What follows belongs to an exercise in optimizing a design on an open flow for small area; a production flow would make more cautious choices.
Function was checked by simulation only, so behaviour that the tests miss may differ from the original.
The series may have gaps, and a smaller design here may also do less where the tests do not look.
Power figures rest on the tool's default switching activity, not on a simulated workload.

<file path="flow/constraint.sdc">
create_clock -name core_clock -period 6.5 [get_ports {clock}]
set_input_delay 1.3000 -clock core_clock [delete_from_list [all_inputs] [get_ports {clock}]]
set_output_delay 1.3000 -clock core_clock [all_outputs]
set_load 0.01 [all_outputs]
</file>
<file path="flow/run.sh">
#!/bin/bash
# synth_recipe.tcl (not shown) runs the flow's synth.tcl, then flattens the netlist and writes it again
# the make line also repeats each setting of config.mk as NAME=value (left out here)
make -C /OpenROAD-flow-scripts/flow DESIGN_CONFIG=/design/flow/config.mk WORK_HOME=/design/flow/orfs CLKGATE_MAP_FILE= SYNTH_SCRIPT=/design/flow/synth_recipe.tcl finish
</file>
<file path="flow/config.mk">
export PLATFORM = sky130hd
export DESIGN_NAME = Conv
export DESIGN_NICKNAME = Conv
export VERILOG_FILES = /design/flow/design.v
export SDC_FILE = /design/flow/constraint.sdc
export NUM_CORES = 4
export LEC_CHECK = 0
export CAP_MARGIN = 20
export CORE_MARGIN = 2
export CORE_UTILIZATION = 40
export SLEW_MARGIN = 20
</file>
<file path="flow/design.v">
module Conv(
  input        clock,
  input        reset,
  input  [1:0] io_mask_0,
  input  [1:0] io_mask_1,
  input  [1:0] io_mask_2,
  input  [1:0] io_mask_3,
  input  [1:0] io_mask_4,
  input  [1:0] io_mask_5,
  input  [1:0] io_mask_6,
  input  [1:0] io_mask_7,
  input  [1:0] io_mask_8,
  input  [1:0] io_mask_9,
  input  [1:0] io_mask_10,
  input  [1:0] io_mask_11,
  input  [1:0] io_mask_12,
  input  [1:0] io_mask_13,
  input  [1:0] io_mask_14,
  input  [1:0] io_mask_15,
  input  [1:0] io_mask_16,
  input  [1:0] io_mask_17,
  input  [1:0] io_mask_18,
  input  [1:0] io_mask_19,
  input  [1:0] io_mask_20,
  input  [1:0] io_mask_21,
  input  [1:0] io_mask_22,
  input  [1:0] io_mask_23,
  input  [1:0] io_mask_24,
  input  [1:0] io_weights_0,
  input  [1:0] io_weights_1,
  input  [1:0] io_weights_2,
  input  [1:0] io_weights_3,
  input  [1:0] io_weights_4,
  input  [1:0] io_weights_5,
  input  [1:0] io_weights_6,
  input  [1:0] io_weights_7,
  input  [1:0] io_weights_8,
  output [3:0] io_out_0,
  output [3:0] io_out_1,
  output [3:0] io_out_2,
  output [3:0] io_out_3,
  output [3:0] io_out_4,
  output [3:0] io_out_5,
  output [3:0] io_out_6,
  output [3:0] io_out_7,
  output [3:0] io_out_8,
  output [3:0] io_out_9,
  output [3:0] io_out_10,
  output [3:0] io_out_11,
  output [3:0] io_out_12,
  output [3:0] io_out_13,
  output [3:0] io_out_14,
  output [3:0] io_out_15,
  output [3:0] io_out_16,
  output [3:0] io_out_17,
  output [3:0] io_out_18,
  output [3:0] io_out_19,
  output [3:0] io_out_20,
  output [3:0] io_out_21,
  output [3:0] io_out_22,
  output [3:0] io_out_23,
  output [3:0] io_out_24
);
  reg  [49:0] m1, m2;
  reg         r1, r2;
  reg  [49:0] res;
  wire [49:0] mask = {io_mask_24, io_mask_23, io_mask_22, io_mask_21, io_mask_20, io_mask_19, io_mask_18, io_mask_17, io_mask_16, io_mask_15, io_mask_14, io_mask_13, io_mask_12, io_mask_11, io_mask_10, io_mask_9, io_mask_8, io_mask_7, io_mask_6, io_mask_5, io_mask_4, io_mask_3, io_mask_2, io_mask_1, io_mask_0};
  wire [17:0] wraw = {io_weights_8, io_weights_7, io_weights_6, io_weights_5, io_weights_4, io_weights_3, io_weights_2, io_weights_1, io_weights_0};
  wire        clr = reset | r1 | r2;
  wire [17:0] w = wraw & {18{~clr}};
  wire [49:0] conv;
  wire [3:0] t0 = {(m2[0] & w[8]), (m2[2] & w[10]), (m2[10] & w[14]), (m2[12] & w[16])};
  wire [3:0] c0 = t0[0] + t0[1] + t0[2] + t0[3];
  assign conv[0] = c0[0];
  assign conv[1] = c0[1] ^ (m2[1] & w[8]) ^ (m2[0] & w[9]) ^ (m2[3] & w[10]) ^ (m2[2] & w[11]) ^ (m2[11] & w[14]) ^ (m2[10] & w[15]) ^ (m2[13] & w[16]) ^ (m2[12] & w[17]);
  wire [5:0] t1 = {(m2[0] & w[6]), (m2[2] & w[8]), (m2[4] & w[10]), (m2[10] & w[12]), (m2[12] & w[14]), (m2[14] & w[16])};
  wire [3:0] c1 = t1[0] + t1[1] + t1[2] + t1[3] + t1[4] + t1[5];
  assign conv[2] = c1[0];
  assign conv[3] = c1[1] ^ (m2[1] & w[6]) ^ (m2[0] & w[7]) ^ (m2[3] & w[8]) ^ (m2[2] & w[9]) ^ (m2[5] & w[10]) ^ (m2[4] & w[11]) ^ (m2[11] & w[12]) ^ (m2[10] & w[13]) ^ (m2[13] & w[14]) ^ (m2[12] & w[15]) ^ (m2[15] & w[16]) ^ (m2[14] & w[17]);
  wire [5:0] t2 = {(m2[2] & w[6]), (m2[4] & w[8]), (m2[6] & w[10]), (m2[12] & w[12]), (m2[14] & w[14]), (m2[16] & w[16])};
  wire [3:0] c2 = t2[0] + t2[1] + t2[2] + t2[3] + t2[4] + t2[5];
  assign conv[4] = c2[0];
  assign conv[5] = c2[1] ^ (m2[3] & w[6]) ^ (m2[2] & w[7]) ^ (m2[5] & w[8]) ^ (m2[4] & w[9]) ^ (m2[7] & w[10]) ^ (m2[6] & w[11]) ^ (m2[13] & w[12]) ^ (m2[12] & w[13]) ^ (m2[15] & w[14]) ^ (m2[14] & w[15]) ^ (m2[17] & w[16]) ^ (m2[16] & w[17]);
  wire [5:0] t3 = {(m2[4] & w[6]), (m2[6] & w[8]), (m2[8] & w[10]), (m2[14] & w[12]), (m2[16] & w[14]), (m2[18] & w[16])};
  wire [3:0] c3 = t3[0] + t3[1] + t3[2] + t3[3] + t3[4] + t3[5];
  assign conv[6] = c3[0];
  assign conv[7] = c3[1] ^ (m2[5] & w[6]) ^ (m2[4] & w[7]) ^ (m2[7] & w[8]) ^ (m2[6] & w[9]) ^ (m2[9] & w[10]) ^ (m2[8] & w[11]) ^ (m2[15] & w[12]) ^ (m2[14] & w[13]) ^ (m2[17] & w[14]) ^ (m2[16] & w[15]) ^ (m2[19] & w[16]) ^ (m2[18] & w[17]);
  wire [3:0] t4 = {(m2[6] & w[6]), (m2[8] & w[8]), (m2[16] & w[12]), (m2[18] & w[14])};
  wire [3:0] c4 = t4[0] + t4[1] + t4[2] + t4[3];
  assign conv[8] = c4[0];
  assign conv[9] = c4[1] ^ (m2[7] & w[6]) ^ (m2[6] & w[7]) ^ (m2[9] & w[8]) ^ (m2[8] & w[9]) ^ (m2[17] & w[12]) ^ (m2[16] & w[13]) ^ (m2[19] & w[14]) ^ (m2[18] & w[15]);
  wire [5:0] t5 = {(m2[0] & w[2]), (m2[2] & w[4]), (m2[10] & w[8]), (m2[12] & w[10]), (m2[20] & w[14]), (m2[22] & w[16])};
  wire [3:0] c5 = t5[0] + t5[1] + t5[2] + t5[3] + t5[4] + t5[5];
  assign conv[10] = c5[0];
  assign conv[11] = c5[1] ^ (m2[1] & w[2]) ^ (m2[0] & w[3]) ^ (m2[3] & w[4]) ^ (m2[2] & w[5]) ^ (m2[11] & w[8]) ^ (m2[10] & w[9]) ^ (m2[13] & w[10]) ^ (m2[12] & w[11]) ^ (m2[21] & w[14]) ^ (m2[20] & w[15]) ^ (m2[23] & w[16]) ^ (m2[22] & w[17]);
  wire [8:0] t6 = {(m2[0] & w[0]), (m2[2] & w[2]), (m2[4] & w[4]), (m2[10] & w[6]), (m2[12] & w[8]), (m2[14] & w[10]), (m2[20] & w[12]), (m2[22] & w[14]), (m2[24] & w[16])};
  wire [3:0] c6 = t6[0] + t6[1] + t6[2] + t6[3] + t6[4] + t6[5] + t6[6] + t6[7] + t6[8];
  assign conv[12] = c6[0];
  assign conv[13] = c6[1] ^ (m2[1] & w[0]) ^ (m2[0] & w[1]) ^ (m2[3] & w[2]) ^ (m2[2] & w[3]) ^ (m2[5] & w[4]) ^ (m2[4] & w[5]) ^ (m2[11] & w[6]) ^ (m2[10] & w[7]) ^ (m2[13] & w[8]) ^ (m2[12] & w[9]) ^ (m2[15] & w[10]) ^ (m2[14] & w[11]) ^ (m2[21] & w[12]) ^ (m2[20] & w[13]) ^ (m2[23] & w[14]) ^ (m2[22] & w[15]) ^ (m2[25] & w[16]) ^ (m2[24] & w[17]);
  wire [8:0] t7 = {(m2[2] & w[0]), (m2[4] & w[2]), (m2[6] & w[4]), (m2[12] & w[6]), (m2[14] & w[8]), (m2[16] & w[10]), (m2[22] & w[12]), (m2[24] & w[14]), (m2[26] & w[16])};
  wire [3:0] c7 = t7[0] + t7[1] + t7[2] + t7[3] + t7[4] + t7[5] + t7[6] + t7[7] + t7[8];
  assign conv[14] = c7[0];
  assign conv[15] = c7[1] ^ (m2[3] & w[0]) ^ (m2[2] & w[1]) ^ (m2[5] & w[2]) ^ (m2[4] & w[3]) ^ (m2[7] & w[4]) ^ (m2[6] & w[5]) ^ (m2[13] & w[6]) ^ (m2[12] & w[7]) ^ (m2[15] & w[8]) ^ (m2[14] & w[9]) ^ (m2[17] & w[10]) ^ (m2[16] & w[11]) ^ (m2[23] & w[12]) ^ (m2[22] & w[13]) ^ (m2[25] & w[14]) ^ (m2[24] & w[15]) ^ (m2[27] & w[16]) ^ (m2[26] & w[17]);
  wire [8:0] t8 = {(m2[4] & w[0]), (m2[6] & w[2]), (m2[8] & w[4]), (m2[14] & w[6]), (m2[16] & w[8]), (m2[18] & w[10]), (m2[24] & w[12]), (m2[26] & w[14]), (m2[28] & w[16])};
  wire [3:0] c8 = t8[0] + t8[1] + t8[2] + t8[3] + t8[4] + t8[5] + t8[6] + t8[7] + t8[8];
  assign conv[16] = c8[0];
  assign conv[17] = c8[1] ^ (m2[5] & w[0]) ^ (m2[4] & w[1]) ^ (m2[7] & w[2]) ^ (m2[6] & w[3]) ^ (m2[9] & w[4]) ^ (m2[8] & w[5]) ^ (m2[15] & w[6]) ^ (m2[14] & w[7]) ^ (m2[17] & w[8]) ^ (m2[16] & w[9]) ^ (m2[19] & w[10]) ^ (m2[18] & w[11]) ^ (m2[25] & w[12]) ^ (m2[24] & w[13]) ^ (m2[27] & w[14]) ^ (m2[26] & w[15]) ^ (m2[29] & w[16]) ^ (m2[28] & w[17]);
  wire [5:0] t9 = {(m2[6] & w[0]), (m2[8] & w[2]), (m2[16] & w[6]), (m2[18] & w[8]), (m2[26] & w[12]), (m2[28] & w[14])};
  wire [3:0] c9 = t9[0] + t9[1] + t9[2] + t9[3] + t9[4] + t9[5];
  assign conv[18] = c9[0];
  assign conv[19] = c9[1] ^ (m2[7] & w[0]) ^ (m2[6] & w[1]) ^ (m2[9] & w[2]) ^ (m2[8] & w[3]) ^ (m2[17] & w[6]) ^ (m2[16] & w[7]) ^ (m2[19] & w[8]) ^ (m2[18] & w[9]) ^ (m2[27] & w[12]) ^ (m2[26] & w[13]) ^ (m2[29] & w[14]) ^ (m2[28] & w[15]);
  wire [5:0] t10 = {(m2[10] & w[2]), (m2[12] & w[4]), (m2[20] & w[8]), (m2[22] & w[10]), (m2[30] & w[14]), (m2[32] & w[16])};
  wire [3:0] c10 = t10[0] + t10[1] + t10[2] + t10[3] + t10[4] + t10[5];
  assign conv[20] = c10[0];
  assign conv[21] = c10[1] ^ (m2[11] & w[2]) ^ (m2[10] & w[3]) ^ (m2[13] & w[4]) ^ (m2[12] & w[5]) ^ (m2[21] & w[8]) ^ (m2[20] & w[9]) ^ (m2[23] & w[10]) ^ (m2[22] & w[11]) ^ (m2[31] & w[14]) ^ (m2[30] & w[15]) ^ (m2[33] & w[16]) ^ (m2[32] & w[17]);
  wire [8:0] t11 = {(m2[10] & w[0]), (m2[12] & w[2]), (m2[14] & w[4]), (m2[20] & w[6]), (m2[22] & w[8]), (m2[24] & w[10]), (m2[30] & w[12]), (m2[32] & w[14]), (m2[34] & w[16])};
  wire [3:0] c11 = t11[0] + t11[1] + t11[2] + t11[3] + t11[4] + t11[5] + t11[6] + t11[7] + t11[8];
  assign conv[22] = c11[0];
  assign conv[23] = c11[1] ^ (m2[11] & w[0]) ^ (m2[10] & w[1]) ^ (m2[13] & w[2]) ^ (m2[12] & w[3]) ^ (m2[15] & w[4]) ^ (m2[14] & w[5]) ^ (m2[21] & w[6]) ^ (m2[20] & w[7]) ^ (m2[23] & w[8]) ^ (m2[22] & w[9]) ^ (m2[25] & w[10]) ^ (m2[24] & w[11]) ^ (m2[31] & w[12]) ^ (m2[30] & w[13]) ^ (m2[33] & w[14]) ^ (m2[32] & w[15]) ^ (m2[35] & w[16]) ^ (m2[34] & w[17]);
  wire [8:0] t12 = {(m2[12] & w[0]), (m2[14] & w[2]), (m2[16] & w[4]), (m2[22] & w[6]), (m2[24] & w[8]), (m2[26] & w[10]), (m2[32] & w[12]), (m2[34] & w[14]), (m2[36] & w[16])};
  wire [3:0] c12 = t12[0] + t12[1] + t12[2] + t12[3] + t12[4] + t12[5] + t12[6] + t12[7] + t12[8];
  assign conv[24] = c12[0];
  assign conv[25] = c12[1] ^ (m2[13] & w[0]) ^ (m2[12] & w[1]) ^ (m2[15] & w[2]) ^ (m2[14] & w[3]) ^ (m2[17] & w[4]) ^ (m2[16] & w[5]) ^ (m2[23] & w[6]) ^ (m2[22] & w[7]) ^ (m2[25] & w[8]) ^ (m2[24] & w[9]) ^ (m2[27] & w[10]) ^ (m2[26] & w[11]) ^ (m2[33] & w[12]) ^ (m2[32] & w[13]) ^ (m2[35] & w[14]) ^ (m2[34] & w[15]) ^ (m2[37] & w[16]) ^ (m2[36] & w[17]);
  wire [8:0] t13 = {(m2[14] & w[0]), (m2[16] & w[2]), (m2[18] & w[4]), (m2[24] & w[6]), (m2[26] & w[8]), (m2[28] & w[10]), (m2[34] & w[12]), (m2[36] & w[14]), (m2[38] & w[16])};
  wire [3:0] c13 = t13[0] + t13[1] + t13[2] + t13[3] + t13[4] + t13[5] + t13[6] + t13[7] + t13[8];
  assign conv[26] = c13[0];
  assign conv[27] = c13[1] ^ (m2[15] & w[0]) ^ (m2[14] & w[1]) ^ (m2[17] & w[2]) ^ (m2[16] & w[3]) ^ (m2[19] & w[4]) ^ (m2[18] & w[5]) ^ (m2[25] & w[6]) ^ (m2[24] & w[7]) ^ (m2[27] & w[8]) ^ (m2[26] & w[9]) ^ (m2[29] & w[10]) ^ (m2[28] & w[11]) ^ (m2[35] & w[12]) ^ (m2[34] & w[13]) ^ (m2[37] & w[14]) ^ (m2[36] & w[15]) ^ (m2[39] & w[16]) ^ (m2[38] & w[17]);
  wire [5:0] t14 = {(m2[16] & w[0]), (m2[18] & w[2]), (m2[26] & w[6]), (m2[28] & w[8]), (m2[36] & w[12]), (m2[38] & w[14])};
  wire [3:0] c14 = t14[0] + t14[1] + t14[2] + t14[3] + t14[4] + t14[5];
  assign conv[28] = c14[0];
  assign conv[29] = c14[1] ^ (m2[17] & w[0]) ^ (m2[16] & w[1]) ^ (m2[19] & w[2]) ^ (m2[18] & w[3]) ^ (m2[27] & w[6]) ^ (m2[26] & w[7]) ^ (m2[29] & w[8]) ^ (m2[28] & w[9]) ^ (m2[37] & w[12]) ^ (m2[36] & w[13]) ^ (m2[39] & w[14]) ^ (m2[38] & w[15]);
  wire [5:0] t15 = {(m2[20] & w[2]), (m2[22] & w[4]), (m2[30] & w[8]), (m2[32] & w[10]), (m2[40] & w[14]), (m2[42] & w[16])};
  wire [3:0] c15 = t15[0] + t15[1] + t15[2] + t15[3] + t15[4] + t15[5];
  assign conv[30] = c15[0];
  assign conv[31] = c15[1] ^ (m2[21] & w[2]) ^ (m2[20] & w[3]) ^ (m2[23] & w[4]) ^ (m2[22] & w[5]) ^ (m2[31] & w[8]) ^ (m2[30] & w[9]) ^ (m2[33] & w[10]) ^ (m2[32] & w[11]) ^ (m2[41] & w[14]) ^ (m2[40] & w[15]) ^ (m2[43] & w[16]) ^ (m2[42] & w[17]);
  wire [8:0] t16 = {(m2[20] & w[0]), (m2[22] & w[2]), (m2[24] & w[4]), (m2[30] & w[6]), (m2[32] & w[8]), (m2[34] & w[10]), (m2[40] & w[12]), (m2[42] & w[14]), (m2[44] & w[16])};
  wire [3:0] c16 = t16[0] + t16[1] + t16[2] + t16[3] + t16[4] + t16[5] + t16[6] + t16[7] + t16[8];
  assign conv[32] = c16[0];
  assign conv[33] = c16[1] ^ (m2[21] & w[0]) ^ (m2[20] & w[1]) ^ (m2[23] & w[2]) ^ (m2[22] & w[3]) ^ (m2[25] & w[4]) ^ (m2[24] & w[5]) ^ (m2[31] & w[6]) ^ (m2[30] & w[7]) ^ (m2[33] & w[8]) ^ (m2[32] & w[9]) ^ (m2[35] & w[10]) ^ (m2[34] & w[11]) ^ (m2[41] & w[12]) ^ (m2[40] & w[13]) ^ (m2[43] & w[14]) ^ (m2[42] & w[15]) ^ (m2[45] & w[16]) ^ (m2[44] & w[17]);
  wire [8:0] t17 = {(m2[22] & w[0]), (m2[24] & w[2]), (m2[26] & w[4]), (m2[32] & w[6]), (m2[34] & w[8]), (m2[36] & w[10]), (m2[42] & w[12]), (m2[44] & w[14]), (m2[46] & w[16])};
  wire [3:0] c17 = t17[0] + t17[1] + t17[2] + t17[3] + t17[4] + t17[5] + t17[6] + t17[7] + t17[8];
  assign conv[34] = c17[0];
  assign conv[35] = c17[1] ^ (m2[23] & w[0]) ^ (m2[22] & w[1]) ^ (m2[25] & w[2]) ^ (m2[24] & w[3]) ^ (m2[27] & w[4]) ^ (m2[26] & w[5]) ^ (m2[33] & w[6]) ^ (m2[32] & w[7]) ^ (m2[35] & w[8]) ^ (m2[34] & w[9]) ^ (m2[37] & w[10]) ^ (m2[36] & w[11]) ^ (m2[43] & w[12]) ^ (m2[42] & w[13]) ^ (m2[45] & w[14]) ^ (m2[44] & w[15]) ^ (m2[47] & w[16]) ^ (m2[46] & w[17]);
  wire [8:0] t18 = {(m2[24] & w[0]), (m2[26] & w[2]), (m2[28] & w[4]), (m2[34] & w[6]), (m2[36] & w[8]), (m2[38] & w[10]), (m2[44] & w[12]), (m2[46] & w[14]), (m2[48] & w[16])};
  wire [3:0] c18 = t18[0] + t18[1] + t18[2] + t18[3] + t18[4] + t18[5] + t18[6] + t18[7] + t18[8];
  assign conv[36] = c18[0];
  assign conv[37] = c18[1] ^ (m2[25] & w[0]) ^ (m2[24] & w[1]) ^ (m2[27] & w[2]) ^ (m2[26] & w[3]) ^ (m2[29] & w[4]) ^ (m2[28] & w[5]) ^ (m2[35] & w[6]) ^ (m2[34] & w[7]) ^ (m2[37] & w[8]) ^ (m2[36] & w[9]) ^ (m2[39] & w[10]) ^ (m2[38] & w[11]) ^ (m2[45] & w[12]) ^ (m2[44] & w[13]) ^ (m2[47] & w[14]) ^ (m2[46] & w[15]) ^ (m2[49] & w[16]) ^ (m2[48] & w[17]);
  wire [5:0] t19 = {(m2[26] & w[0]), (m2[28] & w[2]), (m2[36] & w[6]), (m2[38] & w[8]), (m2[46] & w[12]), (m2[48] & w[14])};
  wire [3:0] c19 = t19[0] + t19[1] + t19[2] + t19[3] + t19[4] + t19[5];
  assign conv[38] = c19[0];
  assign conv[39] = c19[1] ^ (m2[27] & w[0]) ^ (m2[26] & w[1]) ^ (m2[29] & w[2]) ^ (m2[28] & w[3]) ^ (m2[37] & w[6]) ^ (m2[36] & w[7]) ^ (m2[39] & w[8]) ^ (m2[38] & w[9]) ^ (m2[47] & w[12]) ^ (m2[46] & w[13]) ^ (m2[49] & w[14]) ^ (m2[48] & w[15]);
  wire [3:0] t20 = {(m2[30] & w[2]), (m2[32] & w[4]), (m2[40] & w[8]), (m2[42] & w[10])};
  wire [3:0] c20 = t20[0] + t20[1] + t20[2] + t20[3];
  assign conv[40] = c20[0];
  assign conv[41] = c20[1] ^ (m2[31] & w[2]) ^ (m2[30] & w[3]) ^ (m2[33] & w[4]) ^ (m2[32] & w[5]) ^ (m2[41] & w[8]) ^ (m2[40] & w[9]) ^ (m2[43] & w[10]) ^ (m2[42] & w[11]);
  wire [5:0] t21 = {(m2[30] & w[0]), (m2[32] & w[2]), (m2[34] & w[4]), (m2[40] & w[6]), (m2[42] & w[8]), (m2[44] & w[10])};
  wire [3:0] c21 = t21[0] + t21[1] + t21[2] + t21[3] + t21[4] + t21[5];
  assign conv[42] = c21[0];
  assign conv[43] = c21[1] ^ (m2[31] & w[0]) ^ (m2[30] & w[1]) ^ (m2[33] & w[2]) ^ (m2[32] & w[3]) ^ (m2[35] & w[4]) ^ (m2[34] & w[5]) ^ (m2[41] & w[6]) ^ (m2[40] & w[7]) ^ (m2[43] & w[8]) ^ (m2[42] & w[9]) ^ (m2[45] & w[10]) ^ (m2[44] & w[11]);
  wire [5:0] t22 = {(m2[32] & w[0]), (m2[34] & w[2]), (m2[36] & w[4]), (m2[42] & w[6]), (m2[44] & w[8]), (m2[46] & w[10])};
  wire [3:0] c22 = t22[0] + t22[1] + t22[2] + t22[3] + t22[4] + t22[5];
  assign conv[44] = c22[0];
  assign conv[45] = c22[1] ^ (m2[33] & w[0]) ^ (m2[32] & w[1]) ^ (m2[35] & w[2]) ^ (m2[34] & w[3]) ^ (m2[37] & w[4]) ^ (m2[36] & w[5]) ^ (m2[43] & w[6]) ^ (m2[42] & w[7]) ^ (m2[45] & w[8]) ^ (m2[44] & w[9]) ^ (m2[47] & w[10]) ^ (m2[46] & w[11]);
  wire [5:0] t23 = {(m2[34] & w[0]), (m2[36] & w[2]), (m2[38] & w[4]), (m2[44] & w[6]), (m2[46] & w[8]), (m2[48] & w[10])};
  wire [3:0] c23 = t23[0] + t23[1] + t23[2] + t23[3] + t23[4] + t23[5];
  assign conv[46] = c23[0];
  assign conv[47] = c23[1] ^ (m2[35] & w[0]) ^ (m2[34] & w[1]) ^ (m2[37] & w[2]) ^ (m2[36] & w[3]) ^ (m2[39] & w[4]) ^ (m2[38] & w[5]) ^ (m2[45] & w[6]) ^ (m2[44] & w[7]) ^ (m2[47] & w[8]) ^ (m2[46] & w[9]) ^ (m2[49] & w[10]) ^ (m2[48] & w[11]);
  wire [3:0] t24 = {(m2[36] & w[0]), (m2[38] & w[2]), (m2[46] & w[6]), (m2[48] & w[8])};
  wire [3:0] c24 = t24[0] + t24[1] + t24[2] + t24[3];
  assign conv[48] = c24[0];
  assign conv[49] = c24[1] ^ (m2[37] & w[0]) ^ (m2[36] & w[1]) ^ (m2[39] & w[2]) ^ (m2[38] & w[3]) ^ (m2[47] & w[6]) ^ (m2[46] & w[7]) ^ (m2[49] & w[8]) ^ (m2[48] & w[9]);
  always @(posedge clock) begin
    m1  <= mask;
    m2  <= m1;
    r1  <= reset;
    r2  <= r1;
    res <= conv;
  end
  assign io_out_0 = {2'b00, res[1:0]};
  assign io_out_1 = {2'b00, res[3:2]};
  assign io_out_2 = {2'b00, res[5:4]};
  assign io_out_3 = {2'b00, res[7:6]};
  assign io_out_4 = {2'b00, res[9:8]};
  assign io_out_5 = {2'b00, res[11:10]};
  assign io_out_6 = {2'b00, res[13:12]};
  assign io_out_7 = {2'b00, res[15:14]};
  assign io_out_8 = {2'b00, res[17:16]};
  assign io_out_9 = {2'b00, res[19:18]};
  assign io_out_10 = {2'b00, res[21:20]};
  assign io_out_11 = {2'b00, res[23:22]};
  assign io_out_12 = {2'b00, res[25:24]};
  assign io_out_13 = {2'b00, res[27:26]};
  assign io_out_14 = {2'b00, res[29:28]};
  assign io_out_15 = {2'b00, res[31:30]};
  assign io_out_16 = {2'b00, res[33:32]};
  assign io_out_17 = {2'b00, res[35:34]};
  assign io_out_18 = {2'b00, res[37:36]};
  assign io_out_19 = {2'b00, res[39:38]};
  assign io_out_20 = {2'b00, res[41:40]};
  assign io_out_21 = {2'b00, res[43:42]};
  assign io_out_22 = {2'b00, res[45:44]};
  assign io_out_23 = {2'b00, res[47:46]};
  assign io_out_24 = {2'b00, res[49:48]};
endmodule
</file>
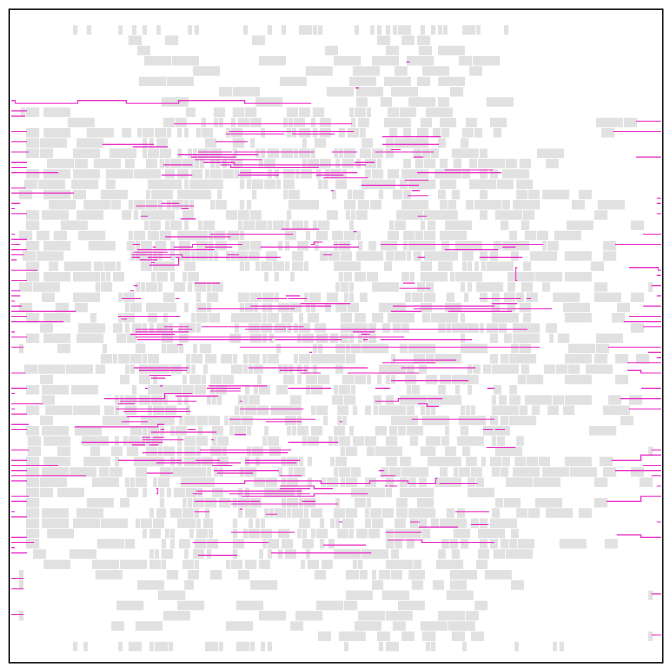
*M3 wires, run 1*
- nets with wire on the layer: 181
- share of all routed wire: 9.4%
- main direction: horizontal

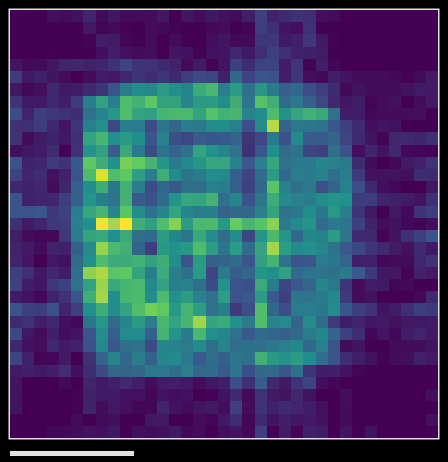
*Routed metal per tile, run 1*
Scale bar: 50 um. 35 x 35 tiles, from dark purple (low) to yellow (high), scaled to the fullest tile. Values are wire area over tile area, all layers added.
- nearly empty tiles: 17%
- densest ninth of the die: middle
- tiles over half the peak: 14%

==> results.txt, run 1 <==
- Layout cells sized above 1: 0.05014
- Worst hold endpoint: m2[45]$_DFF_P_
- Worst Setup SP: reset
- Max Freq: 0.1919 GHz
- Critical path's largest stage delay: around 550 ps
- CP max-delay cell: fa_1
- DRC viols: 0
- Main flop type after synthesis: dfxtp_1
- Seq/Total Area, Yosys: 0.2677
- Crit-path cells: clkdlybuf4s50_1 -> nor3_2 -> and2_1 -> nand2_1 -> fa_1 -> inv_1 -> fa_1 -> fa_1 -> fa_1 -> xnor2_1 -> xnor2_1 -> xnor2_1 -> xnor2_1 -> xnor2_1
- Maximum root-to-sink buffer count: 2
- Switching share of total power: 0.3303
- FF-to-FF End: res[27]$_DFF_P_
- FF-to-FF path depth: 13
- Dpl cell area: around 13000 sq um
- Syn Std Cell Area: 11370 sq um
- Total negative slack: 0 ps
- I/O Pins: 170
- Drt via density: 4.974
- Initial Utilization: 0.4080
- Clock power share: 0.333
- # port buffers: 119
- Max-cap viol count: 0
- Final setup fails: 0
- Critical path data arrival time: 5570 ps
- GRT overflow: 0
- Largest area contributor in the netlist: dfxtp_1
- Total die area: 29780 sq um
- CP top delay family: adder cells
- Die Height: 172.6 um
- Buf/Inv on CP: 2
- Avg Cell Area, Syn: approximately 8.6 sq um
- Die X: ~170 um
- Clock sinks: 152
- Leak: 5.909 nW
- Fill cells: 2711
- Clock transition at path regs: 70 ps
- CTS tree: built
- Met2 WL: 14430 um
- Row count: 61
- Vias in the first global route: between 8000 and 9000
- # resized after CTS: 0
- Layout area overhead: 15.47%
- Worst hold slack: 326.2 ps
- Max rail drop VDD: a little under 0.0002 V
- Worst Skew: 21.67 ps
- Worst hold path type: register to register
- Post-route ant nets: 0
- Post-CTS Repair Setup Buffers: 0
- Gp weighted congestion: 0.8347
- PD cells: 222.1 nW/um^2
- Placed insts: ~1700
- Post-Layout Cell Count: 1774
- Clk latency of the worst-skew pair: 440 ps
- Hold Vio Cnt, Final: 0
- Synth top area cells: dfxtp_1 (27%), xnor2_1 (23%), nand2_1 (12%)
- Via count: ~9000
- Worst hold path startpoint: m1[45]$_DFF_P_
- H-tree depth: 4
- Top cells by count, synth: nand2_1 (365), xnor2_1 (298), dfxtp_1 (152)
- Worst R2R Setup Slack: 2270 ps
- Power Internal: slightly below 2 mW
- Hold-fix buffer count after cts: 0
- Hold path depth: 0
- Most used cell, CP: xnor2_1
- Period Utilization, post-route: 0.8018
- Worst EP required: just under 7000 ps
- First-pass GRT wire length: 50490 um
- Number of synthesized register bits: 152
- Final nets: approximately 1500
- CTS Buf Count: 17
- Worst-path maximum fanout: 10
- Status: no timing/DRC/antenna violations
- Setup Crit Path Kind: primary input to register
- Tightest Pin Transition: 1192 ps
- Cells after Synth: 1325
- Slew Limit Headroom: 0.2031
- Top cell type's share of synthesized area: 0.2677
- CP startpoint kind: primary input
- Length of the first detailed-routing pass in iterations: 5
- Pin count of the biggest net entering global routing: 104
- Post-route cell area: around 13000 sq um
- Finished Core Util: 0.4711
- FFs w/ async S/R, synth: 0
- Initial antenna violation count: 0
- Sw Pwr: about 0.96 mW
- ANT cells: 0
- Syn. warnings: 1
- CTS root buf: clkbuf_16
- Fin. max-slew vios: 0
- Total Wirelength: 32680 um
- CP Capture Type: register
- Tmin final: roughly 5200 ps
- FF-to-FF Start: r1$_DFF_P_
- Core region area: 27860 sq um
- Gr usage total: 0.2194
- RSZ-0062 raised after global routing: false
- Post-synth EDFFs: 0
- Flop pwr share: 0.363
- Most numerous cell in the Yosys netlist: nand2_1
- Distinct cells, synth: 22
- Initial DRC count: 850
- Hpwl dp: about 21000 um
- Logic pwr share: 0.304
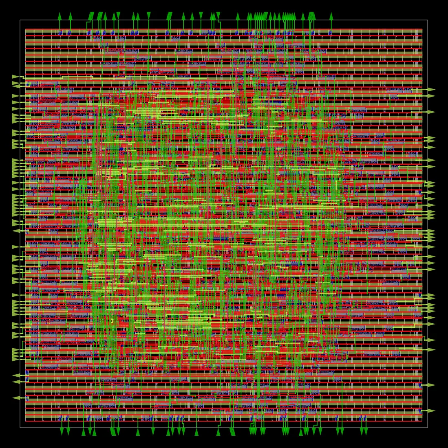
*The routed nets, run 1*
met1 wire length: 14530 um
Routed WL per cell: 18.42 um
top routing layer in use: met4
Met3 Wirelength: 3064 um

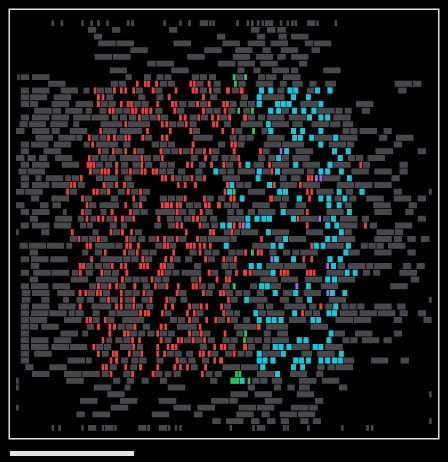
*Gate-type map, run 1*
Scale bar: 50 um.
- green: nor cells (cells 15)
- purple: inv cells (cells 9)
- red: nand cells (cells 376)
- cyan: and/or cells (cells 146)

[run 1: area by class of cell]
class | instances | area, sq um | share of cell area
clock buffers | 18 | 439.2 | 0.03346
clock inverters | 14 | 127.6 | 0.009724
inverters | 9 | 33.78 | 0.002574
multi-input cells | 1052 | 7570 | 0.5767
flip-flops and latches | 152 | 3043 | 0.2318
well taps | 378 | 473.0 | 0.03603
repair buffers | 151 | 1439 | 0.1096
[run 1: power groups by stage]
| stage | clock network [mW] | registers (mW) | logic, mW |
|---|---|---|---|
| floorplan | 0 | 1.07 | 0.619 |
| global placement | 0 | 1.08 | 0.866 |
| detailed placement | 0 | 1.08 | 0.876 |
| CTS | 0.993 | 1.06 | 0.879 |
| global route | 1.04 | 1.06 | 0.953 |
| finish | 0.970 | 1.06 | 0.887 |
[run 1: worst max-delay path by stage]
| stage | to | slack [ps] | depth (start not counted) |
|---|---|---|---|
| 2_1_floorplan | res[27]$_DFF_P_ | 1560 | 15 |
| 4_1_cts | res[27]$_DFF_P_ | 1280 | 14 |
| 5_1_grt | res[27]$_DFF_P_ | 1120 | 14 |
| 3_3_place_gp | res[27]$_DFF_P_ | 880 | 14 |
| 6_report | res[27]$_DFF_P_ | 1290 | 14 |
| 3_5_place_dp | res[27]$_DFF_P_ | 850 | 14 |
[run 1: sequential cells by signal, summed over array words and instances, names as in the netlist]
signal / flops
res: 50
m1: 50
m2: 50
r1: 1
r2: 1
[run 1: cells by family after synthesis]
family,Yosys count,share of synthesized area
xor+xnor,385,0.3076
buf+inv,170,0.08299
fa+ha+maj,80,0.1303
flops,152,0.2677
simple gates,537,0.2110
other cells,1,0.0003299
[run 1: layer usage]
| layer | vias to the layer above | GRT usage |
|---|---|---|
| met3 | 57 | 0.04068 |
| met1 | 4213 | 0.3119 |
| met4 | 0 | 0.07051 |
| met2 | 492 | 0.3362 |
| li1 | 4062 | - |
| met5 | - | 0 |
[run 1: metrics by stage]
stage / setup WS, ps / total power [mW]
2_1_floorplan: 1562 / 1.686
3_3_place_gp: 883.1 / 1.946
3_5_place_dp: 854.1 / 1.955
4_1_cts: 1282 / 2.929
5_1_grt: 1124 / 3.052
6_report: 1288 / 2.915
[run 1: cells in the final DEF, fill, tap and decap left out, drive strengths merged]
cell type,instances
and3,142
nand2,367
ha,16
inv,17
clkdlybuf4s50,118
nor3,1
and2,3
fa,64
nand3,9
nor2,14
dfxtp,152
xnor2,300
or3,1
xor2,77
conb,50
xnor3,8
clkinvlp,2
clkbuf,18
buf,33
clkinv,4
### Nets reached from selected ports, run 1

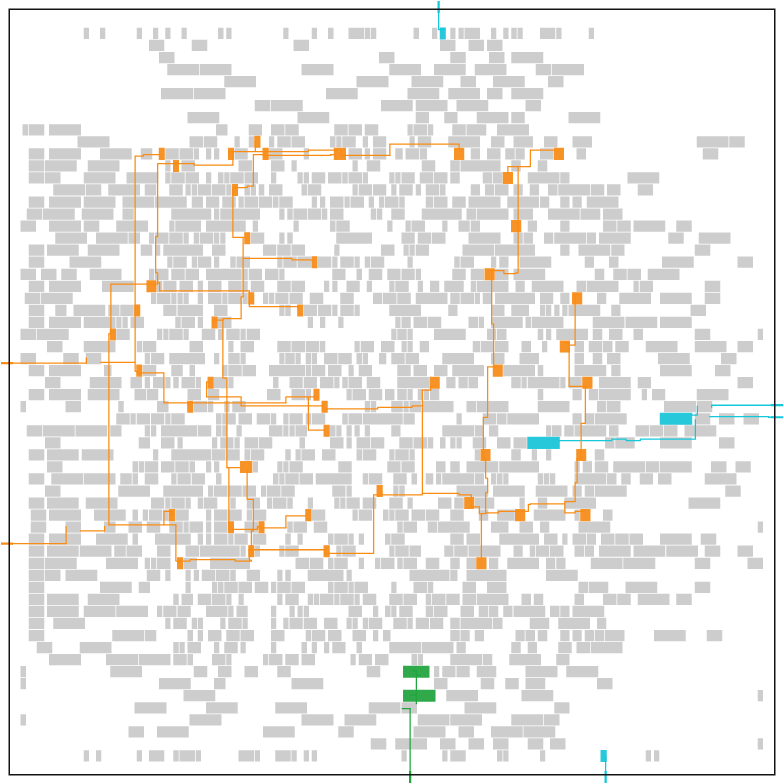

## Run 2: large edit since run 1, in outline
flow/design.v: 204 -> 1008 lines; modules unchanged: 0
  ConvFA: new, 4 lines
  ConvP1: new, 3 lines
  ConvNand: new, 3 lines
  ConvNor: new, 3 lines
  ConvXor: new, 3 lines
  ConvXnor: new, 3 lines
  Conv: edited, 204 -> 989 lines
==> module ConvP1 as of run 2 <==
module ConvP1(input m0, input m1, input x, input d1, input d2, input d3, output y);
  assign y = ~((m1 & d1) | (m0 & d2) | (x & d3));
endmodule
==> module ConvXor as of run 2 <==
module ConvXor(input a, input b, output y);
  assign y = a ^ b;
endmodule
==> module ConvNor as of run 2 <==
module ConvNor(input a, input b, output y);
  assign y = ~(a | b);
endmodule
==> module ConvFA as of run 2 <==
module ConvFA(input a, input b, input c, output s, output co);
  assign s  = a ^ b ^ c;
  assign co = (a & b) | (a & c) | (b & c);
endmodule
==> module ConvNand as of run 2 <==
module ConvNand(input a, input b, output y);
  assign y = ~(a & b);
endmodule
==> module ConvXnor as of run 2 <==
module ConvXnor(input a, input b, output y);
  assign y = ~(a ^ b);
endmodule
--- a/flow/config.mk
+++ b/flow/config.mk
@@ -10,2 +10,3 @@
 export CORE_UTILIZATION = 40
 export SLEW_MARGIN = 20
+export SYNTH_HIERARCHICAL = 1
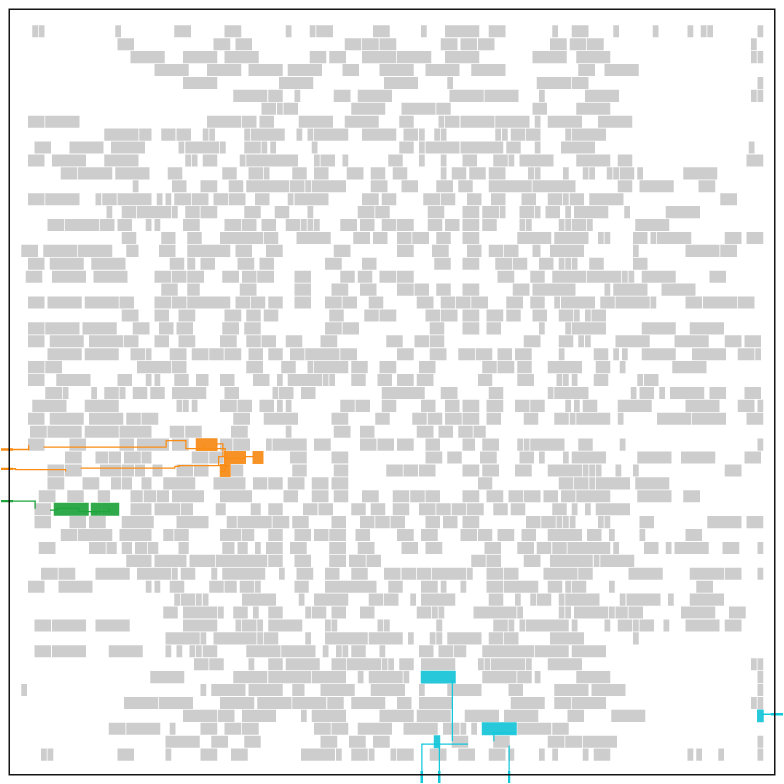
*Nets reached from selected ports, run 2*
- orange: io_weights_0 (bits 2; direction input; edge left; end cells 4; buffers 2; wire 110 um)
- green: reset (bits 1; direction input; edge left; end cells 3; buffers 1; wire 20.8 um)
- cyan: io_out_17 (bits 4; direction output; edge 3 bottom, 1 right; end cells 4; buffers 2; wire 48.4 um)

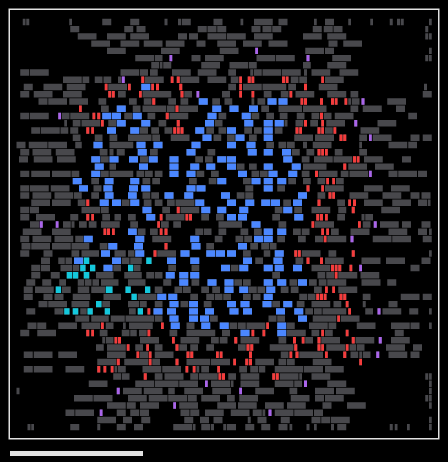
*Gate-type map, run 2*
Scale bar: 50 um.
- red: nand cells (cells 169)
- purple: inv cells (cells 25; where spread over the die)
- cyan: and/or cells (cells 19)
- blue: aoi and oai cells (cells 169)

==> results.txt, run 2 <==
- Status: no timing/DRC/antenna violations
- Tightest Pin Transition: 1234 ps
- Largest area contributor in the netlist: dfxtp_1
- Critical path data arrival time: 4870 ps
- RSZ-0062 raised after global routing: false
- Main flop type after synthesis: dfxtp_1
- Layer with the highest usage: met2
- ANT cells: 0
- CTS tree: built
- DRC viols: 0
- Synth top area cells: dfxtp_1 (31%), xor2_1 (21%), a222oi_1 (17%)
- Clk latency of the worst-skew pair: around 430 ps
- Placed insts: around 1400
- Largest regs: m1: 50 flops, m2: 50 flops, res: 50 flops
- Max Freq: about 0.22 GHz
- Core region area: ~24000 sq um
- End point of the critical path: res[27]$_DFF_P_
- Final nets: 1241
- Commonest non-fill, non-tap cells in the layout: xor2_1 (236), nand2_1 (169), a222oi_1 (169), dfxtp_1 (152), clkdlybuf4s50_1 (119)
- Most numerous cell in the Yosys netlist: xor2_1
- # resized after CTS: 0
- Dpl cell area: 11450 sq um
- Met3 usage: 0.06379
- Top cells by count, synth: xor2_1 (236), a222oi_1 (169), nand2_1 (169)
- Leak: 4.380 nW
- Post-synth EDFFs: 0
- Gp weighted congestion: 0.8166
- Hpwl dp: 18900 um
- Finished Core Util: 0.4991
- Initial Utilization: 0.4060
- Met1 usage: 0.3282
- Top cell type's share of synthesized area: 0.3091
- Final setup fails: 0
- Post-route ant nets: 0
- Via count: 8718
- Row count: 57
- Die Height: 160.9 um
- CP startpoint kind: primary input
- Post-route cell area: 12100 sq um
- Initial DRC count: 2100
- Most common cell after layout, fill and taps aside: xor2_1
- Worst hold path type: register to register
- Max rail drop VDD: 0.0001331 V
- Post-CTS Repair Setup Buffers: 0
- Drt via density: 6.042
- Length of the first detailed-routing pass in iterations: 16
- Clock transition at path regs: ~60 ps
- Cells after Synth: 952
- CP Capture Type: register
- Setup Crit Path Kind: primary input to register
- Post-Layout Cell Count: 1443
- Worst-path maximum fanout: 18
- CTS Buf Count: 17
- Vias in the first global route: 8705
- Max-cap viol count: 0
- FF-to-FF path depth: 8
- Hold Vio Cnt, Final: 0
- Total negative slack: 0 ps
- Seq/Total Area, Yosys: 0.3091
- Period Utilization, post-route: 0.7014
- I/O Pins: 170
- Gr usage total: 0.2470
- Die X: 160.9 um
- Placement Setup Slack: 1545 ps
- FF-to-FF End: res[27]$_DFF_P_
- # port buffers: 119
- Hold-fix buffer count after cts: 0
- FFs w/ async S/R, synth: 0
- Worst Skew: about 11 ps
- Tmin final: ~4600 ps
- Avg Cell Area, Syn: 10.34 sq um
- Total die area: 25880 sq um
- First-pass GRT wire length: 49110 um
- Routed WL per cell: around 23 um
- M2 GR Usage: 0.3714
- Syn Std Cell Area: 9844 sq um
- Total Wirelength: roughly 33000 um
- GRT overflow: 0
- Worst EP required: 6810 ps
- Final worst slack: approximately 1900 ps
- Slew Limit Headroom: 0.1768
- Worst Setup SP: reset
- Maximum root-to-sink buffer count: 2
- Layout cells sized above 1: 0.05898
- Worst R2R Setup Slack: 2930 ps
- Syn. warnings: 7
- Layout area overhead: 22.93%
- Number of synthesized register bits: roughly 150
- PD cells: 217.3 nW/um^2
- H-tree depth: 4
- Pin count of the biggest net entering global routing: 26
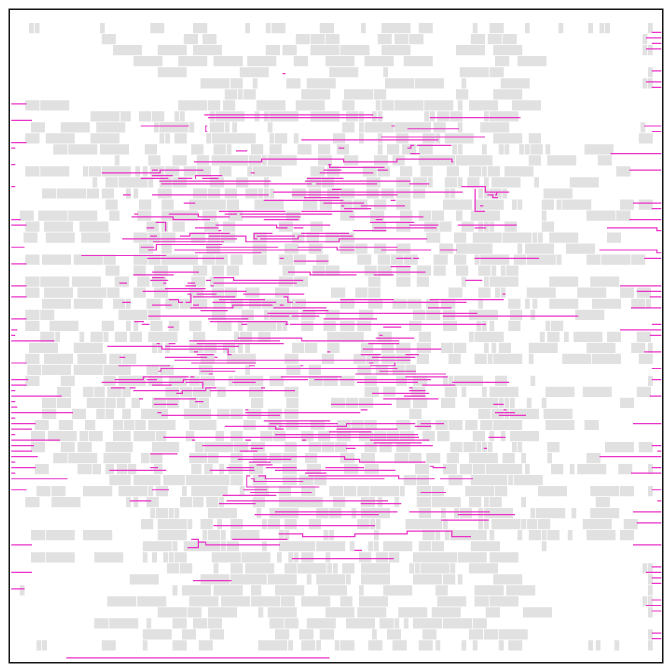
*M3 wires, run 2*
- nets with wire on the layer: 186
- share of all routed wire: 12%
- longest straight run: 64.6 um
- main direction: horizontal

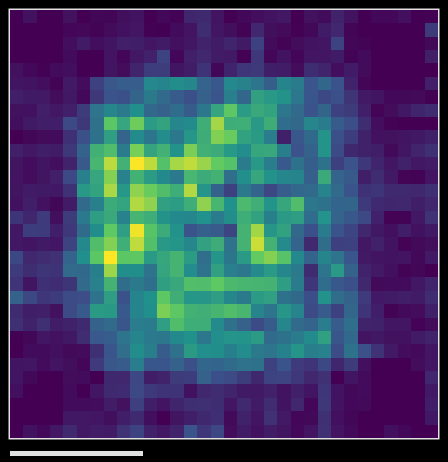
*Routed metal per tile, run 2*
Scale bar: 50 um. 32 x 32 tiles, from dark purple (low) to yellow (high), scaled to the fullest tile. Values are wire area over tile area, all layers added.
- densest ninth of the die: middle
- mean over tiles: 0.22
- emptiest ninth of the die: top right
- tiles over half the peak: 18%
- fullest tile: 0.90
- nearly empty tiles: 14%

## run 2: metrics by stage
step / power, mW / hold WS [ps]
finish: 2.630 / 319.8
global route: 2.727 / 323.4
CTS: 2.643 / 322.8
floorplan: 1.366 / 309.6
detailed placement: 1.592 / 312.1
global placement: 1.589 / 310.8
## run 2: modules after synthesis, one instance, submodules excluded
module,cell area [sq um],cells
ConvNor,3.754,1
ConvP1,10.01,1
ConvXor,8.758,1
ConvNand,3.754,1
Conv,3856,269
ConvXnor,8.758,1
ConvFA,20.02,1
## run 2: worst max-delay path: stages
cell and delay, ps:
clkdlybuf4s50_1 450, nor3_2 680, and2_1 610, buf_4 390
nand2_1 140, fa_1 530, fa_1 440, xor2_1 180
xnor2_1 140
## run 2: how the worst min path moves through the flow
stage / start / endpoint / slack [ps] / cells after the start
finish: m1[35]$_DFF_P_ / m2[35]$_DFF_P_ / 320 / 0
global placement: m1[34]$_DFF_P_ / m2[34]$_DFF_P_ / 310 / 0
detailed placement: m1[22]$_DFF_P_ / m2[22]$_DFF_P_ / 310 / 0
CTS: m1[35]$_DFF_P_ / m2[35]$_DFF_P_ / 320 / 0
global route: m1[35]$_DFF_P_ / m2[35]$_DFF_P_ / 320 / 0
floorplan: m1[0]$_DFF_P_ / m2[0]$_DFF_P_ / 310 / 0
## run 2: routing by layer
| metal | wire length, um | vias to the layer above |
|---|---|---|
| met2 | 14120 | 661 |
| met3 | 4050 | 114 |
| met1 | 13030 | 4176 |
| li1 | - | 3767 |
| met5 | 0 | - |
| met4 | 1403 | 0 |
## run 2: power by group
group	switching, mW	internal [mW]
registers	0.0767	1.02
logic	0.254	0.232
clock network	0.406	0.643
total	0.737	1.89
## run 2: layout make-up
cell class,instances,area (sq um),area share
clock buffers,20,436.7,0.03608
clock inverters,11,172.7,0.01427
well taps,324,405.4,0.03350
multi-input cells,771,6579,0.5436
inverters,25,93.84,0.007754
flip-flops and latches,152,3043,0.2514
repair buffers,140,1371,0.1133
## run 2: logic make-up after synthesis
logic type,share of synthesized area
XOR/XNOR,0.2358
AND/OR/NAND/NOR,0.1024
AO/OA/AOI/OAI,0.1718
flip-flops,0.3091
buffers and inverters,0.05033
adder cells (fa/ha/maj),0.1301
other,0.0003809
==> run 3: changes to the inputs <==
--- a/flow/design.v
+++ b/flow/design.v
@@ -131,8 +131,8 @@
   wire n0_8;
   ConvP1 gn0_8 (.m0(m2[12]), .m1(m2[13]), .x(x[6]), .d1(d1[8]), .d2(d2[8]), .d3(d3[8]), .y(n0_8));
   wire n0_9, n0_10; ConvFA gn0_9 (.a(n0_1), .b(n0_2), .c(n0_3), .s(n0_9), .co(n0_10));
-  wire n0_11, n0_12; ConvXnor gn0_11 (.a(n0_9), .b(n0_4), .y(n0_11)); ConvNor gn0_12 (.a(n0_9), .b(n0_4), .y(n0_12));
-  assign conv[0] = ~n0_11;
+  wire n0_11, n0_12; ConvXor gn0_11 (.a(n0_9), .b(n0_4), .y(n0_11)); ConvNor gn0_12 (.a(n0_9), .b(n0_4), .y(n0_12));
+  assign conv[0] = n0_11;
   wire n0_13; ConvXor gn0_13 (.a(n0_5), .b(n0_6), .y(n0_13));
   wire n0_14; ConvXor gn0_14 (.a(n0_7), .b(n0_8), .y(n0_14));
   wire n0_15; ConvXor gn0_15 (.a(n0_10), .b(n0_12), .y(n0_15));
@@ -159,8 +159,8 @@
   ConvP1 gn1_12 (.m0(m2[14]), .m1(m2[15]), .x(x[7]), .d1(d1[8]), .d2(d2[8]), .d3(d3[8]), .y(n1_12));
   wire n1_13, n1_14; ConvFA gn1_13 (.a(n1_1), .b(n1_2), .c(n1_3), .s(n1_13), .co(n1_14));
   wire n1_15, n1_16; ConvFA gn1_15 (.a(n1_4), .b(n1_5), .c(n1_6), .s(n1_15), .co(n1_16));
-  wire n1_17, n1_18; ConvXnor gn1_17 (.a(n1_13), .b(n1_15), .y(n1_17)); ConvNor gn1_18 (.a(n1_13), .b(n1_15), .y(n1_18));
-  assign conv[2] = ~n1_17;
+  wire n1_17, n1_18; ConvXor gn1_17 (.a(n1_13), .b(n1_15), .y(n1_17)); ConvNor gn1_18 (.a(n1_13), .b(n1_15), .y(n1_18));
+  assign conv[2] = n1_17;
   wire n1_19; ConvXor gn1_19 (.a(n1_7), .b(n1_8), .y(n1_19));
   wire n1_20; ConvXor gn1_20 (.a(n1_9), .b(n1_10), .y(n1_20));
   wire n1_21; ConvXor gn1_21 (.a(n1_11), .b(n1_12), .y(n1_21));
@@ -190,8 +190,8 @@
   ConvP1 gn2_12 (.m0(m2[16]), .m1(m2[17]), .x(x[8]), .d1(d1[8]), .d2(d2[8]), .d3(d3[8]), .y(n2_12));
   wire n2_13, n2_14; ConvFA gn2_13 (.a(n2_1), .b(n2_2), .c(n2_3), .s(n2_13), .co(n2_14));
   wire n2_15, n2_16; ConvFA gn2_15 (.a(n2_4), .b(n2_5), .c(n2_6), .s(n2_15), .co(n2_16));
-  wire n2_17, n2_18; ConvXnor gn2_17 (.a(n2_13), .b(n2_15), .y(n2_17)); ConvNor gn2_18 (.a(n2_13), .b(n2_15), .y(n2_18));
-  assign conv[4] = ~n2_17;
+  wire n2_17, n2_18; ConvXor gn2_17 (.a(n2_13), .b(n2_15), .y(n2_17)); ConvNor gn2_18 (.a(n2_13), .b(n2_15), .y(n2_18));
+  assign conv[4] = n2_17;
   wire n2_19; ConvXor gn2_19 (.a(n2_7), .b(n2_8), .y(n2_19));
   wire n2_20; ConvXor gn2_20 (.a(n2_9), .b(n2_10), .y(n2_20));
   wire n2_21; ConvXor gn2_21 (.a(n2_11), .b(n2_12), .y(n2_21));
@@ -221,8 +221,8 @@
   ConvP1 gn3_12 (.m0(m2[18]), .m1(m2[19]), .x(x[9]), .d1(d1[8]), .d2(d2[8]), .d3(d3[8]), .y(n3_12));
   wire n3_13, n3_14; ConvFA gn3_13 (.a(n3_1), .b(n3_2), .c(n3_3), .s(n3_13), .co(n3_14));
   wire n3_15, n3_16; ConvFA gn3_15 (.a(n3_4), .b(n3_5), .c(n3_6), .s(n3_15), .co(n3_16));
-  wire n3_17, n3_18; ConvXnor gn3_17 (.a(n3_13), .b(n3_15), .y(n3_17)); ConvNor gn3_18 (.a(n3_13), .b(n3_15), .y(n3_18));
-  assign conv[6] = ~n3_17;
+  wire n3_17, n3_18; ConvXor gn3_17 (.a(n3_13), .b(n3_15), .y(n3_17)); ConvNor gn3_18 (.a(n3_13), .b(n3_15), .y(n3_18));
+  assign conv[6] = n3_17;
   wire n3_19; ConvXor gn3_19 (.a(n3_7), .b(n3_8), .y(n3_19));
   wire n3_20; ConvXor gn3_20 (.a(n3_9), .b(n3_10), .y(n3_20));
   wire n3_21; ConvXor gn3_21 (.a(n3_11), .b(n3_12), .y(n3_21));
@@ -245,8 +245,8 @@
   wire n4_8;
   ConvP1 gn4_8 (.m0(m2[18]), .m1(m2[19]), .x(x[9]), .d1(d1[7]), .d2(d2[7]), .d3(d3[7]), .y(n4_8));
   wire n4_9, n4_10; ConvFA gn4_9 (.a(n4_1), .b(n4_2), .c(n4_3), .s(n4_9), .co(n4_10));
-  wire n4_11, n4_12; ConvXnor gn4_11 (.a(n4_9), .b(n4_4), .y(n4_11)); ConvNor gn4_12 (.a(n4_9), .b(n4_4), .y(n4_12));
-  assign conv[8] = ~n4_11;
+  wire n4_11, n4_12; ConvXor gn4_11 (.a(n4_9), .b(n4_4), .y(n4_11)); ConvNor gn4_12 (.a(n4_9), .b(n4_4), .y(n4_12));
+  assign conv[8] = n4_11;
   wire n4_13; ConvXor gn4_13 (.a(n4_5), .b(n4_6), .y(n4_13));
   wire n4_14; ConvXor gn4_14 (.a(n4_7), .b(n4_8), .y(n4_14));
   wire n4_15; ConvXor gn4_15 (.a(n4_10), .b(n4_12), .y(n4_15));
@@ -273,8 +273,8 @@
   ConvP1 gn5_12 (.m0(m2[22]), .m1(m2[23]), .x(x[11]), .d1(d1[8]), .d2(d2[8]), .d3(d3[8]), .y(n5_12));
   wire n5_13, n5_14; ConvFA gn5_13 (.a(n5_1), .b(n5_2), .c(n5_3), .s(n5_13), .co(n5_14));
   wire n5_15, n5_16; ConvFA gn5_15 (.a(n5_4), .b(n5_5), .c(n5_6), .s(n5_15), .co(n5_16));
-  wire n5_17, n5_18; ConvXnor gn5_17 (.a(n5_13), .b(n5_15), .y(n5_17)); ConvNor gn5_18 (.a(n5_13), .b(n5_15), .y(n5_18));
-  assign conv[10] = ~n5_17;
+  wire n5_17, n5_18; ConvXor gn5_17 (.a(n5_13), .b(n5_15), .y(n5_17)); ConvNor gn5_18 (.a(n5_13), .b(n5_15), .y(n5_18));
+  assign conv[10] = n5_17;
   wire n5_19; ConvXor gn5_19 (.a(n5_7), .b(n5_8), .y(n5_19));
   wire n5_20; ConvXor gn5_20 (.a(n5_9), .b(n5_10), .y(n5_20));
   wire n5_21; ConvXor gn5_21 (.a(n5_11), .b(n5_12), .y(n5_21));
@@ -439,8 +439,8 @@
   ConvP1 gn9_12 (.m0(m2[28]), .m1(m2[29]), .x(x[14]), .d1(d1[7]), .d2(d2[7]), .d3(d3[7]), .y(n9_12));
   wire n9_13, n9_14; ConvFA gn9_13 (.a(n9_1), .b(n9_2), .c(n9_3), .s(n9_13), .co(n9_14));
   wire n9_15, n9_16; ConvFA gn9_15 (.a(n9_4), .b(n9_5), .c(n9_6), .s(n9_15), .co(n9_16));
-  wire n9_17, n9_18; ConvXnor gn9_17 (.a(n9_13), .b(n9_15), .y(n9_17)); ConvNor gn9_18 (.a(n9_13), .b(n9_15), .y(n9_18));
-  assign conv[18] = ~n9_17;
+  wire n9_17, n9_18; ConvXor gn9_17 (.a(n9_13), .b(n9_15), .y(n9_17)); ConvNor gn9_18 (.a(n9_13), .b(n9_15), .y(n9_18));
+  assign conv[18] = n9_17;
   wire n9_19; ConvXor gn9_19 (.a(n9_7), .b(n9_8), .y(n9_19));
   wire n9_20; ConvXor gn9_20 (.a(n9_9), .b(n9_10), .y(n9_20));
   wire n9_21; ConvXor gn9_21 (.a(n9_11), .b(n9_12), .y(n9_21));
@@ -470,8 +470,8 @@
   ConvP1 gn10_12 (.m0(m2[32]), .m1(m2[33]), .x(x[16]), .d1(d1[8]), .d2(d2[8]), .d3(d3[8]), .y(n10_12));
   wire n10_13, n10_14; ConvFA gn10_13 (.a(n10_1), .b(n10_2), .c(n10_3), .s(n10_13), .co(n10_14));
   wire n10_15, n10_16; ConvFA gn10_15 (.a(n10_4), .b(n10_5), .c(n10_6), .s(n10_15), .co(n10_16));
-  wire n10_17, n10_18; ConvXnor gn10_17 (.a(n10_13), .b(n10_15), .y(n10_17)); ConvNor gn10_18 (.a(n10_13), .b(n10_15), .y(n10_18));
-  assign conv[20] = ~n10_17;
+  wire n10_17, n10_18; ConvXor gn10_17 (.a(n10_13), .b(n10_15), .y(n10_17)); ConvNor gn10_18 (.a(n10_13), .b(n10_15), .y(n10_18));
+  assign conv[20] = n10_17;
   wire n10_19; ConvXor gn10_19 (.a(n10_7), .b(n10_8), .y(n10_19));
   wire n10_20; ConvXor gn10_20 (.a(n10_9), .b(n10_10), .y(n10_20));
   wire n10_21; ConvXor gn10_21 (.a(n10_11), .b(n10_12), .y(n10_21));
@@ -636,8 +636,8 @@
   ConvP1 gn14_12 (.m0(m2[38]), .m1(m2[39]), .x(x[19]), .d1(d1[7]), .d2(d2[7]), .d3(d3[7]), .y(n14_12));
   wire n14_13, n14_14; ConvFA gn14_13 (.a(n14_1), .b(n14_2), .c(n14_3), .s(n14_13), .co(n14_14));
   wire n14_15, n14_16; ConvFA gn14_15 (.a(n14_4), .b(n14_5), .c(n14_6), .s(n14_15), .co(n14_16));
-  wire n14_17, n14_18; ConvXnor gn14_17 (.a(n14_13), .b(n14_15), .y(n14_17)); ConvNor gn14_18 (.a(n14_13), .b(n14_15), .y(n14_18));
-  assign conv[28] = ~n14_17;
+  wire n14_17, n14_18; ConvXor gn14_17 (.a(n14_13), .b(n14_15), .y(n14_17)); ConvNor gn14_18 (.a(n14_13), .b(n14_15), .y(n14_18));
+  assign conv[28] = n14_17;
   wire n14_19; ConvXor gn14_19 (.a(n14_7), .b(n14_8), .y(n14_19));
   wire n14_20; ConvXor gn14_20 (.a(n14_9), .b(n14_10), .y(n14_20));
   wire n14_21; ConvXor gn14_21 (.a(n14_11), .b(n14_12), .y(n14_21));
@@ -667,8 +667,8 @@
   ConvP1 gn15_12 (.m0(m2[42]), .m1(m2[43]), .x(x[21]), .d1(d1[8]), .d2(d2[8]), .d3(d3[8]), .y(n15_12));
   wire n15_13, n15_14; ConvFA gn15_13 (.a(n15_1), .b(n15_2), .c(n15_3), .s(n15_13), .co(n15_14));
   wire n15_15, n15_16; ConvFA gn15_15 (.a(n15_4), .b(n15_5), .c(n15_6), .s(n15_15), .co(n15_16));
-  wire n15_17, n15_18; ConvXnor gn15_17 (.a(n15_13), .b(n15_15), .y(n15_17)); ConvNor gn15_18 (.a(n15_13), .b(n15_15), .y(n15_18));
-  assign conv[30] = ~n15_17;
+  wire n15_17, n15_18; ConvXor gn15_17 (.a(n15_13), .b(n15_15), .y(n15_17)); ConvNor gn15_18 (.a(n15_13), .b(n15_15), .y(n15_18));
+  assign conv[30] = n15_17;
   wire n15_19; ConvXor gn15_19 (.a(n15_7), .b(n15_8), .y(n15_19));
   wire n15_20; ConvXor gn15_20 (.a(n15_9), .b(n15_10), .y(n15_20));
   wire n15_21; ConvXor gn15_21 (.a(n15_11), .b(n15_12), .y(n15_21));
@@ -833,8 +833,8 @@
   ConvP1 gn19_12 (.m0(m2[48]), .m1(m2[49]), .x(x[24]), .d1(d1[7]), .d2(d2[7]), .d3(d3[7]), .y(n19_12));
   wire n19_13, n19_14; ConvFA gn19_13 (.a(n19_1), .b(n19_2), .c(n19_3), .s(n19_13), .co(n19_14));
   wire n19_15, n19_16; ConvFA gn19_15 (.a(n19_4), .b(n19_5), .c(n19_6), .s(n19_15), .co(n19_16));
-  wire n19_17, n19_18; ConvXnor gn19_17 (.a(n19_13), .b(n19_15), .y(n19_17)); ConvNor gn19_18 (.a(n19_13), .b(n19_15), .y(n19_18));
-  assign conv[38] = ~n19_17;
+  wire n19_17, n19_18; ConvXor gn19_17 (.a(n19_13), .b(n19_15), .y(n19_17)); ConvNor gn19_18 (.a(n19_13), .b(n19_15), .y(n19_18));
+  assign conv[38] = n19_17;
   wire n19_19; ConvXor gn19_19 (.a(n19_7), .b(n19_8), .y(n19_19));
   wire n19_20; ConvXor gn19_20 (.a(n19_9), .b(n19_10), .y(n19_20));
   wire n19_21; ConvXor gn19_21 (.a(n19_11), .b(n19_12), .y(n19_21));
@@ -857,8 +857,8 @@
   wire n20_8;
   ConvP1 gn20_8 (.m0(m2[42]), .m1(m2[43]), .x(x[21]), .d1(d1[5]), .d2(d2[5]), .d3(d3[5]), .y(n20_8));
   wire n20_9, n20_10; ConvFA gn20_9 (.a(n20_1), .b(n20_2), .c(n20_3), .s(n20_9), .co(n20_10));
-  wire n20_11, n20_12; ConvXnor gn20_11 (.a(n20_9), .b(n20_4), .y(n20_11)); ConvNor gn20_12 (.a(n20_9), .b(n20_4), .y(n20_12));
-  assign conv[40] = ~n20_11;
+  wire n20_11, n20_12; ConvXor gn20_11 (.a(n20_9), .b(n20_4), .y(n20_11)); ConvNor gn20_12 (.a(n20_9), .b(n20_4), .y(n20_12));
+  assign conv[40] = n20_11;
   wire n20_13; ConvXor gn20_13 (.a(n20_5), .b(n20_6), .y(n20_13));
   wire n20_14; ConvXor gn20_14 (.a(n20_7), .b(n20_8), .y(n20_14));
   wire n20_15; ConvXor gn20_15 (.a(n20_10), .b(n20_12), .y(n20_15));
@@ -885,8 +885,8 @@
   ConvP1 gn21_12 (.m0(m2[44]), .m1(m2[45]), .x(x[22]), .d1(d1[5]), .d2(d2[5]), .d3(d3[5]), .y(n21_12));
   wire n21_13, n21_14; ConvFA gn21_13 (.a(n21_1), .b(n21_2), .c(n21_3), .s(n21_13), .co(n21_14));
   wire n21_15, n21_16; ConvFA gn21_15 (.a(n21_4), .b(n21_5), .c(n21_6), .s(n21_15), .co(n21_16));
-  wire n21_17, n21_18; ConvXnor gn21_17 (.a(n21_13), .b(n21_15), .y(n21_17)); ConvNor gn21_18 (.a(n21_13), .b(n21_15), .y(n21_18));
-  assign conv[42] = ~n21_17;
+  wire n21_17, n21_18; ConvXor gn21_17 (.a(n21_13), .b(n21_15), .y(n21_17)); ConvNor gn21_18 (.a(n21_13), .b(n21_15), .y(n21_18));
+  assign conv[42] = n21_17;
   wire n21_19; ConvXor gn21_19 (.a(n21_7), .b(n21_8), .y(n21_19));
   wire n21_20; ConvXor gn21_20 (.a(n21_9), .b(n21_10), .y(n21_20));
   wire n21_21; ConvXor gn21_21 (.a(n21_11), .b(n21_12), .y(n21_21));
@@ -916,8 +916,8 @@
   ConvP1 gn22_12 (.m0(m2[46]), .m1(m2[47]), .x(x[23]), .d1(d1[5]), .d2(d2[5]), .d3(d3[5]), .y(n22_12));
   wire n22_13, n22_14; ConvFA gn22_13 (.a(n22_1), .b(n22_2), .c(n22_3), .s(n22_13), .co(n22_14));
   wire n22_15, n22_16; ConvFA gn22_15 (.a(n22_4), .b(n22_5), .c(n22_6), .s(n22_15), .co(n22_16));
-  wire n22_17, n22_18; ConvXnor gn22_17 (.a(n22_13), .b(n22_15), .y(n22_17)); ConvNor gn22_18 (.a(n22_13), .b(n22_15), .y(n22_18));
-  assign conv[44] = ~n22_17;
+  wire n22_17, n22_18; ConvXor gn22_17 (.a(n22_13), .b(n22_15), .y(n22_17)); ConvNor gn22_18 (.a(n22_13), .b(n22_15), .y(n22_18));
+  assign conv[44] = n22_17;
   wire n22_19; ConvXor gn22_19 (.a(n22_7), .b(n22_8), .y(n22_19));
   wire n22_20; ConvXor gn22_20 (.a(n22_9), .b(n22_10), .y(n22_20));
   wire n22_21; ConvXor gn22_21 (.a(n22_11), .b(n22_12), .y(n22_21));
@@ -947,8 +947,8 @@
   ConvP1 gn23_12 (.m0(m2[48]), .m1(m2[49]), .x(x[24]), .d1(d1[5]), .d2(d2[5]), .d3(d3[5]), .y(n23_12));
   wire n23_13, n23_14; ConvFA gn23_13 (.a(n23_1), .b(n23_2), .c(n23_3), .s(n23_13), .co(n23_14));
   wire n23_15, n23_16; ConvFA gn23_15 (.a(n23_4), .b(n23_5), .c(n23_6), .s(n23_15), .co(n23_16));
-  wire n23_17, n23_18; ConvXnor gn23_17 (.a(n23_13), .b(n23_15), .y(n23_17)); ConvNor gn23_18 (.a(n23_13), .b(n23_15), .y(n23_18));
-  assign conv[46] = ~n23_17;
+  wire n23_17, n23_18; ConvXor gn23_17 (.a(n23_13), .b(n23_15), .y(n23_17)); ConvNor gn23_18 (.a(n23_13), .b(n23_15), .y(n23_18));
+  assign conv[46] = n23_17;
   wire n23_19; ConvXor gn23_19 (.a(n23_7), .b(n23_8), .y(n23_19));
   wire n23_20; ConvXor gn23_20 (.a(n23_9), .b(n23_10), .y(n23_20));
   wire n23_21; ConvXor gn23_21 (.a(n23_11), .b(n23_12), .y(n23_21));
@@ -971,8 +971,8 @@
   wire n24_8;
   ConvP1 gn24_8 (.m0(m2[48]), .m1(m2[49]), .x(x[24]), .d1(d1[4]), .d2(d2[4]), .d3(d3[4]), .y(n24_8));
   wire n24_9, n24_10; ConvFA gn24_9 (.a(n24_1), .b(n24_2), .c(n24_3), .s(n24_9), .co(n24_10));
-  wire n24_11, n24_12; ConvXnor gn24_11 (.a(n24_9), .b(n24_4), .y(n24_11)); ConvNor gn24_12 (.a(n24_9), .b(n24_4), .y(n24_12));
-  assign conv[48] = ~n24_11;
+  wire n24_11, n24_12; ConvXor gn24_11 (.a(n24_9), .b(n24_4), .y(n24_11)); ConvNor gn24_12 (.a(n24_9), .b(n24_4), .y(n24_12));
+  assign conv[48] = n24_11;
   wire n24_13; ConvXor gn24_13 (.a(n24_5), .b(n24_6), .y(n24_13));
   wire n24_14; ConvXor gn24_14 (.a(n24_7), .b(n24_8), .y(n24_14));
   wire n24_15; ConvXor gn24_15 (.a(n24_10), .b(n24_12), .y(n24_15));
==> flow/flow/run.sh (new file) <==
#!/bin/bash
# The standard layout with three changes: ports are buffered with the smallest buffer
# (buf_1); the clock tree is built from clkbuf_8 without dummy loads; and the constant-0
# outputs share the one tie cell synthesis made instead of getting a tie cell each.
# make's full output goes to standard_make.log here; ORFS keeps each step's log in orfs/logs.
set -euo pipefail
bash standard.sh \
  "BUFFER_PORTS_ARGS=-buffer_cell sky130_fd_sc_hd__buf_1" \
  "CTS_ARGS=-sink_clustering_enable -repair_clock_nets -buf_list sky130_fd_sc_hd__clkbuf_8 -dont_use_dummy_load" \
  SKIP_REPAIR_TIE_FANOUT=1 \
  finish > standard_make.log 2>&1
==> flow/standard.sh (new file) <==
#!/bin/bash
# synth_recipe.tcl (not shown) runs the flow's synth.tcl, then flattens the netlist and writes it again
# the make line also repeats each setting of config.mk as NAME=value (left out here)
make -C /OpenROAD-flow-scripts/flow DESIGN_CONFIG=/design/flow/config.mk WORK_HOME=/design/flow/orfs CLKGATE_MAP_FILE= SYNTH_SCRIPT=/design/flow/synth_recipe.tcl "${@:-finish}"
removed: flow/run.sh
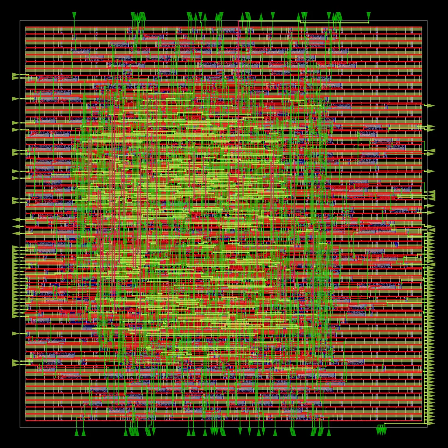
*The routed nets, run 3*
met1 wire length: 12670 um
Routed WL per cell: 23.43 um

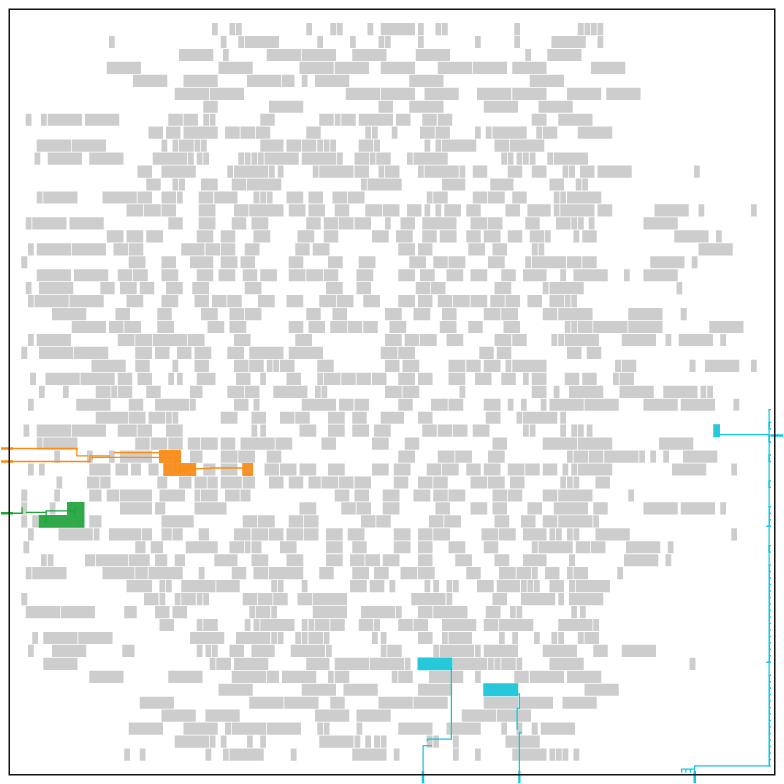
*Nets reached from selected ports, run 3*
- orange: io_weights_0 (bits 2; direction input; edge left; end cells 4; buffers 2; wire 98.0 um)
- green: reset (bits 1; direction input; edge left; end cells 3; buffers 1; wire 18.1 um)
- cyan: io_out_17 (bits 4; direction output; edge 3 bottom, 1 right; end cells 3; buffers 2; wire 170 um)

==> results.txt, run 3 <==
- Post-route ant nets: 0
- Clk latency of the worst-skew pair: around 460 ps
- Maximum root-to-sink buffer count: 2
- RSZ-0062 raised after global routing: false
- Initial Utilization: 0.4047
- Initial DRC count: between 2000 and 2500
- Core region area: 24180 sq um
- Layout cells sized above 1: 0.05197
- Post-synth EDFFs: 0
- Critical path's largest stage delay: just under 900 ps
- Clock sinks: 152
- Total Wirelength: 31930 um
- I/O Pins: 170
- CTS root buf: clkbuf_8
- Vias in the first global route: 8351
- Setup Crit Path Kind: primary input to register
- Initial antenna violation count: 0
- Syn. warnings: 7
- Commonest non-fill, non-tap cells in the layout: xor2_1 (252), nand2_1 (169), a222oi_1 (169), dfxtp_1 (152), buf_1 (119)
- # resized after CTS: 0
- First-pass GRT wire length: 47730 um
- Via count: 8474
- CP Capture Type: register
- Hpwl dp: about 19000 um
- Final Power: 2.022 mW
- FF-to-FF path depth: 7
- Most used cell, CP: fa_1
- Number of synthesized register bits: 152
- Syn Std Cell Area: 9784 sq um
- Main flop type after synthesis: dfxtp_1
- Tmin final: between 4000 and 5000 ps
- Hold path depth: 0
- Worst Skew: ~25 ps
- Top cell type's share of synthesized area: 0.3110
- FFs w/ async S/R, synth: 0
- Die Height: 160.4 um
- Seq/Total Area, Yosys: 0.3110
- H-tree depth: 4
- Hold-fix buffer count after cts: 0
- Post-CTS Repair Setup Buffers: 0
- ANT cells: 0
- CP top delay family: simple AND/OR/NAND/NOR gates
- Clock transition at path regs: 80 ps
- Slew Limit Headroom: 0.1871
- Crit-path cells: buf_1 -> nor3_2 -> and2_1 -> nand2_1 -> fa_1 -> fa_1 -> xor2_1 -> xnor2_1
- CP max-delay cell: and2_1
- Fill cells: 2422
- Final setup fails: 0
- Total die area: 25730 sq um
- Max Freq: 0.2392 GHz
- Status: no timing/DRC/antenna violations
- Stages on the worst setup path: 8
- Largest regs: m1: 50 flops, m2: 50 flops, res: 50 flops
- Distinct cells, synth: 18
- Pin count of the biggest net entering global routing: between 50 and 60
- Most common cell after layout, fill and taps aside: xor2_1
- Total negative slack: 0 ps
- Buf/Inv on CP: 1
- Row count: 57
- Layout area overhead: 9.668%
- Worst-path maximum fanout: 18
- Avg Cell Area, Syn: 10.45 sq um
- Hold Vio Cnt, Final: 0
- Fin. max-slew vios: 0
- Drt via density: just over 6
- CP startpoint kind: primary input
- Gr usage total: 0.2416
- Max-cap viol count: 0
- Cells after Synth: 936
- # port buffers: 119
- Tightest Pin Transition: approximately 1200 ps
- Multi-input logic area: around 6400 sq um
- Largest area contributor in the netlist: dfxtp_1
- PD cells: 188.4 nW/um^2
- Top cells by count, synth: xor2_1 (252), a222oi_1 (169), nand2_1 (169)
- Worst hold path type: register to register
- Worst EP required: 6820 ps
- Synth top area cells: dfxtp_1 (31%), xor2_1 (23%), a222oi_1 (17%)
- Most numerous cell in the Yosys netlist: xor2_1
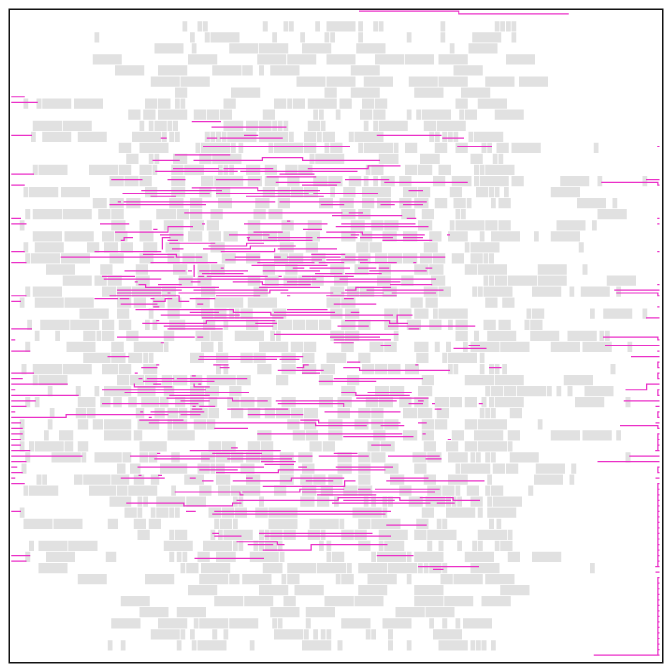
*M3 wires, run 3*
- wire length on this layer: 4050 um
- share of all routed wire: 13%

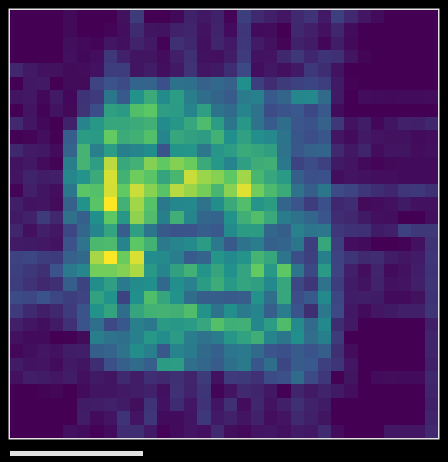
*Routed metal per tile, run 3*
Scale bar: 50 um. 32 x 32 tiles, from dark purple (low) to yellow (high), scaled to the fullest tile. Values are wire area over tile area, all layers added.
- mean over tiles: 0.22
- nearly empty tiles: 16%
- emptiest ninth of the die: top right
- densest ninth of the die: middle
- tiles over half the peak: 17%

## run 3: cell count changes after synthesis, sizes merged
| cell | previous run | this run |
|---|---|---|
| inv | 25 | 9 |
| xnor2 | 29 | 13 |
| xor2 | 236 | 252 |
## run 3: through the flow
stage	area [sq um]	setup slack, ps	hold slack, ps	utilization	instances
2_1_floorplan	9784	2260	309.6	-	936
3_3_place_gp	10440	2006	310.7	0.4319	1342
3_5_place_dp	10460	1880	312.1	0.4324	1343
4_1_cts	10690	2371	308.0	0.4421	1360
5_1_grt	10730	2091	323.9	0.4438	1363
6_report	10730	2319	309.2	0.4438	1363
## run 3: logic make-up after synthesis
family                   count (synthesis)  share of synthesized area
flip-flops                             152                     0.3110
buffers and inverters                   62                    0.04450
AO/OA/AOI/OAI                          169                     0.1729
adder cells (fa/ha/maj)                 64                     0.1309
AND/OR/NAND/NOR                        223                     0.1031
other                                    1                  0.0003833
XOR/XNOR                               265                     0.2372
## run 3: path summary, 6_finish.rpt
kind             startpoint         endpoint  slack (ps)
max                   reset  res[25]$_DFF_P_        2320
min          m1[49]$_DFF_P_   m2[49]$_DFF_P_         310
max reg2reg      r1$_DFF_P_  res[25]$_DFF_P_        2930
min reg2reg  m1[49]$_DFF_P_   m2[49]$_DFF_P_         310
## run 3: report_power, final
group / leakage (nW) / switching, mW / internal (mW) / total (mW)
logic: 2.19 / 0.253 / 0.138 / 0.391
registers: 1.28 / 0.0741 / 1.02 / 1.09
clock network: 0.122 / 0.308 / 0.231 / 0.539
total: 3.58 / 0.636 / 1.39 / 2.02
## run 3: area by class of cell
| type | instances | share of cell area |
|---|---|---|
| Multi-Input combinational cell | 722 | 0.5960 |
| Sequential cell | 152 | 0.2836 |
| Timing Repair Buffer | 139 | 0.05772 |
| Tap cell | 324 | 0.03778 |
| Clock buffer | 17 | 0.02180 |
| Inverter | 9 | 0.003148 |
## run 3: metal layers
| metal | track usage | vias up | share of wire |
|---|---|---|---|
| li1 | - | 3660 | - |
| met1 | 0.3346 | 4052 | 0.40 |
| met2 | 0.3654 | 665 | 0.44 |
| met3 | 0.05449 | 97 | 0.13 |
| met4 | 0.09746 | 0 | 0.033 |
| met5 | 0 | - | 0 |
## run 3: modules after synthesis (local to each module, per instance)
module,times used,area [sq um],flip-flops and latches,cells
ConvNor,16,3.754,0,1
ConvXnor,13,8.758,0,1
Conv,1,3796,152,253
ConvP1,169,10.01,0,1
ConvNand,169,3.754,0,1
ConvXor,252,8.758,0,1
ConvFA,64,20.02,0,1
## run 3: worst reg2reg max path, cell delays in order, from the launching register on
cell     delay, ps
dfxtp_1        330
nor3_2         700
and2_1         880
nand2_1        230
fa_1           570
fa_1           440
xor2_1         180
xnor2_1        130
==> run 4: changes to the inputs <==
--- a/flow/design.v
+++ b/flow/design.v
@@ -14,6 +14,18 @@
 module ConvXor(input a, input b, output y);
   assign y = a ^ b;
 endmodule
+module ConvAnd2(input a, input b, output y);
+  assign y = a & b;
+endmodule
+module ConvAnd3(input a, input b, input c, output y);
+  assign y = a & b & c;
+endmodule
+module ConvAnd3b(input a, input bn, input c, output y);
+  assign y = a & ~bn & c;
+endmodule
+module ConvNor3(input a, input b, input c, output y);
+  assign y = ~(a | b | c);
+endmodule
 module ConvXnor(input a, input b, output y);
   assign y = ~(a ^ b);
 endmodule
@@ -81,17 +93,44 @@
   reg [49:0] m1, m2; reg r1, r2; reg [49:0] res;
   wire [49:0] mask = {io_mask_24, io_mask_23, io_mask_22, io_mask_21, io_mask_20, io_mask_19, io_mask_18, io_mask_17, io_mask_16, io_mask_15, io_mask_14, io_mask_13, io_mask_12, io_mask_11, io_mask_10, io_mask_9, io_mask_8, io_mask_7, io_mask_6, io_mask_5, io_mask_4, io_mask_3, io_mask_2, io_mask_1, io_mask_0};
   wire [17:0] w = {io_weights_8, io_weights_7, io_weights_6, io_weights_5, io_weights_4, io_weights_3, io_weights_2, io_weights_1, io_weights_0};
-  wire en = ~(reset | r1 | r2);
+  wire en; ConvNor3 gen (.a(reset), .b(r1), .c(r2), .y(en));
   wire [8:0] g0, d1, d2, d3; wire [24:0] x;
-  assign g0[0] = w[0] & en; assign d1[0] = w[0] & ~w[1] & en; assign d2[0] = ~w[0] & w[1] & en; assign d3[0] = w[0] & w[1] & en;
-  assign g0[1] = w[2] & en; assign d1[1] = w[2] & ~w[3] & en; assign d2[1] = ~w[2] & w[3] & en; assign d3[1] = w[2] & w[3] & en;
-  assign g0[2] = w[4] & en; assign d1[2] = w[4] & ~w[5] & en; assign d2[2] = ~w[4] & w[5] & en; assign d3[2] = w[4] & w[5] & en;
-  assign g0[3] = w[6] & en; assign d1[3] = w[6] & ~w[7] & en; assign d2[3] = ~w[6] & w[7] & en; assign d3[3] = w[6] & w[7] & en;
-  assign g0[4] = w[8] & en; assign d1[4] = w[8] & ~w[9] & en; assign d2[4] = ~w[8] & w[9] & en; assign d3[4] = w[8] & w[9] & en;
-  assign g0[5] = w[10] & en; assign d1[5] = w[10] & ~w[11] & en; assign d2[5] = ~w[10] & w[11] & en; assign d3[5] = w[10] & w[11] & en;
-  assign g0[6] = w[12] & en; assign d1[6] = w[12] & ~w[13] & en; assign d2[6] = ~w[12] & w[13] & en; assign d3[6] = w[12] & w[13] & en;
-  assign g0[7] = w[14] & en; assign d1[7] = w[14] & ~w[15] & en; assign d2[7] = ~w[14] & w[15] & en; assign d3[7] = w[14] & w[15] & en;
-  assign g0[8] = w[16] & en; assign d1[8] = w[16] & ~w[17] & en; assign d2[8] = ~w[16] & w[17] & en; assign d3[8] = w[16] & w[17] & en;
+  ConvAnd2 ga0 (.a(w[0]), .b(en), .y(g0[0]));
+  ConvAnd3b gb0 (.a(w[0]), .bn(w[1]), .c(en), .y(d1[0]));
+  ConvAnd3b gc0 (.a(w[1]), .bn(w[0]), .c(en), .y(d2[0]));
+  ConvAnd3 gd0 (.a(w[0]), .b(w[1]), .c(en), .y(d3[0]));
+  ConvAnd2 ga1 (.a(w[2]), .b(en), .y(g0[1]));
+  ConvAnd3b gb1 (.a(w[2]), .bn(w[3]), .c(en), .y(d1[1]));
+  ConvAnd3b gc1 (.a(w[3]), .bn(w[2]), .c(en), .y(d2[1]));
+  ConvAnd3 gd1 (.a(w[2]), .b(w[3]), .c(en), .y(d3[1]));
+  ConvAnd2 ga2 (.a(w[4]), .b(en), .y(g0[2]));
+  ConvAnd3b gb2 (.a(w[4]), .bn(w[5]), .c(en), .y(d1[2]));
+  ConvAnd3b gc2 (.a(w[5]), .bn(w[4]), .c(en), .y(d2[2]));
+  ConvAnd3 gd2 (.a(w[4]), .b(w[5]), .c(en), .y(d3[2]));
+  ConvAnd2 ga3 (.a(w[6]), .b(en), .y(g0[3]));
+  ConvAnd3b gb3 (.a(w[6]), .bn(w[7]), .c(en), .y(d1[3]));
+  ConvAnd3b gc3 (.a(w[7]), .bn(w[6]), .c(en), .y(d2[3]));
+  ConvAnd3 gd3 (.a(w[6]), .b(w[7]), .c(en), .y(d3[3]));
+  ConvAnd2 ga4 (.a(w[8]), .b(en), .y(g0[4]));
+  ConvAnd3b gb4 (.a(w[8]), .bn(w[9]), .c(en), .y(d1[4]));
+  ConvAnd3b gc4 (.a(w[9]), .bn(w[8]), .c(en), .y(d2[4]));
+  ConvAnd3 gd4 (.a(w[8]), .b(w[9]), .c(en), .y(d3[4]));
+  ConvAnd2 ga5 (.a(w[10]), .b(en), .y(g0[5]));
+  ConvAnd3b gb5 (.a(w[10]), .bn(w[11]), .c(en), .y(d1[5]));
+  ConvAnd3b gc5 (.a(w[11]), .bn(w[10]), .c(en), .y(d2[5]));
+  ConvAnd3 gd5 (.a(w[10]), .b(w[11]), .c(en), .y(d3[5]));
+  ConvAnd2 ga6 (.a(w[12]), .b(en), .y(g0[6]));
+  ConvAnd3b gb6 (.a(w[12]), .bn(w[13]), .c(en), .y(d1[6]));
+  ConvAnd3b gc6 (.a(w[13]), .bn(w[12]), .c(en), .y(d2[6]));
+  ConvAnd3 gd6 (.a(w[12]), .b(w[13]), .c(en), .y(d3[6]));
+  ConvAnd2 ga7 (.a(w[14]), .b(en), .y(g0[7]));
+  ConvAnd3b gb7 (.a(w[14]), .bn(w[15]), .c(en), .y(d1[7]));
+  ConvAnd3b gc7 (.a(w[15]), .bn(w[14]), .c(en), .y(d2[7]));
+  ConvAnd3 gd7 (.a(w[14]), .b(w[15]), .c(en), .y(d3[7]));
+  ConvAnd2 ga8 (.a(w[16]), .b(en), .y(g0[8]));
+  ConvAnd3b gb8 (.a(w[16]), .bn(w[17]), .c(en), .y(d1[8]));
+  ConvAnd3b gc8 (.a(w[17]), .bn(w[16]), .c(en), .y(d2[8]));
+  ConvAnd3 gd8 (.a(w[16]), .b(w[17]), .c(en), .y(d3[8]));
   ConvXor xp0 (.a(m2[0]), .b(m2[1]), .y(x[0]));
   ConvXor xp1 (.a(m2[2]), .b(m2[3]), .y(x[1]));
   ConvXor xp2 (.a(m2[4]), .b(m2[5]), .y(x[2]));
==> results.txt, run 4 <==
- Status: no timing/DRC/antenna violations
- Clk latency of the worst-skew pair: 470 ps
- GRT overflow: 0
- Register area: approximately 3000 sq um
- Main flop type after synthesis: dfxtp_1
- Largest regs: m1: 50 flops, m2: 50 flops, res: 50 flops
- Synth top area cells: dfxtp_1 (31%), xor2_1 (23%), a222oi_1 (17%)
- Final Power: ~2.0 mW
- Power Internal: approximately 1.4 mW
- Hpwl dp: about 18000 um
- H-tree depth: 4
- Total Wirelength: 31670 um
- Post-CTS Repair Setup Buffers: 0
- Die Height: 159.9 um
- Post-route ant nets: 0
- Dpl cell area: ~10000 sq um
- Top cells by count, synth: xor2_1 (252), a222oi_1 (169), nand2_1 (169)
- Total negative slack: 0 ps
- Final setup fails: 0
- Initial DRC count: roughly 2200
- Sw Pwr: 0.6300 mW
- Top cell type's share of synthesized area: 0.3129
- Commonest non-fill, non-tap cells in the layout: xor2_1 (252), nand2_1 (169), a222oi_1 (169), dfxtp_1 (152), buf_1 (119)
- Number of synthesized register bits: 152
- # port buffers: 119
- FF-to-FF Start: r1$_DFF_P_
- Worst hold path startpoint: m1[3]$_DFF_P_
- DRC viols: 0
- Layout cells sized above 1: 0.02632
- Drt via density: ~6.3
- Worst-path maximum fanout: 36
- Critical path data arrival time: 4240 ps
- Max rail drop VDD: 0.00009622 V
- Final nets: around 1200
- Clock power share: 0.268
- Via count: 8467
- First-pass GRT wire length: 47580 um
- CTS root buf: clkbuf_8
- Worst hold path type: register to register
- CP Capture Type: register
- Maximum root-to-sink buffer count: 2
- Clock sinks: 152
- Gp weighted congestion: 0.8345
- FFs w/ async S/R, synth: 0
- Die X: 159.9 um
- Pin count of the biggest net entering global routing: 51
- Worst Skew: 25.93 ps
- Largest area contributor in the netlist: dfxtp_1
- Cells after Synth: between 900 and 1000
- Post-synth EDFFs: 0
- CP startpoint kind: primary input
- Total die area: 25570 sq um
- Top routing layer in use: met4
- Max Freq: 0.2552 GHz
- Initial antenna violation count: 0
- Slew Limit Headroom: 0.2443
- Switching share of total power: 0.3133
- Seq/Total Area, Yosys: 0.3129
- Tmin final: 3919 ps
- Setup Crit Path Kind: primary input to register
- Post-route cell area: 10500 sq um
- Avg Cell Area, Syn: 10.43 sq um
- Logic pwr share: 0.186
- Fill cells: between 2000 and 2500
- Most common cell after layout, fill and taps aside: xor2_1
- Clock transition at path regs: 90 ps
- Hold-fix buffer count after cts: 0
- Fin. max-slew vios: 0
- # resized after CTS: 0
- Met2 WL: 13730 um
- Max-cap viol count: 0
- ANT cells: 0
- I/O Pins: 170
- CTS Buf Count: 17
- Period Utilization, post-route: 0.6029
- Multi-input logic area: 6274 sq um
- Finished Core Util: 0.4354
- Distinct cells, synth: 14
- Met3 Wirelength: a little over 4000 um
- Leak: around 3.6 nW
- Syn Std Cell Area: approximately 9700 sq um
- Vias in the first global route: 8469
- CTS tree: built
- Core region area: around 24000 sq um
- Layout area overhead: 7.939%
- Length of the first detailed-routing pass in iterations: 16
- Gr usage total: 0.2408
- PD cells: about 190 nW/um^2
- Worst Setup SP: reset
- Met1 wire length: 12470 um
- RSZ-0062 raised after global routing: false
- Most numerous cell in the Yosys netlist: xor2_1
- Flop pwr share: 0.546
- Tightest Pin Transition: roughly 1100 ps
- Worst EP required: 6820 ps
- Syn. warnings: 7
- Row count: 57
==> run 4: cell types whose count changed after synthesis, sizes merged <==
cell,before,now
and3b,0,18
nor3b,18,0
buf,52,50
clkbuf,1,0
or3,1,0
==> run 4: worst paths after layout <==
check	cells past startpoint	end	slack (ps)
min	0	m2[3]$_DFF_P_	300
max reg2reg	8	res[25]$_DFF_P_	3180
max	9	res[25]$_DFF_P_	2580
min reg2reg	0	m2[3]$_DFF_P_	300
==> run 4: per-stage QoR <==
stage	setup WS, ps	instances	hold slack [ps]
floorplan	2399	932	309.6
global placement	2258	1333	311.6
detailed placement	2151	1333	312.1
CTS	2646	1350	294.9
global route	2465	1350	300.6
finish	2581	1350	299.9
==> run 4: critical path, stage by stage <==
cell     delay (ps)
buf_1            90
nor3_2          140
buf_4           270
and2_1          890
nand2_1         230
fa_1            570
fa_1            420
xor2_1          180
xnor2_1         140
==> run 4: metal layers <==
layer | vias up | GRT usage
li1 | 3639 | -
met1 | 4052 | 0.3123
met2 | 665 | 0.3640
met3 | 111 | 0.07351
met4 | 0 | 0.1212
met5 | - | 0
==> run 4: modules after synthesis (local to each module, per instance), excerpt <==
| module | copies in the design | cells inside |
|---|---|---|
| Conv | 1 | 212 |
| ConvXnor | 13 | 1 |
| ConvNor | 16 | 1 |
| ConvXor | 252 | 1 |
| ConvAnd2 | 9 | 1 |
| ConvFA | 64 | 1 |
| ConvAnd3b | 18 | 1 |
==> run 4: cells by family after synthesis <==
logic type / after synthesis / synth area share
buffers and inverters: 59 / 0.04207
adders and majority gates: 64 / 0.1318
other: 1 / 0.0003856
DFF: 152 / 0.3129
AOI/OAI and AO/OA: 169 / 0.1740
xor gates and xnor gates: 265 / 0.2387
and+or+nand+nor: 222 / 0.1002
==> run 4: cell type report <==
cell class              instances  area share
multi-input cells             721      0.5977
flip-flops and latches        152      0.2899
repair buffers                127     0.04828
well taps                     324     0.03862
clock buffers                  17     0.02229
inverters                       9    0.003219
==> run 4: power groups by stage <==
stage	logic [mW]	clock network [mW]	registers, mW
6_report	0.374	0.538	1.10
4_1_cts	0.370	0.568	1.10
5_1_grt	0.407	0.599	1.11
3_5_place_dp	0.369	0	1.12
2_1_floorplan	0.239	0	1.12
3_3_place_gp	0.362	0	1.12
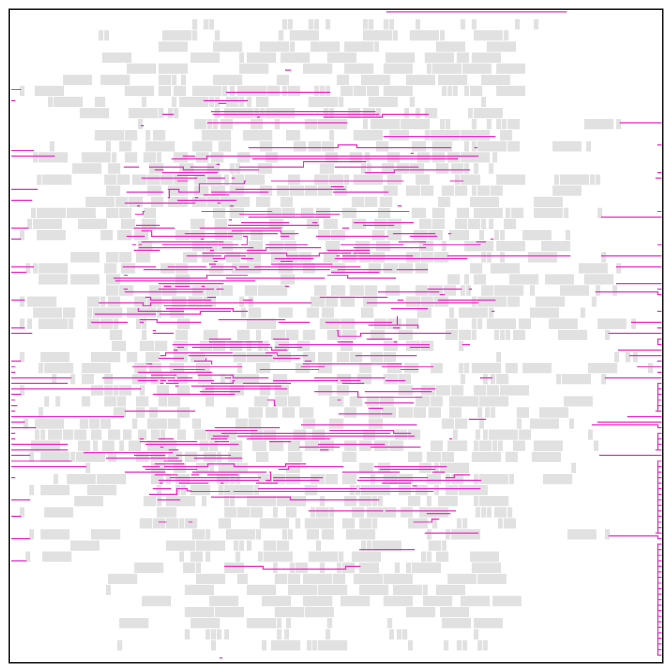
*M3 wires, run 4*
- main direction: horizontal
- longest straight run: 66.5 um
- share of all routed wire: 13%
- wire length on this layer: 4150 um
- nets with wire on the layer: 181

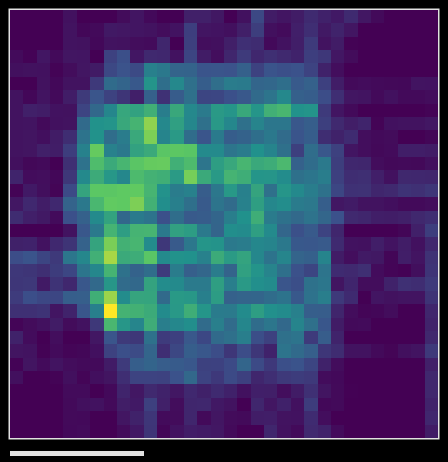
*Routed metal per tile, run 4*
Scale bar: 50 um. 32 x 32 tiles, from dark purple (low) to yellow (high), scaled to the fullest tile. Values are wire area over tile area, all layers added.
- fullest tile: 1.0
- tiles over half the peak: 12%
- mean over tiles: 0.22
- nearly empty tiles: 17%
- densest ninth of the die: middle

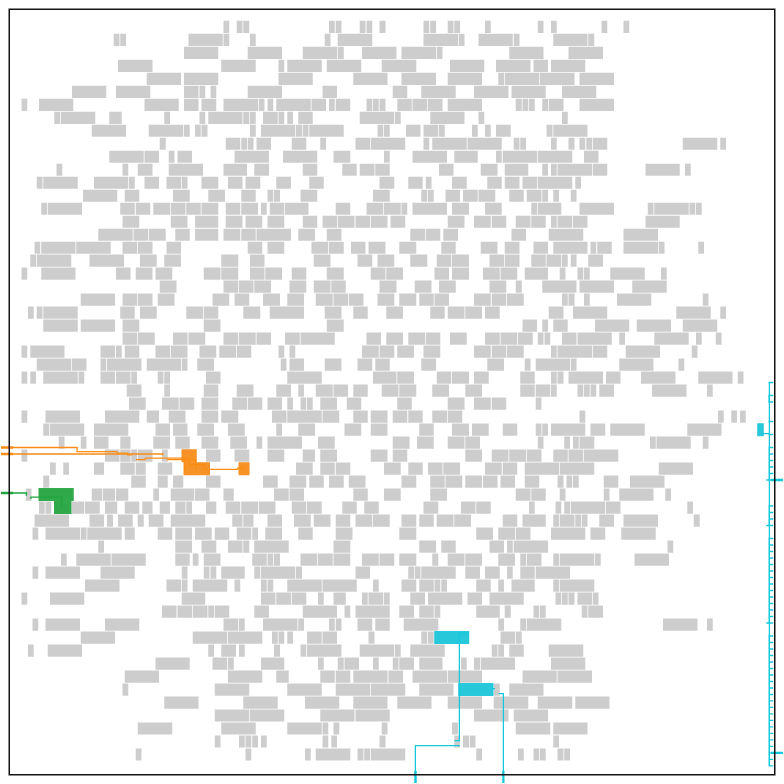
*Nets reached from selected ports, run 4*
- cyan: io_out_17 (bits 4; direction output; edge 2 bottom, 2 right; end cells 3; buffers 2; wire 176 um)
- orange: io_weights_0 (bits 2; direction input; edge left; end cells 4; buffers 2; wire 94.6 um)
- green: reset (bits 1; direction input; edge left; end cells 2; buffers 1; wire 12.3 um)

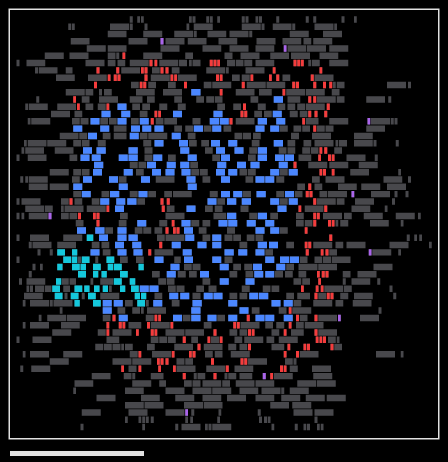
*Gate-type map, run 4*
Scale bar: 50 um.
- blue: aoi and oai cells (cells 169)
- red: nand cells (cells 169)
- cyan: and/or cells (cells 36)
- purple: inv cells (cells 9)

==> run 5: changes to the inputs <==
==> flow/run.sh (new file) <==
#!/bin/bash
# synth_recipe.tcl (not shown) runs the flow's synth.tcl, then flattens the netlist and writes it again
# the make line also repeats each setting of config.mk as NAME=value (left out here)
make -C /OpenROAD-flow-scripts/flow DESIGN_CONFIG=/design/flow/config.mk WORK_HOME=/design/flow/orfs CLKGATE_MAP_FILE= SYNTH_SCRIPT=/design/flow/synth_recipe.tcl finish
--- a/flow/config.mk
+++ b/flow/config.mk
@@ -8,5 +8,6 @@
 export CAP_MARGIN = 20
 export CORE_MARGIN = 2
 export CORE_UTILIZATION = 40
+export CTS_BUF_LIST = sky130_fd_sc_hd__clkbuf_8
 export SLEW_MARGIN = 20
 export SYNTH_HIERARCHICAL = 1
removed: flow/flow/run.sh
removed: flow/standard.sh
==> results.txt, run 5 <==
- Finished Core Util: 0.4792
- Pin count of the biggest net entering global routing: 26
- Leak: between 4 and 5 nW
- Maximum root-to-sink buffer count: 2
- Post-synth EDFFs: 0
- Worst hold path type: register to register
- Compound-Gate Fraction of Synth Area: 0.1740
- Total Wirelength: 32300 um
- Layout area overhead: 18.80%
- Via count: 8568
- First-pass GRT wire length: 47420 um
- Clock transition at path regs: approximately 90 ps
- CP startpoint kind: primary input
- Core region area: about 24000 sq um
- Commonest non-fill, non-tap cells in the layout: xor2_1 (252), nand2_1 (169), a222oi_1 (169), dfxtp_1 (152), clkdlybuf4s50_1 (119)
- Largest family of logic cells by synthesized area: XOR/XNOR gates
- Post-route ant nets: 0
- Seq/Total Area, Yosys: 0.3129
- Tightest Pin Transition: 1176 ps
- Syn Std Cell Area: 9724 sq um
- Hpwl dp: 18350 um
- Synth Area in Simple Gates: 0.1002
- Met1 usage: 0.3284
- Worst hold slack: 318.6 ps
- M2 GR Usage: 0.3760
- Post-synthesis xor/xnor area fraction: 0.2387
- Length of the first detailed-routing pass in iterations: 16
- Crit-path cells: clkdlybuf4s50_1 -> nor3_2 -> buf_4 -> and2_1 -> nand2_1 -> fa_1 -> fa_1 -> xor2_1 -> xnor2_1
- Top cell type's share of synthesized area: 0.3129
- CTS root buf: clkbuf_8
- FF-to-FF path depth: 8
- Worst EP required: 6850 ps
- Top cells by count, synth: xor2_1 (252), a222oi_1 (169), nand2_1 (169)
- Max-cap viol count: 0
- Distinct cells, synth: 14
- Routed WL per cell: 22.91 um
- I/O Pins: 170
- Fill cells: 2362
- Setup Crit Path Kind: primary input to register
- CP Capture Type: register
- Die X: ~160 um
- Tmin final: about 4700 ps
- Initial DRC count: 2551
- Syn. warnings: 7
- DRC viols: 0
- Most common cell after layout, fill and taps aside: xor2_1
- Layout cells sized above 1: 0.03499
- GRT overflow: 0
- Slew Limit Headroom: 0.2157
- # resized after CTS: 0
- Multiplexer share of the synthesized area: 0
- Initial Utilization: 0.4034
- RSZ-0062 raised after global routing: false
- Met3 usage: 0.05662
- Number of synthesized register bits: ~150
- Final setup fails: 0
- Drt via density: 6.077
- Synth top area cells: dfxtp_1 (31%), xor2_1 (23%), a222oi_1 (17%)
- Register area: 3043 sq um
- Worst-path maximum fanout: 20
- Period Utilization, post-route: 0.7270
- Gp weighted congestion: 0.8112
- H-tree depth: 4
- Fin. max-slew vios: 0
- CTS tree: built
- Total die area: 25570 sq um
- Initial antenna violation count: 0
- Layer with the highest usage: met2
- Multi-input logic area: approximately 6500 sq um
- Gr usage total: 0.2426
- Status: no timing/DRC/antenna violations
- Most numerous cell in the Yosys netlist: xor2_1
- Synth Area in Adders: 0.1318
- Clk latency of the worst-skew pair: around 470 ps
- Critical path's largest stage delay: 920 ps
- Max rail drop VDD: 0.0001377 V
- PD cells: 198.7 nW/um^2
- CTS Buf Count: 17
- Final Power: approximately 2.3 mW
- CP max-delay cell: and2_1
- Die Height: 159.9 um
- Vias in the first global route: 8139
- ANT cells: 0
- Max Freq: around 0.21 GHz
- Hold Vio Cnt, Final: 0
- Clock sinks: between 150 and 200
- Main flop type after synthesis: dfxtp_1
- Largest regs: m1: 50 flops, m2: 50 flops, res: 50 flops
- Final nets: 1207
- Row count: 57
- Cells after Synth: about 930
- FFs w/ async S/R, synth: 0
- Avg Cell Area, Syn: 10.43 sq um
- Worst Skew: 15.66 ps
- Total negative slack: 0 ps
- Hold-fix buffer count after cts: 0
- Most used cell, CP: fa_1
- Critical path data arrival time: 5080 ps
- Largest area contributor in the netlist: dfxtp_1
- Hold path depth: 0
- Post-CTS Repair Setup Buffers: 0
- # port buffers: 119
[run 5: changes by cell type in the layout (fill, tap and decap cells not counted), moves of 4 or more]
cell / change
buf_1: -119
buf_4: -4
clkdlybuf4s50_1: +119
conb_1: +49
[run 5: kinds of logic after synthesis]
kind of cell	after synthesis
AND/OR/NAND/NOR	222
adder cells (fa/ha/maj)	64
buffers and inverters	59
other	1
XOR/XNOR	265
flip-flops	152
AO/OA/AOI/OAI	169
[run 5: report_power, final]
part,switching (mW),internal (mW)
Clock,0.389,0.342
Sequential,0.0866,1.02
Combinational,0.238,0.222
[run 5: metrics by stage]
step	cell area [sq um]	worst slack, ps	instances
after floorplan	9908	2399	981
final	11550	1774	1410
after detailed placement	11160	1376	1378
after CTS	11550	1882	1410
after global placement	11160	1505	1378
after global routing	11550	1552	1410
[run 5: path summary, 6_finish.rpt]
kind                                startpoint         endpoint  slack [ps]
worst max-delay path                     reset  res[17]$_DFF_P_        1770
worst min-delay path            m1[17]$_DFF_P_   m2[17]$_DFF_P_         320
worst min register to register  m1[17]$_DFF_P_   m2[17]$_DFF_P_         320
worst max register to register      r1$_DFF_P_  res[17]$_DFF_P_        2710
[run 5: per-module statistics from Yosys (local to each module, per instance), a selection]
module / cells inside / flops+latches / times used
Conv: 212 / 152 / 1
ConvFA: 1 / 0 / 64
ConvNor3: 1 / 0 / 1
ConvP1: 1 / 0 / 169
ConvXor: 1 / 0 / 252
ConvXnor: 1 / 0 / 13
ConvAnd3b: 1 / 0 / 18
ConvAnd3: 1 / 0 / 9
ConvNand: 1 / 0 / 169
ConvNor: 1 / 0 / 16
[run 5: worst max-delay path, delay by kind of cell]
family	cells	cell delay (ps)
xor gates and xnor gates	2	310
adders and majority gates	2	1020
and+or+nand+nor	3	1680
buffers and inverters	2	750
[run 5: metal layers]
layer	wire length, um	share of wire	vias up
met1	12660	0.39	4068
met2	14310	0.44	714
met3	4224	0.13	94
li1	-	-	3692
met4	1095	0.034	0
met5	0	0	-
[run 5: area by class of cell]
class                   instances  share of cell area
clock buffers                  17             0.02025
clock inverters                15             0.01332
inverters                       9            0.002924
multi-input cells             770              0.5593
flip-flops and latches        152              0.2634
well taps                     324             0.03509
repair buffers                123              0.1057
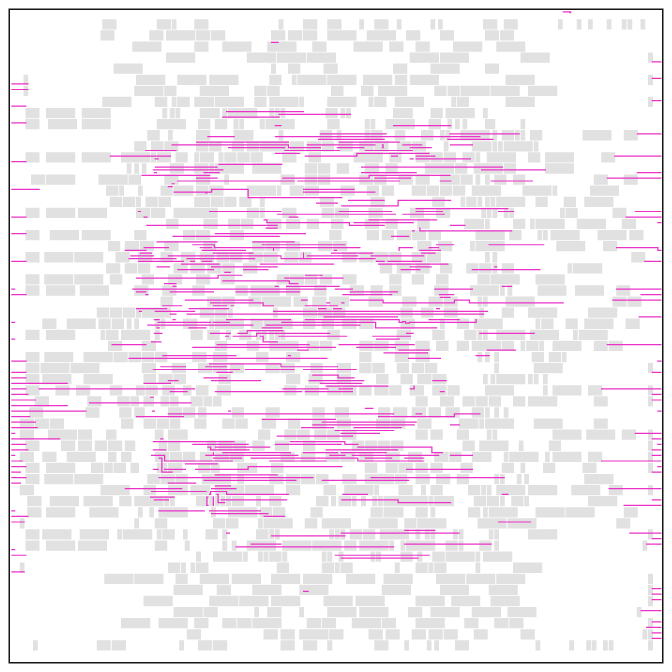
*M3 wires, run 5*
- nets with wire on the layer: 209
- longest straight run: 72.7 um
- share of all routed wire: 13%
- main direction: horizontal
- wire length on this layer: 4220 um

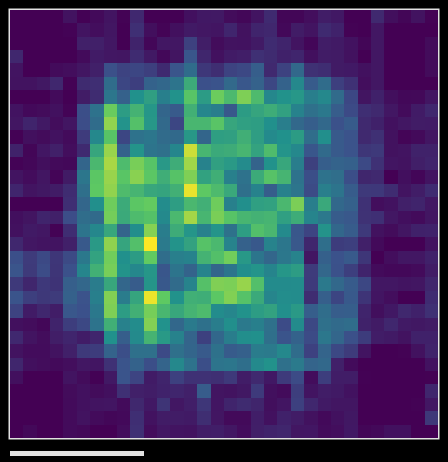
*Routed metal per tile, run 5*
Scale bar: 50 um. 32 x 32 tiles, from dark purple (low) to yellow (high), scaled to the fullest tile. Values are wire area over tile area, all layers added.
- mean over tiles: 0.22
- nearly empty tiles: 14%
- tiles over half the peak: 18%
- densest ninth of the die: middle
- fullest tile: 0.89

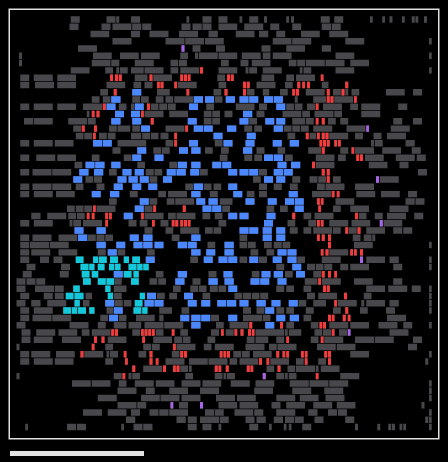
*Gate-type map, run 5*
Scale bar: 50 um.
- blue: aoi and oai cells (cells 169)
- purple: inv cells (cells 9)
- cyan: and/or cells (cells 36)
- red: nand cells (cells 169)

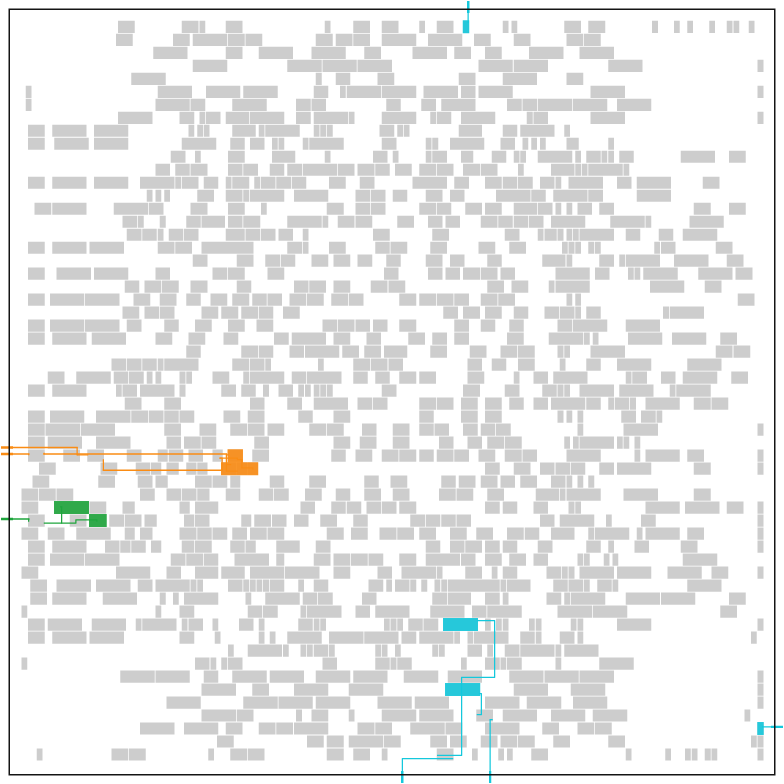
*Nets reached from selected ports, run 5*
- green: reset (bits 1; direction input; edge left; end cells 2; buffers 1; wire 19.5 um)
- cyan: io_out_17 (bits 4; direction output; edge 2 bottom, 1 top, 1 right; end cells 4; buffers 2; wire 79.1 um)
- orange: io_weights_0 (bits 2; direction input; edge left; end cells 4; buffers 2; wire 106 um)

[separate check: timing with driven ports]
How much do the figures lean on ideal ports? The routed layouts below were timed once more, with nothing changed but the port constraints.
Step 1 assumes that a clkbuf_16 drives the clock port and a buf_2 every other input.
Step 2 adds t to the input delays and takes it off the output delays; t is the mean of the earliest and latest rising clock arrival at the registers after step 1. Input paths then give back, and output paths get back, about the clock's delay inside the block.
a / b / c = ideal / step 1 / step 2; a / b = the first two.
run | t, ns | setup WS [ns] | worst register clock-pin slew, ns
run 1 | 0.480 | 1.288 / 1.309 / 0.829 | 0.07 / 0.07
run 2 | 0.472 | 1.941 / 1.963 / 1.491 | 0.07 / 0.07
run 3 | 0.487 | 2.319 / 2.343 / 1.856 | 0.09 / 0.09
run 4 | 0.492 | 2.581 / 2.602 / 2.109 | 0.09 / 0.09
run 5 | 0.506 | 1.774 / 1.793 / 1.288 | 0.09 / 0.09
After both steps setup and hold are still met in every run listed. For run 5, which loses most, drivers alone change the setup slack by +0.019 ns; drivers and shift together by -0.486 ns.
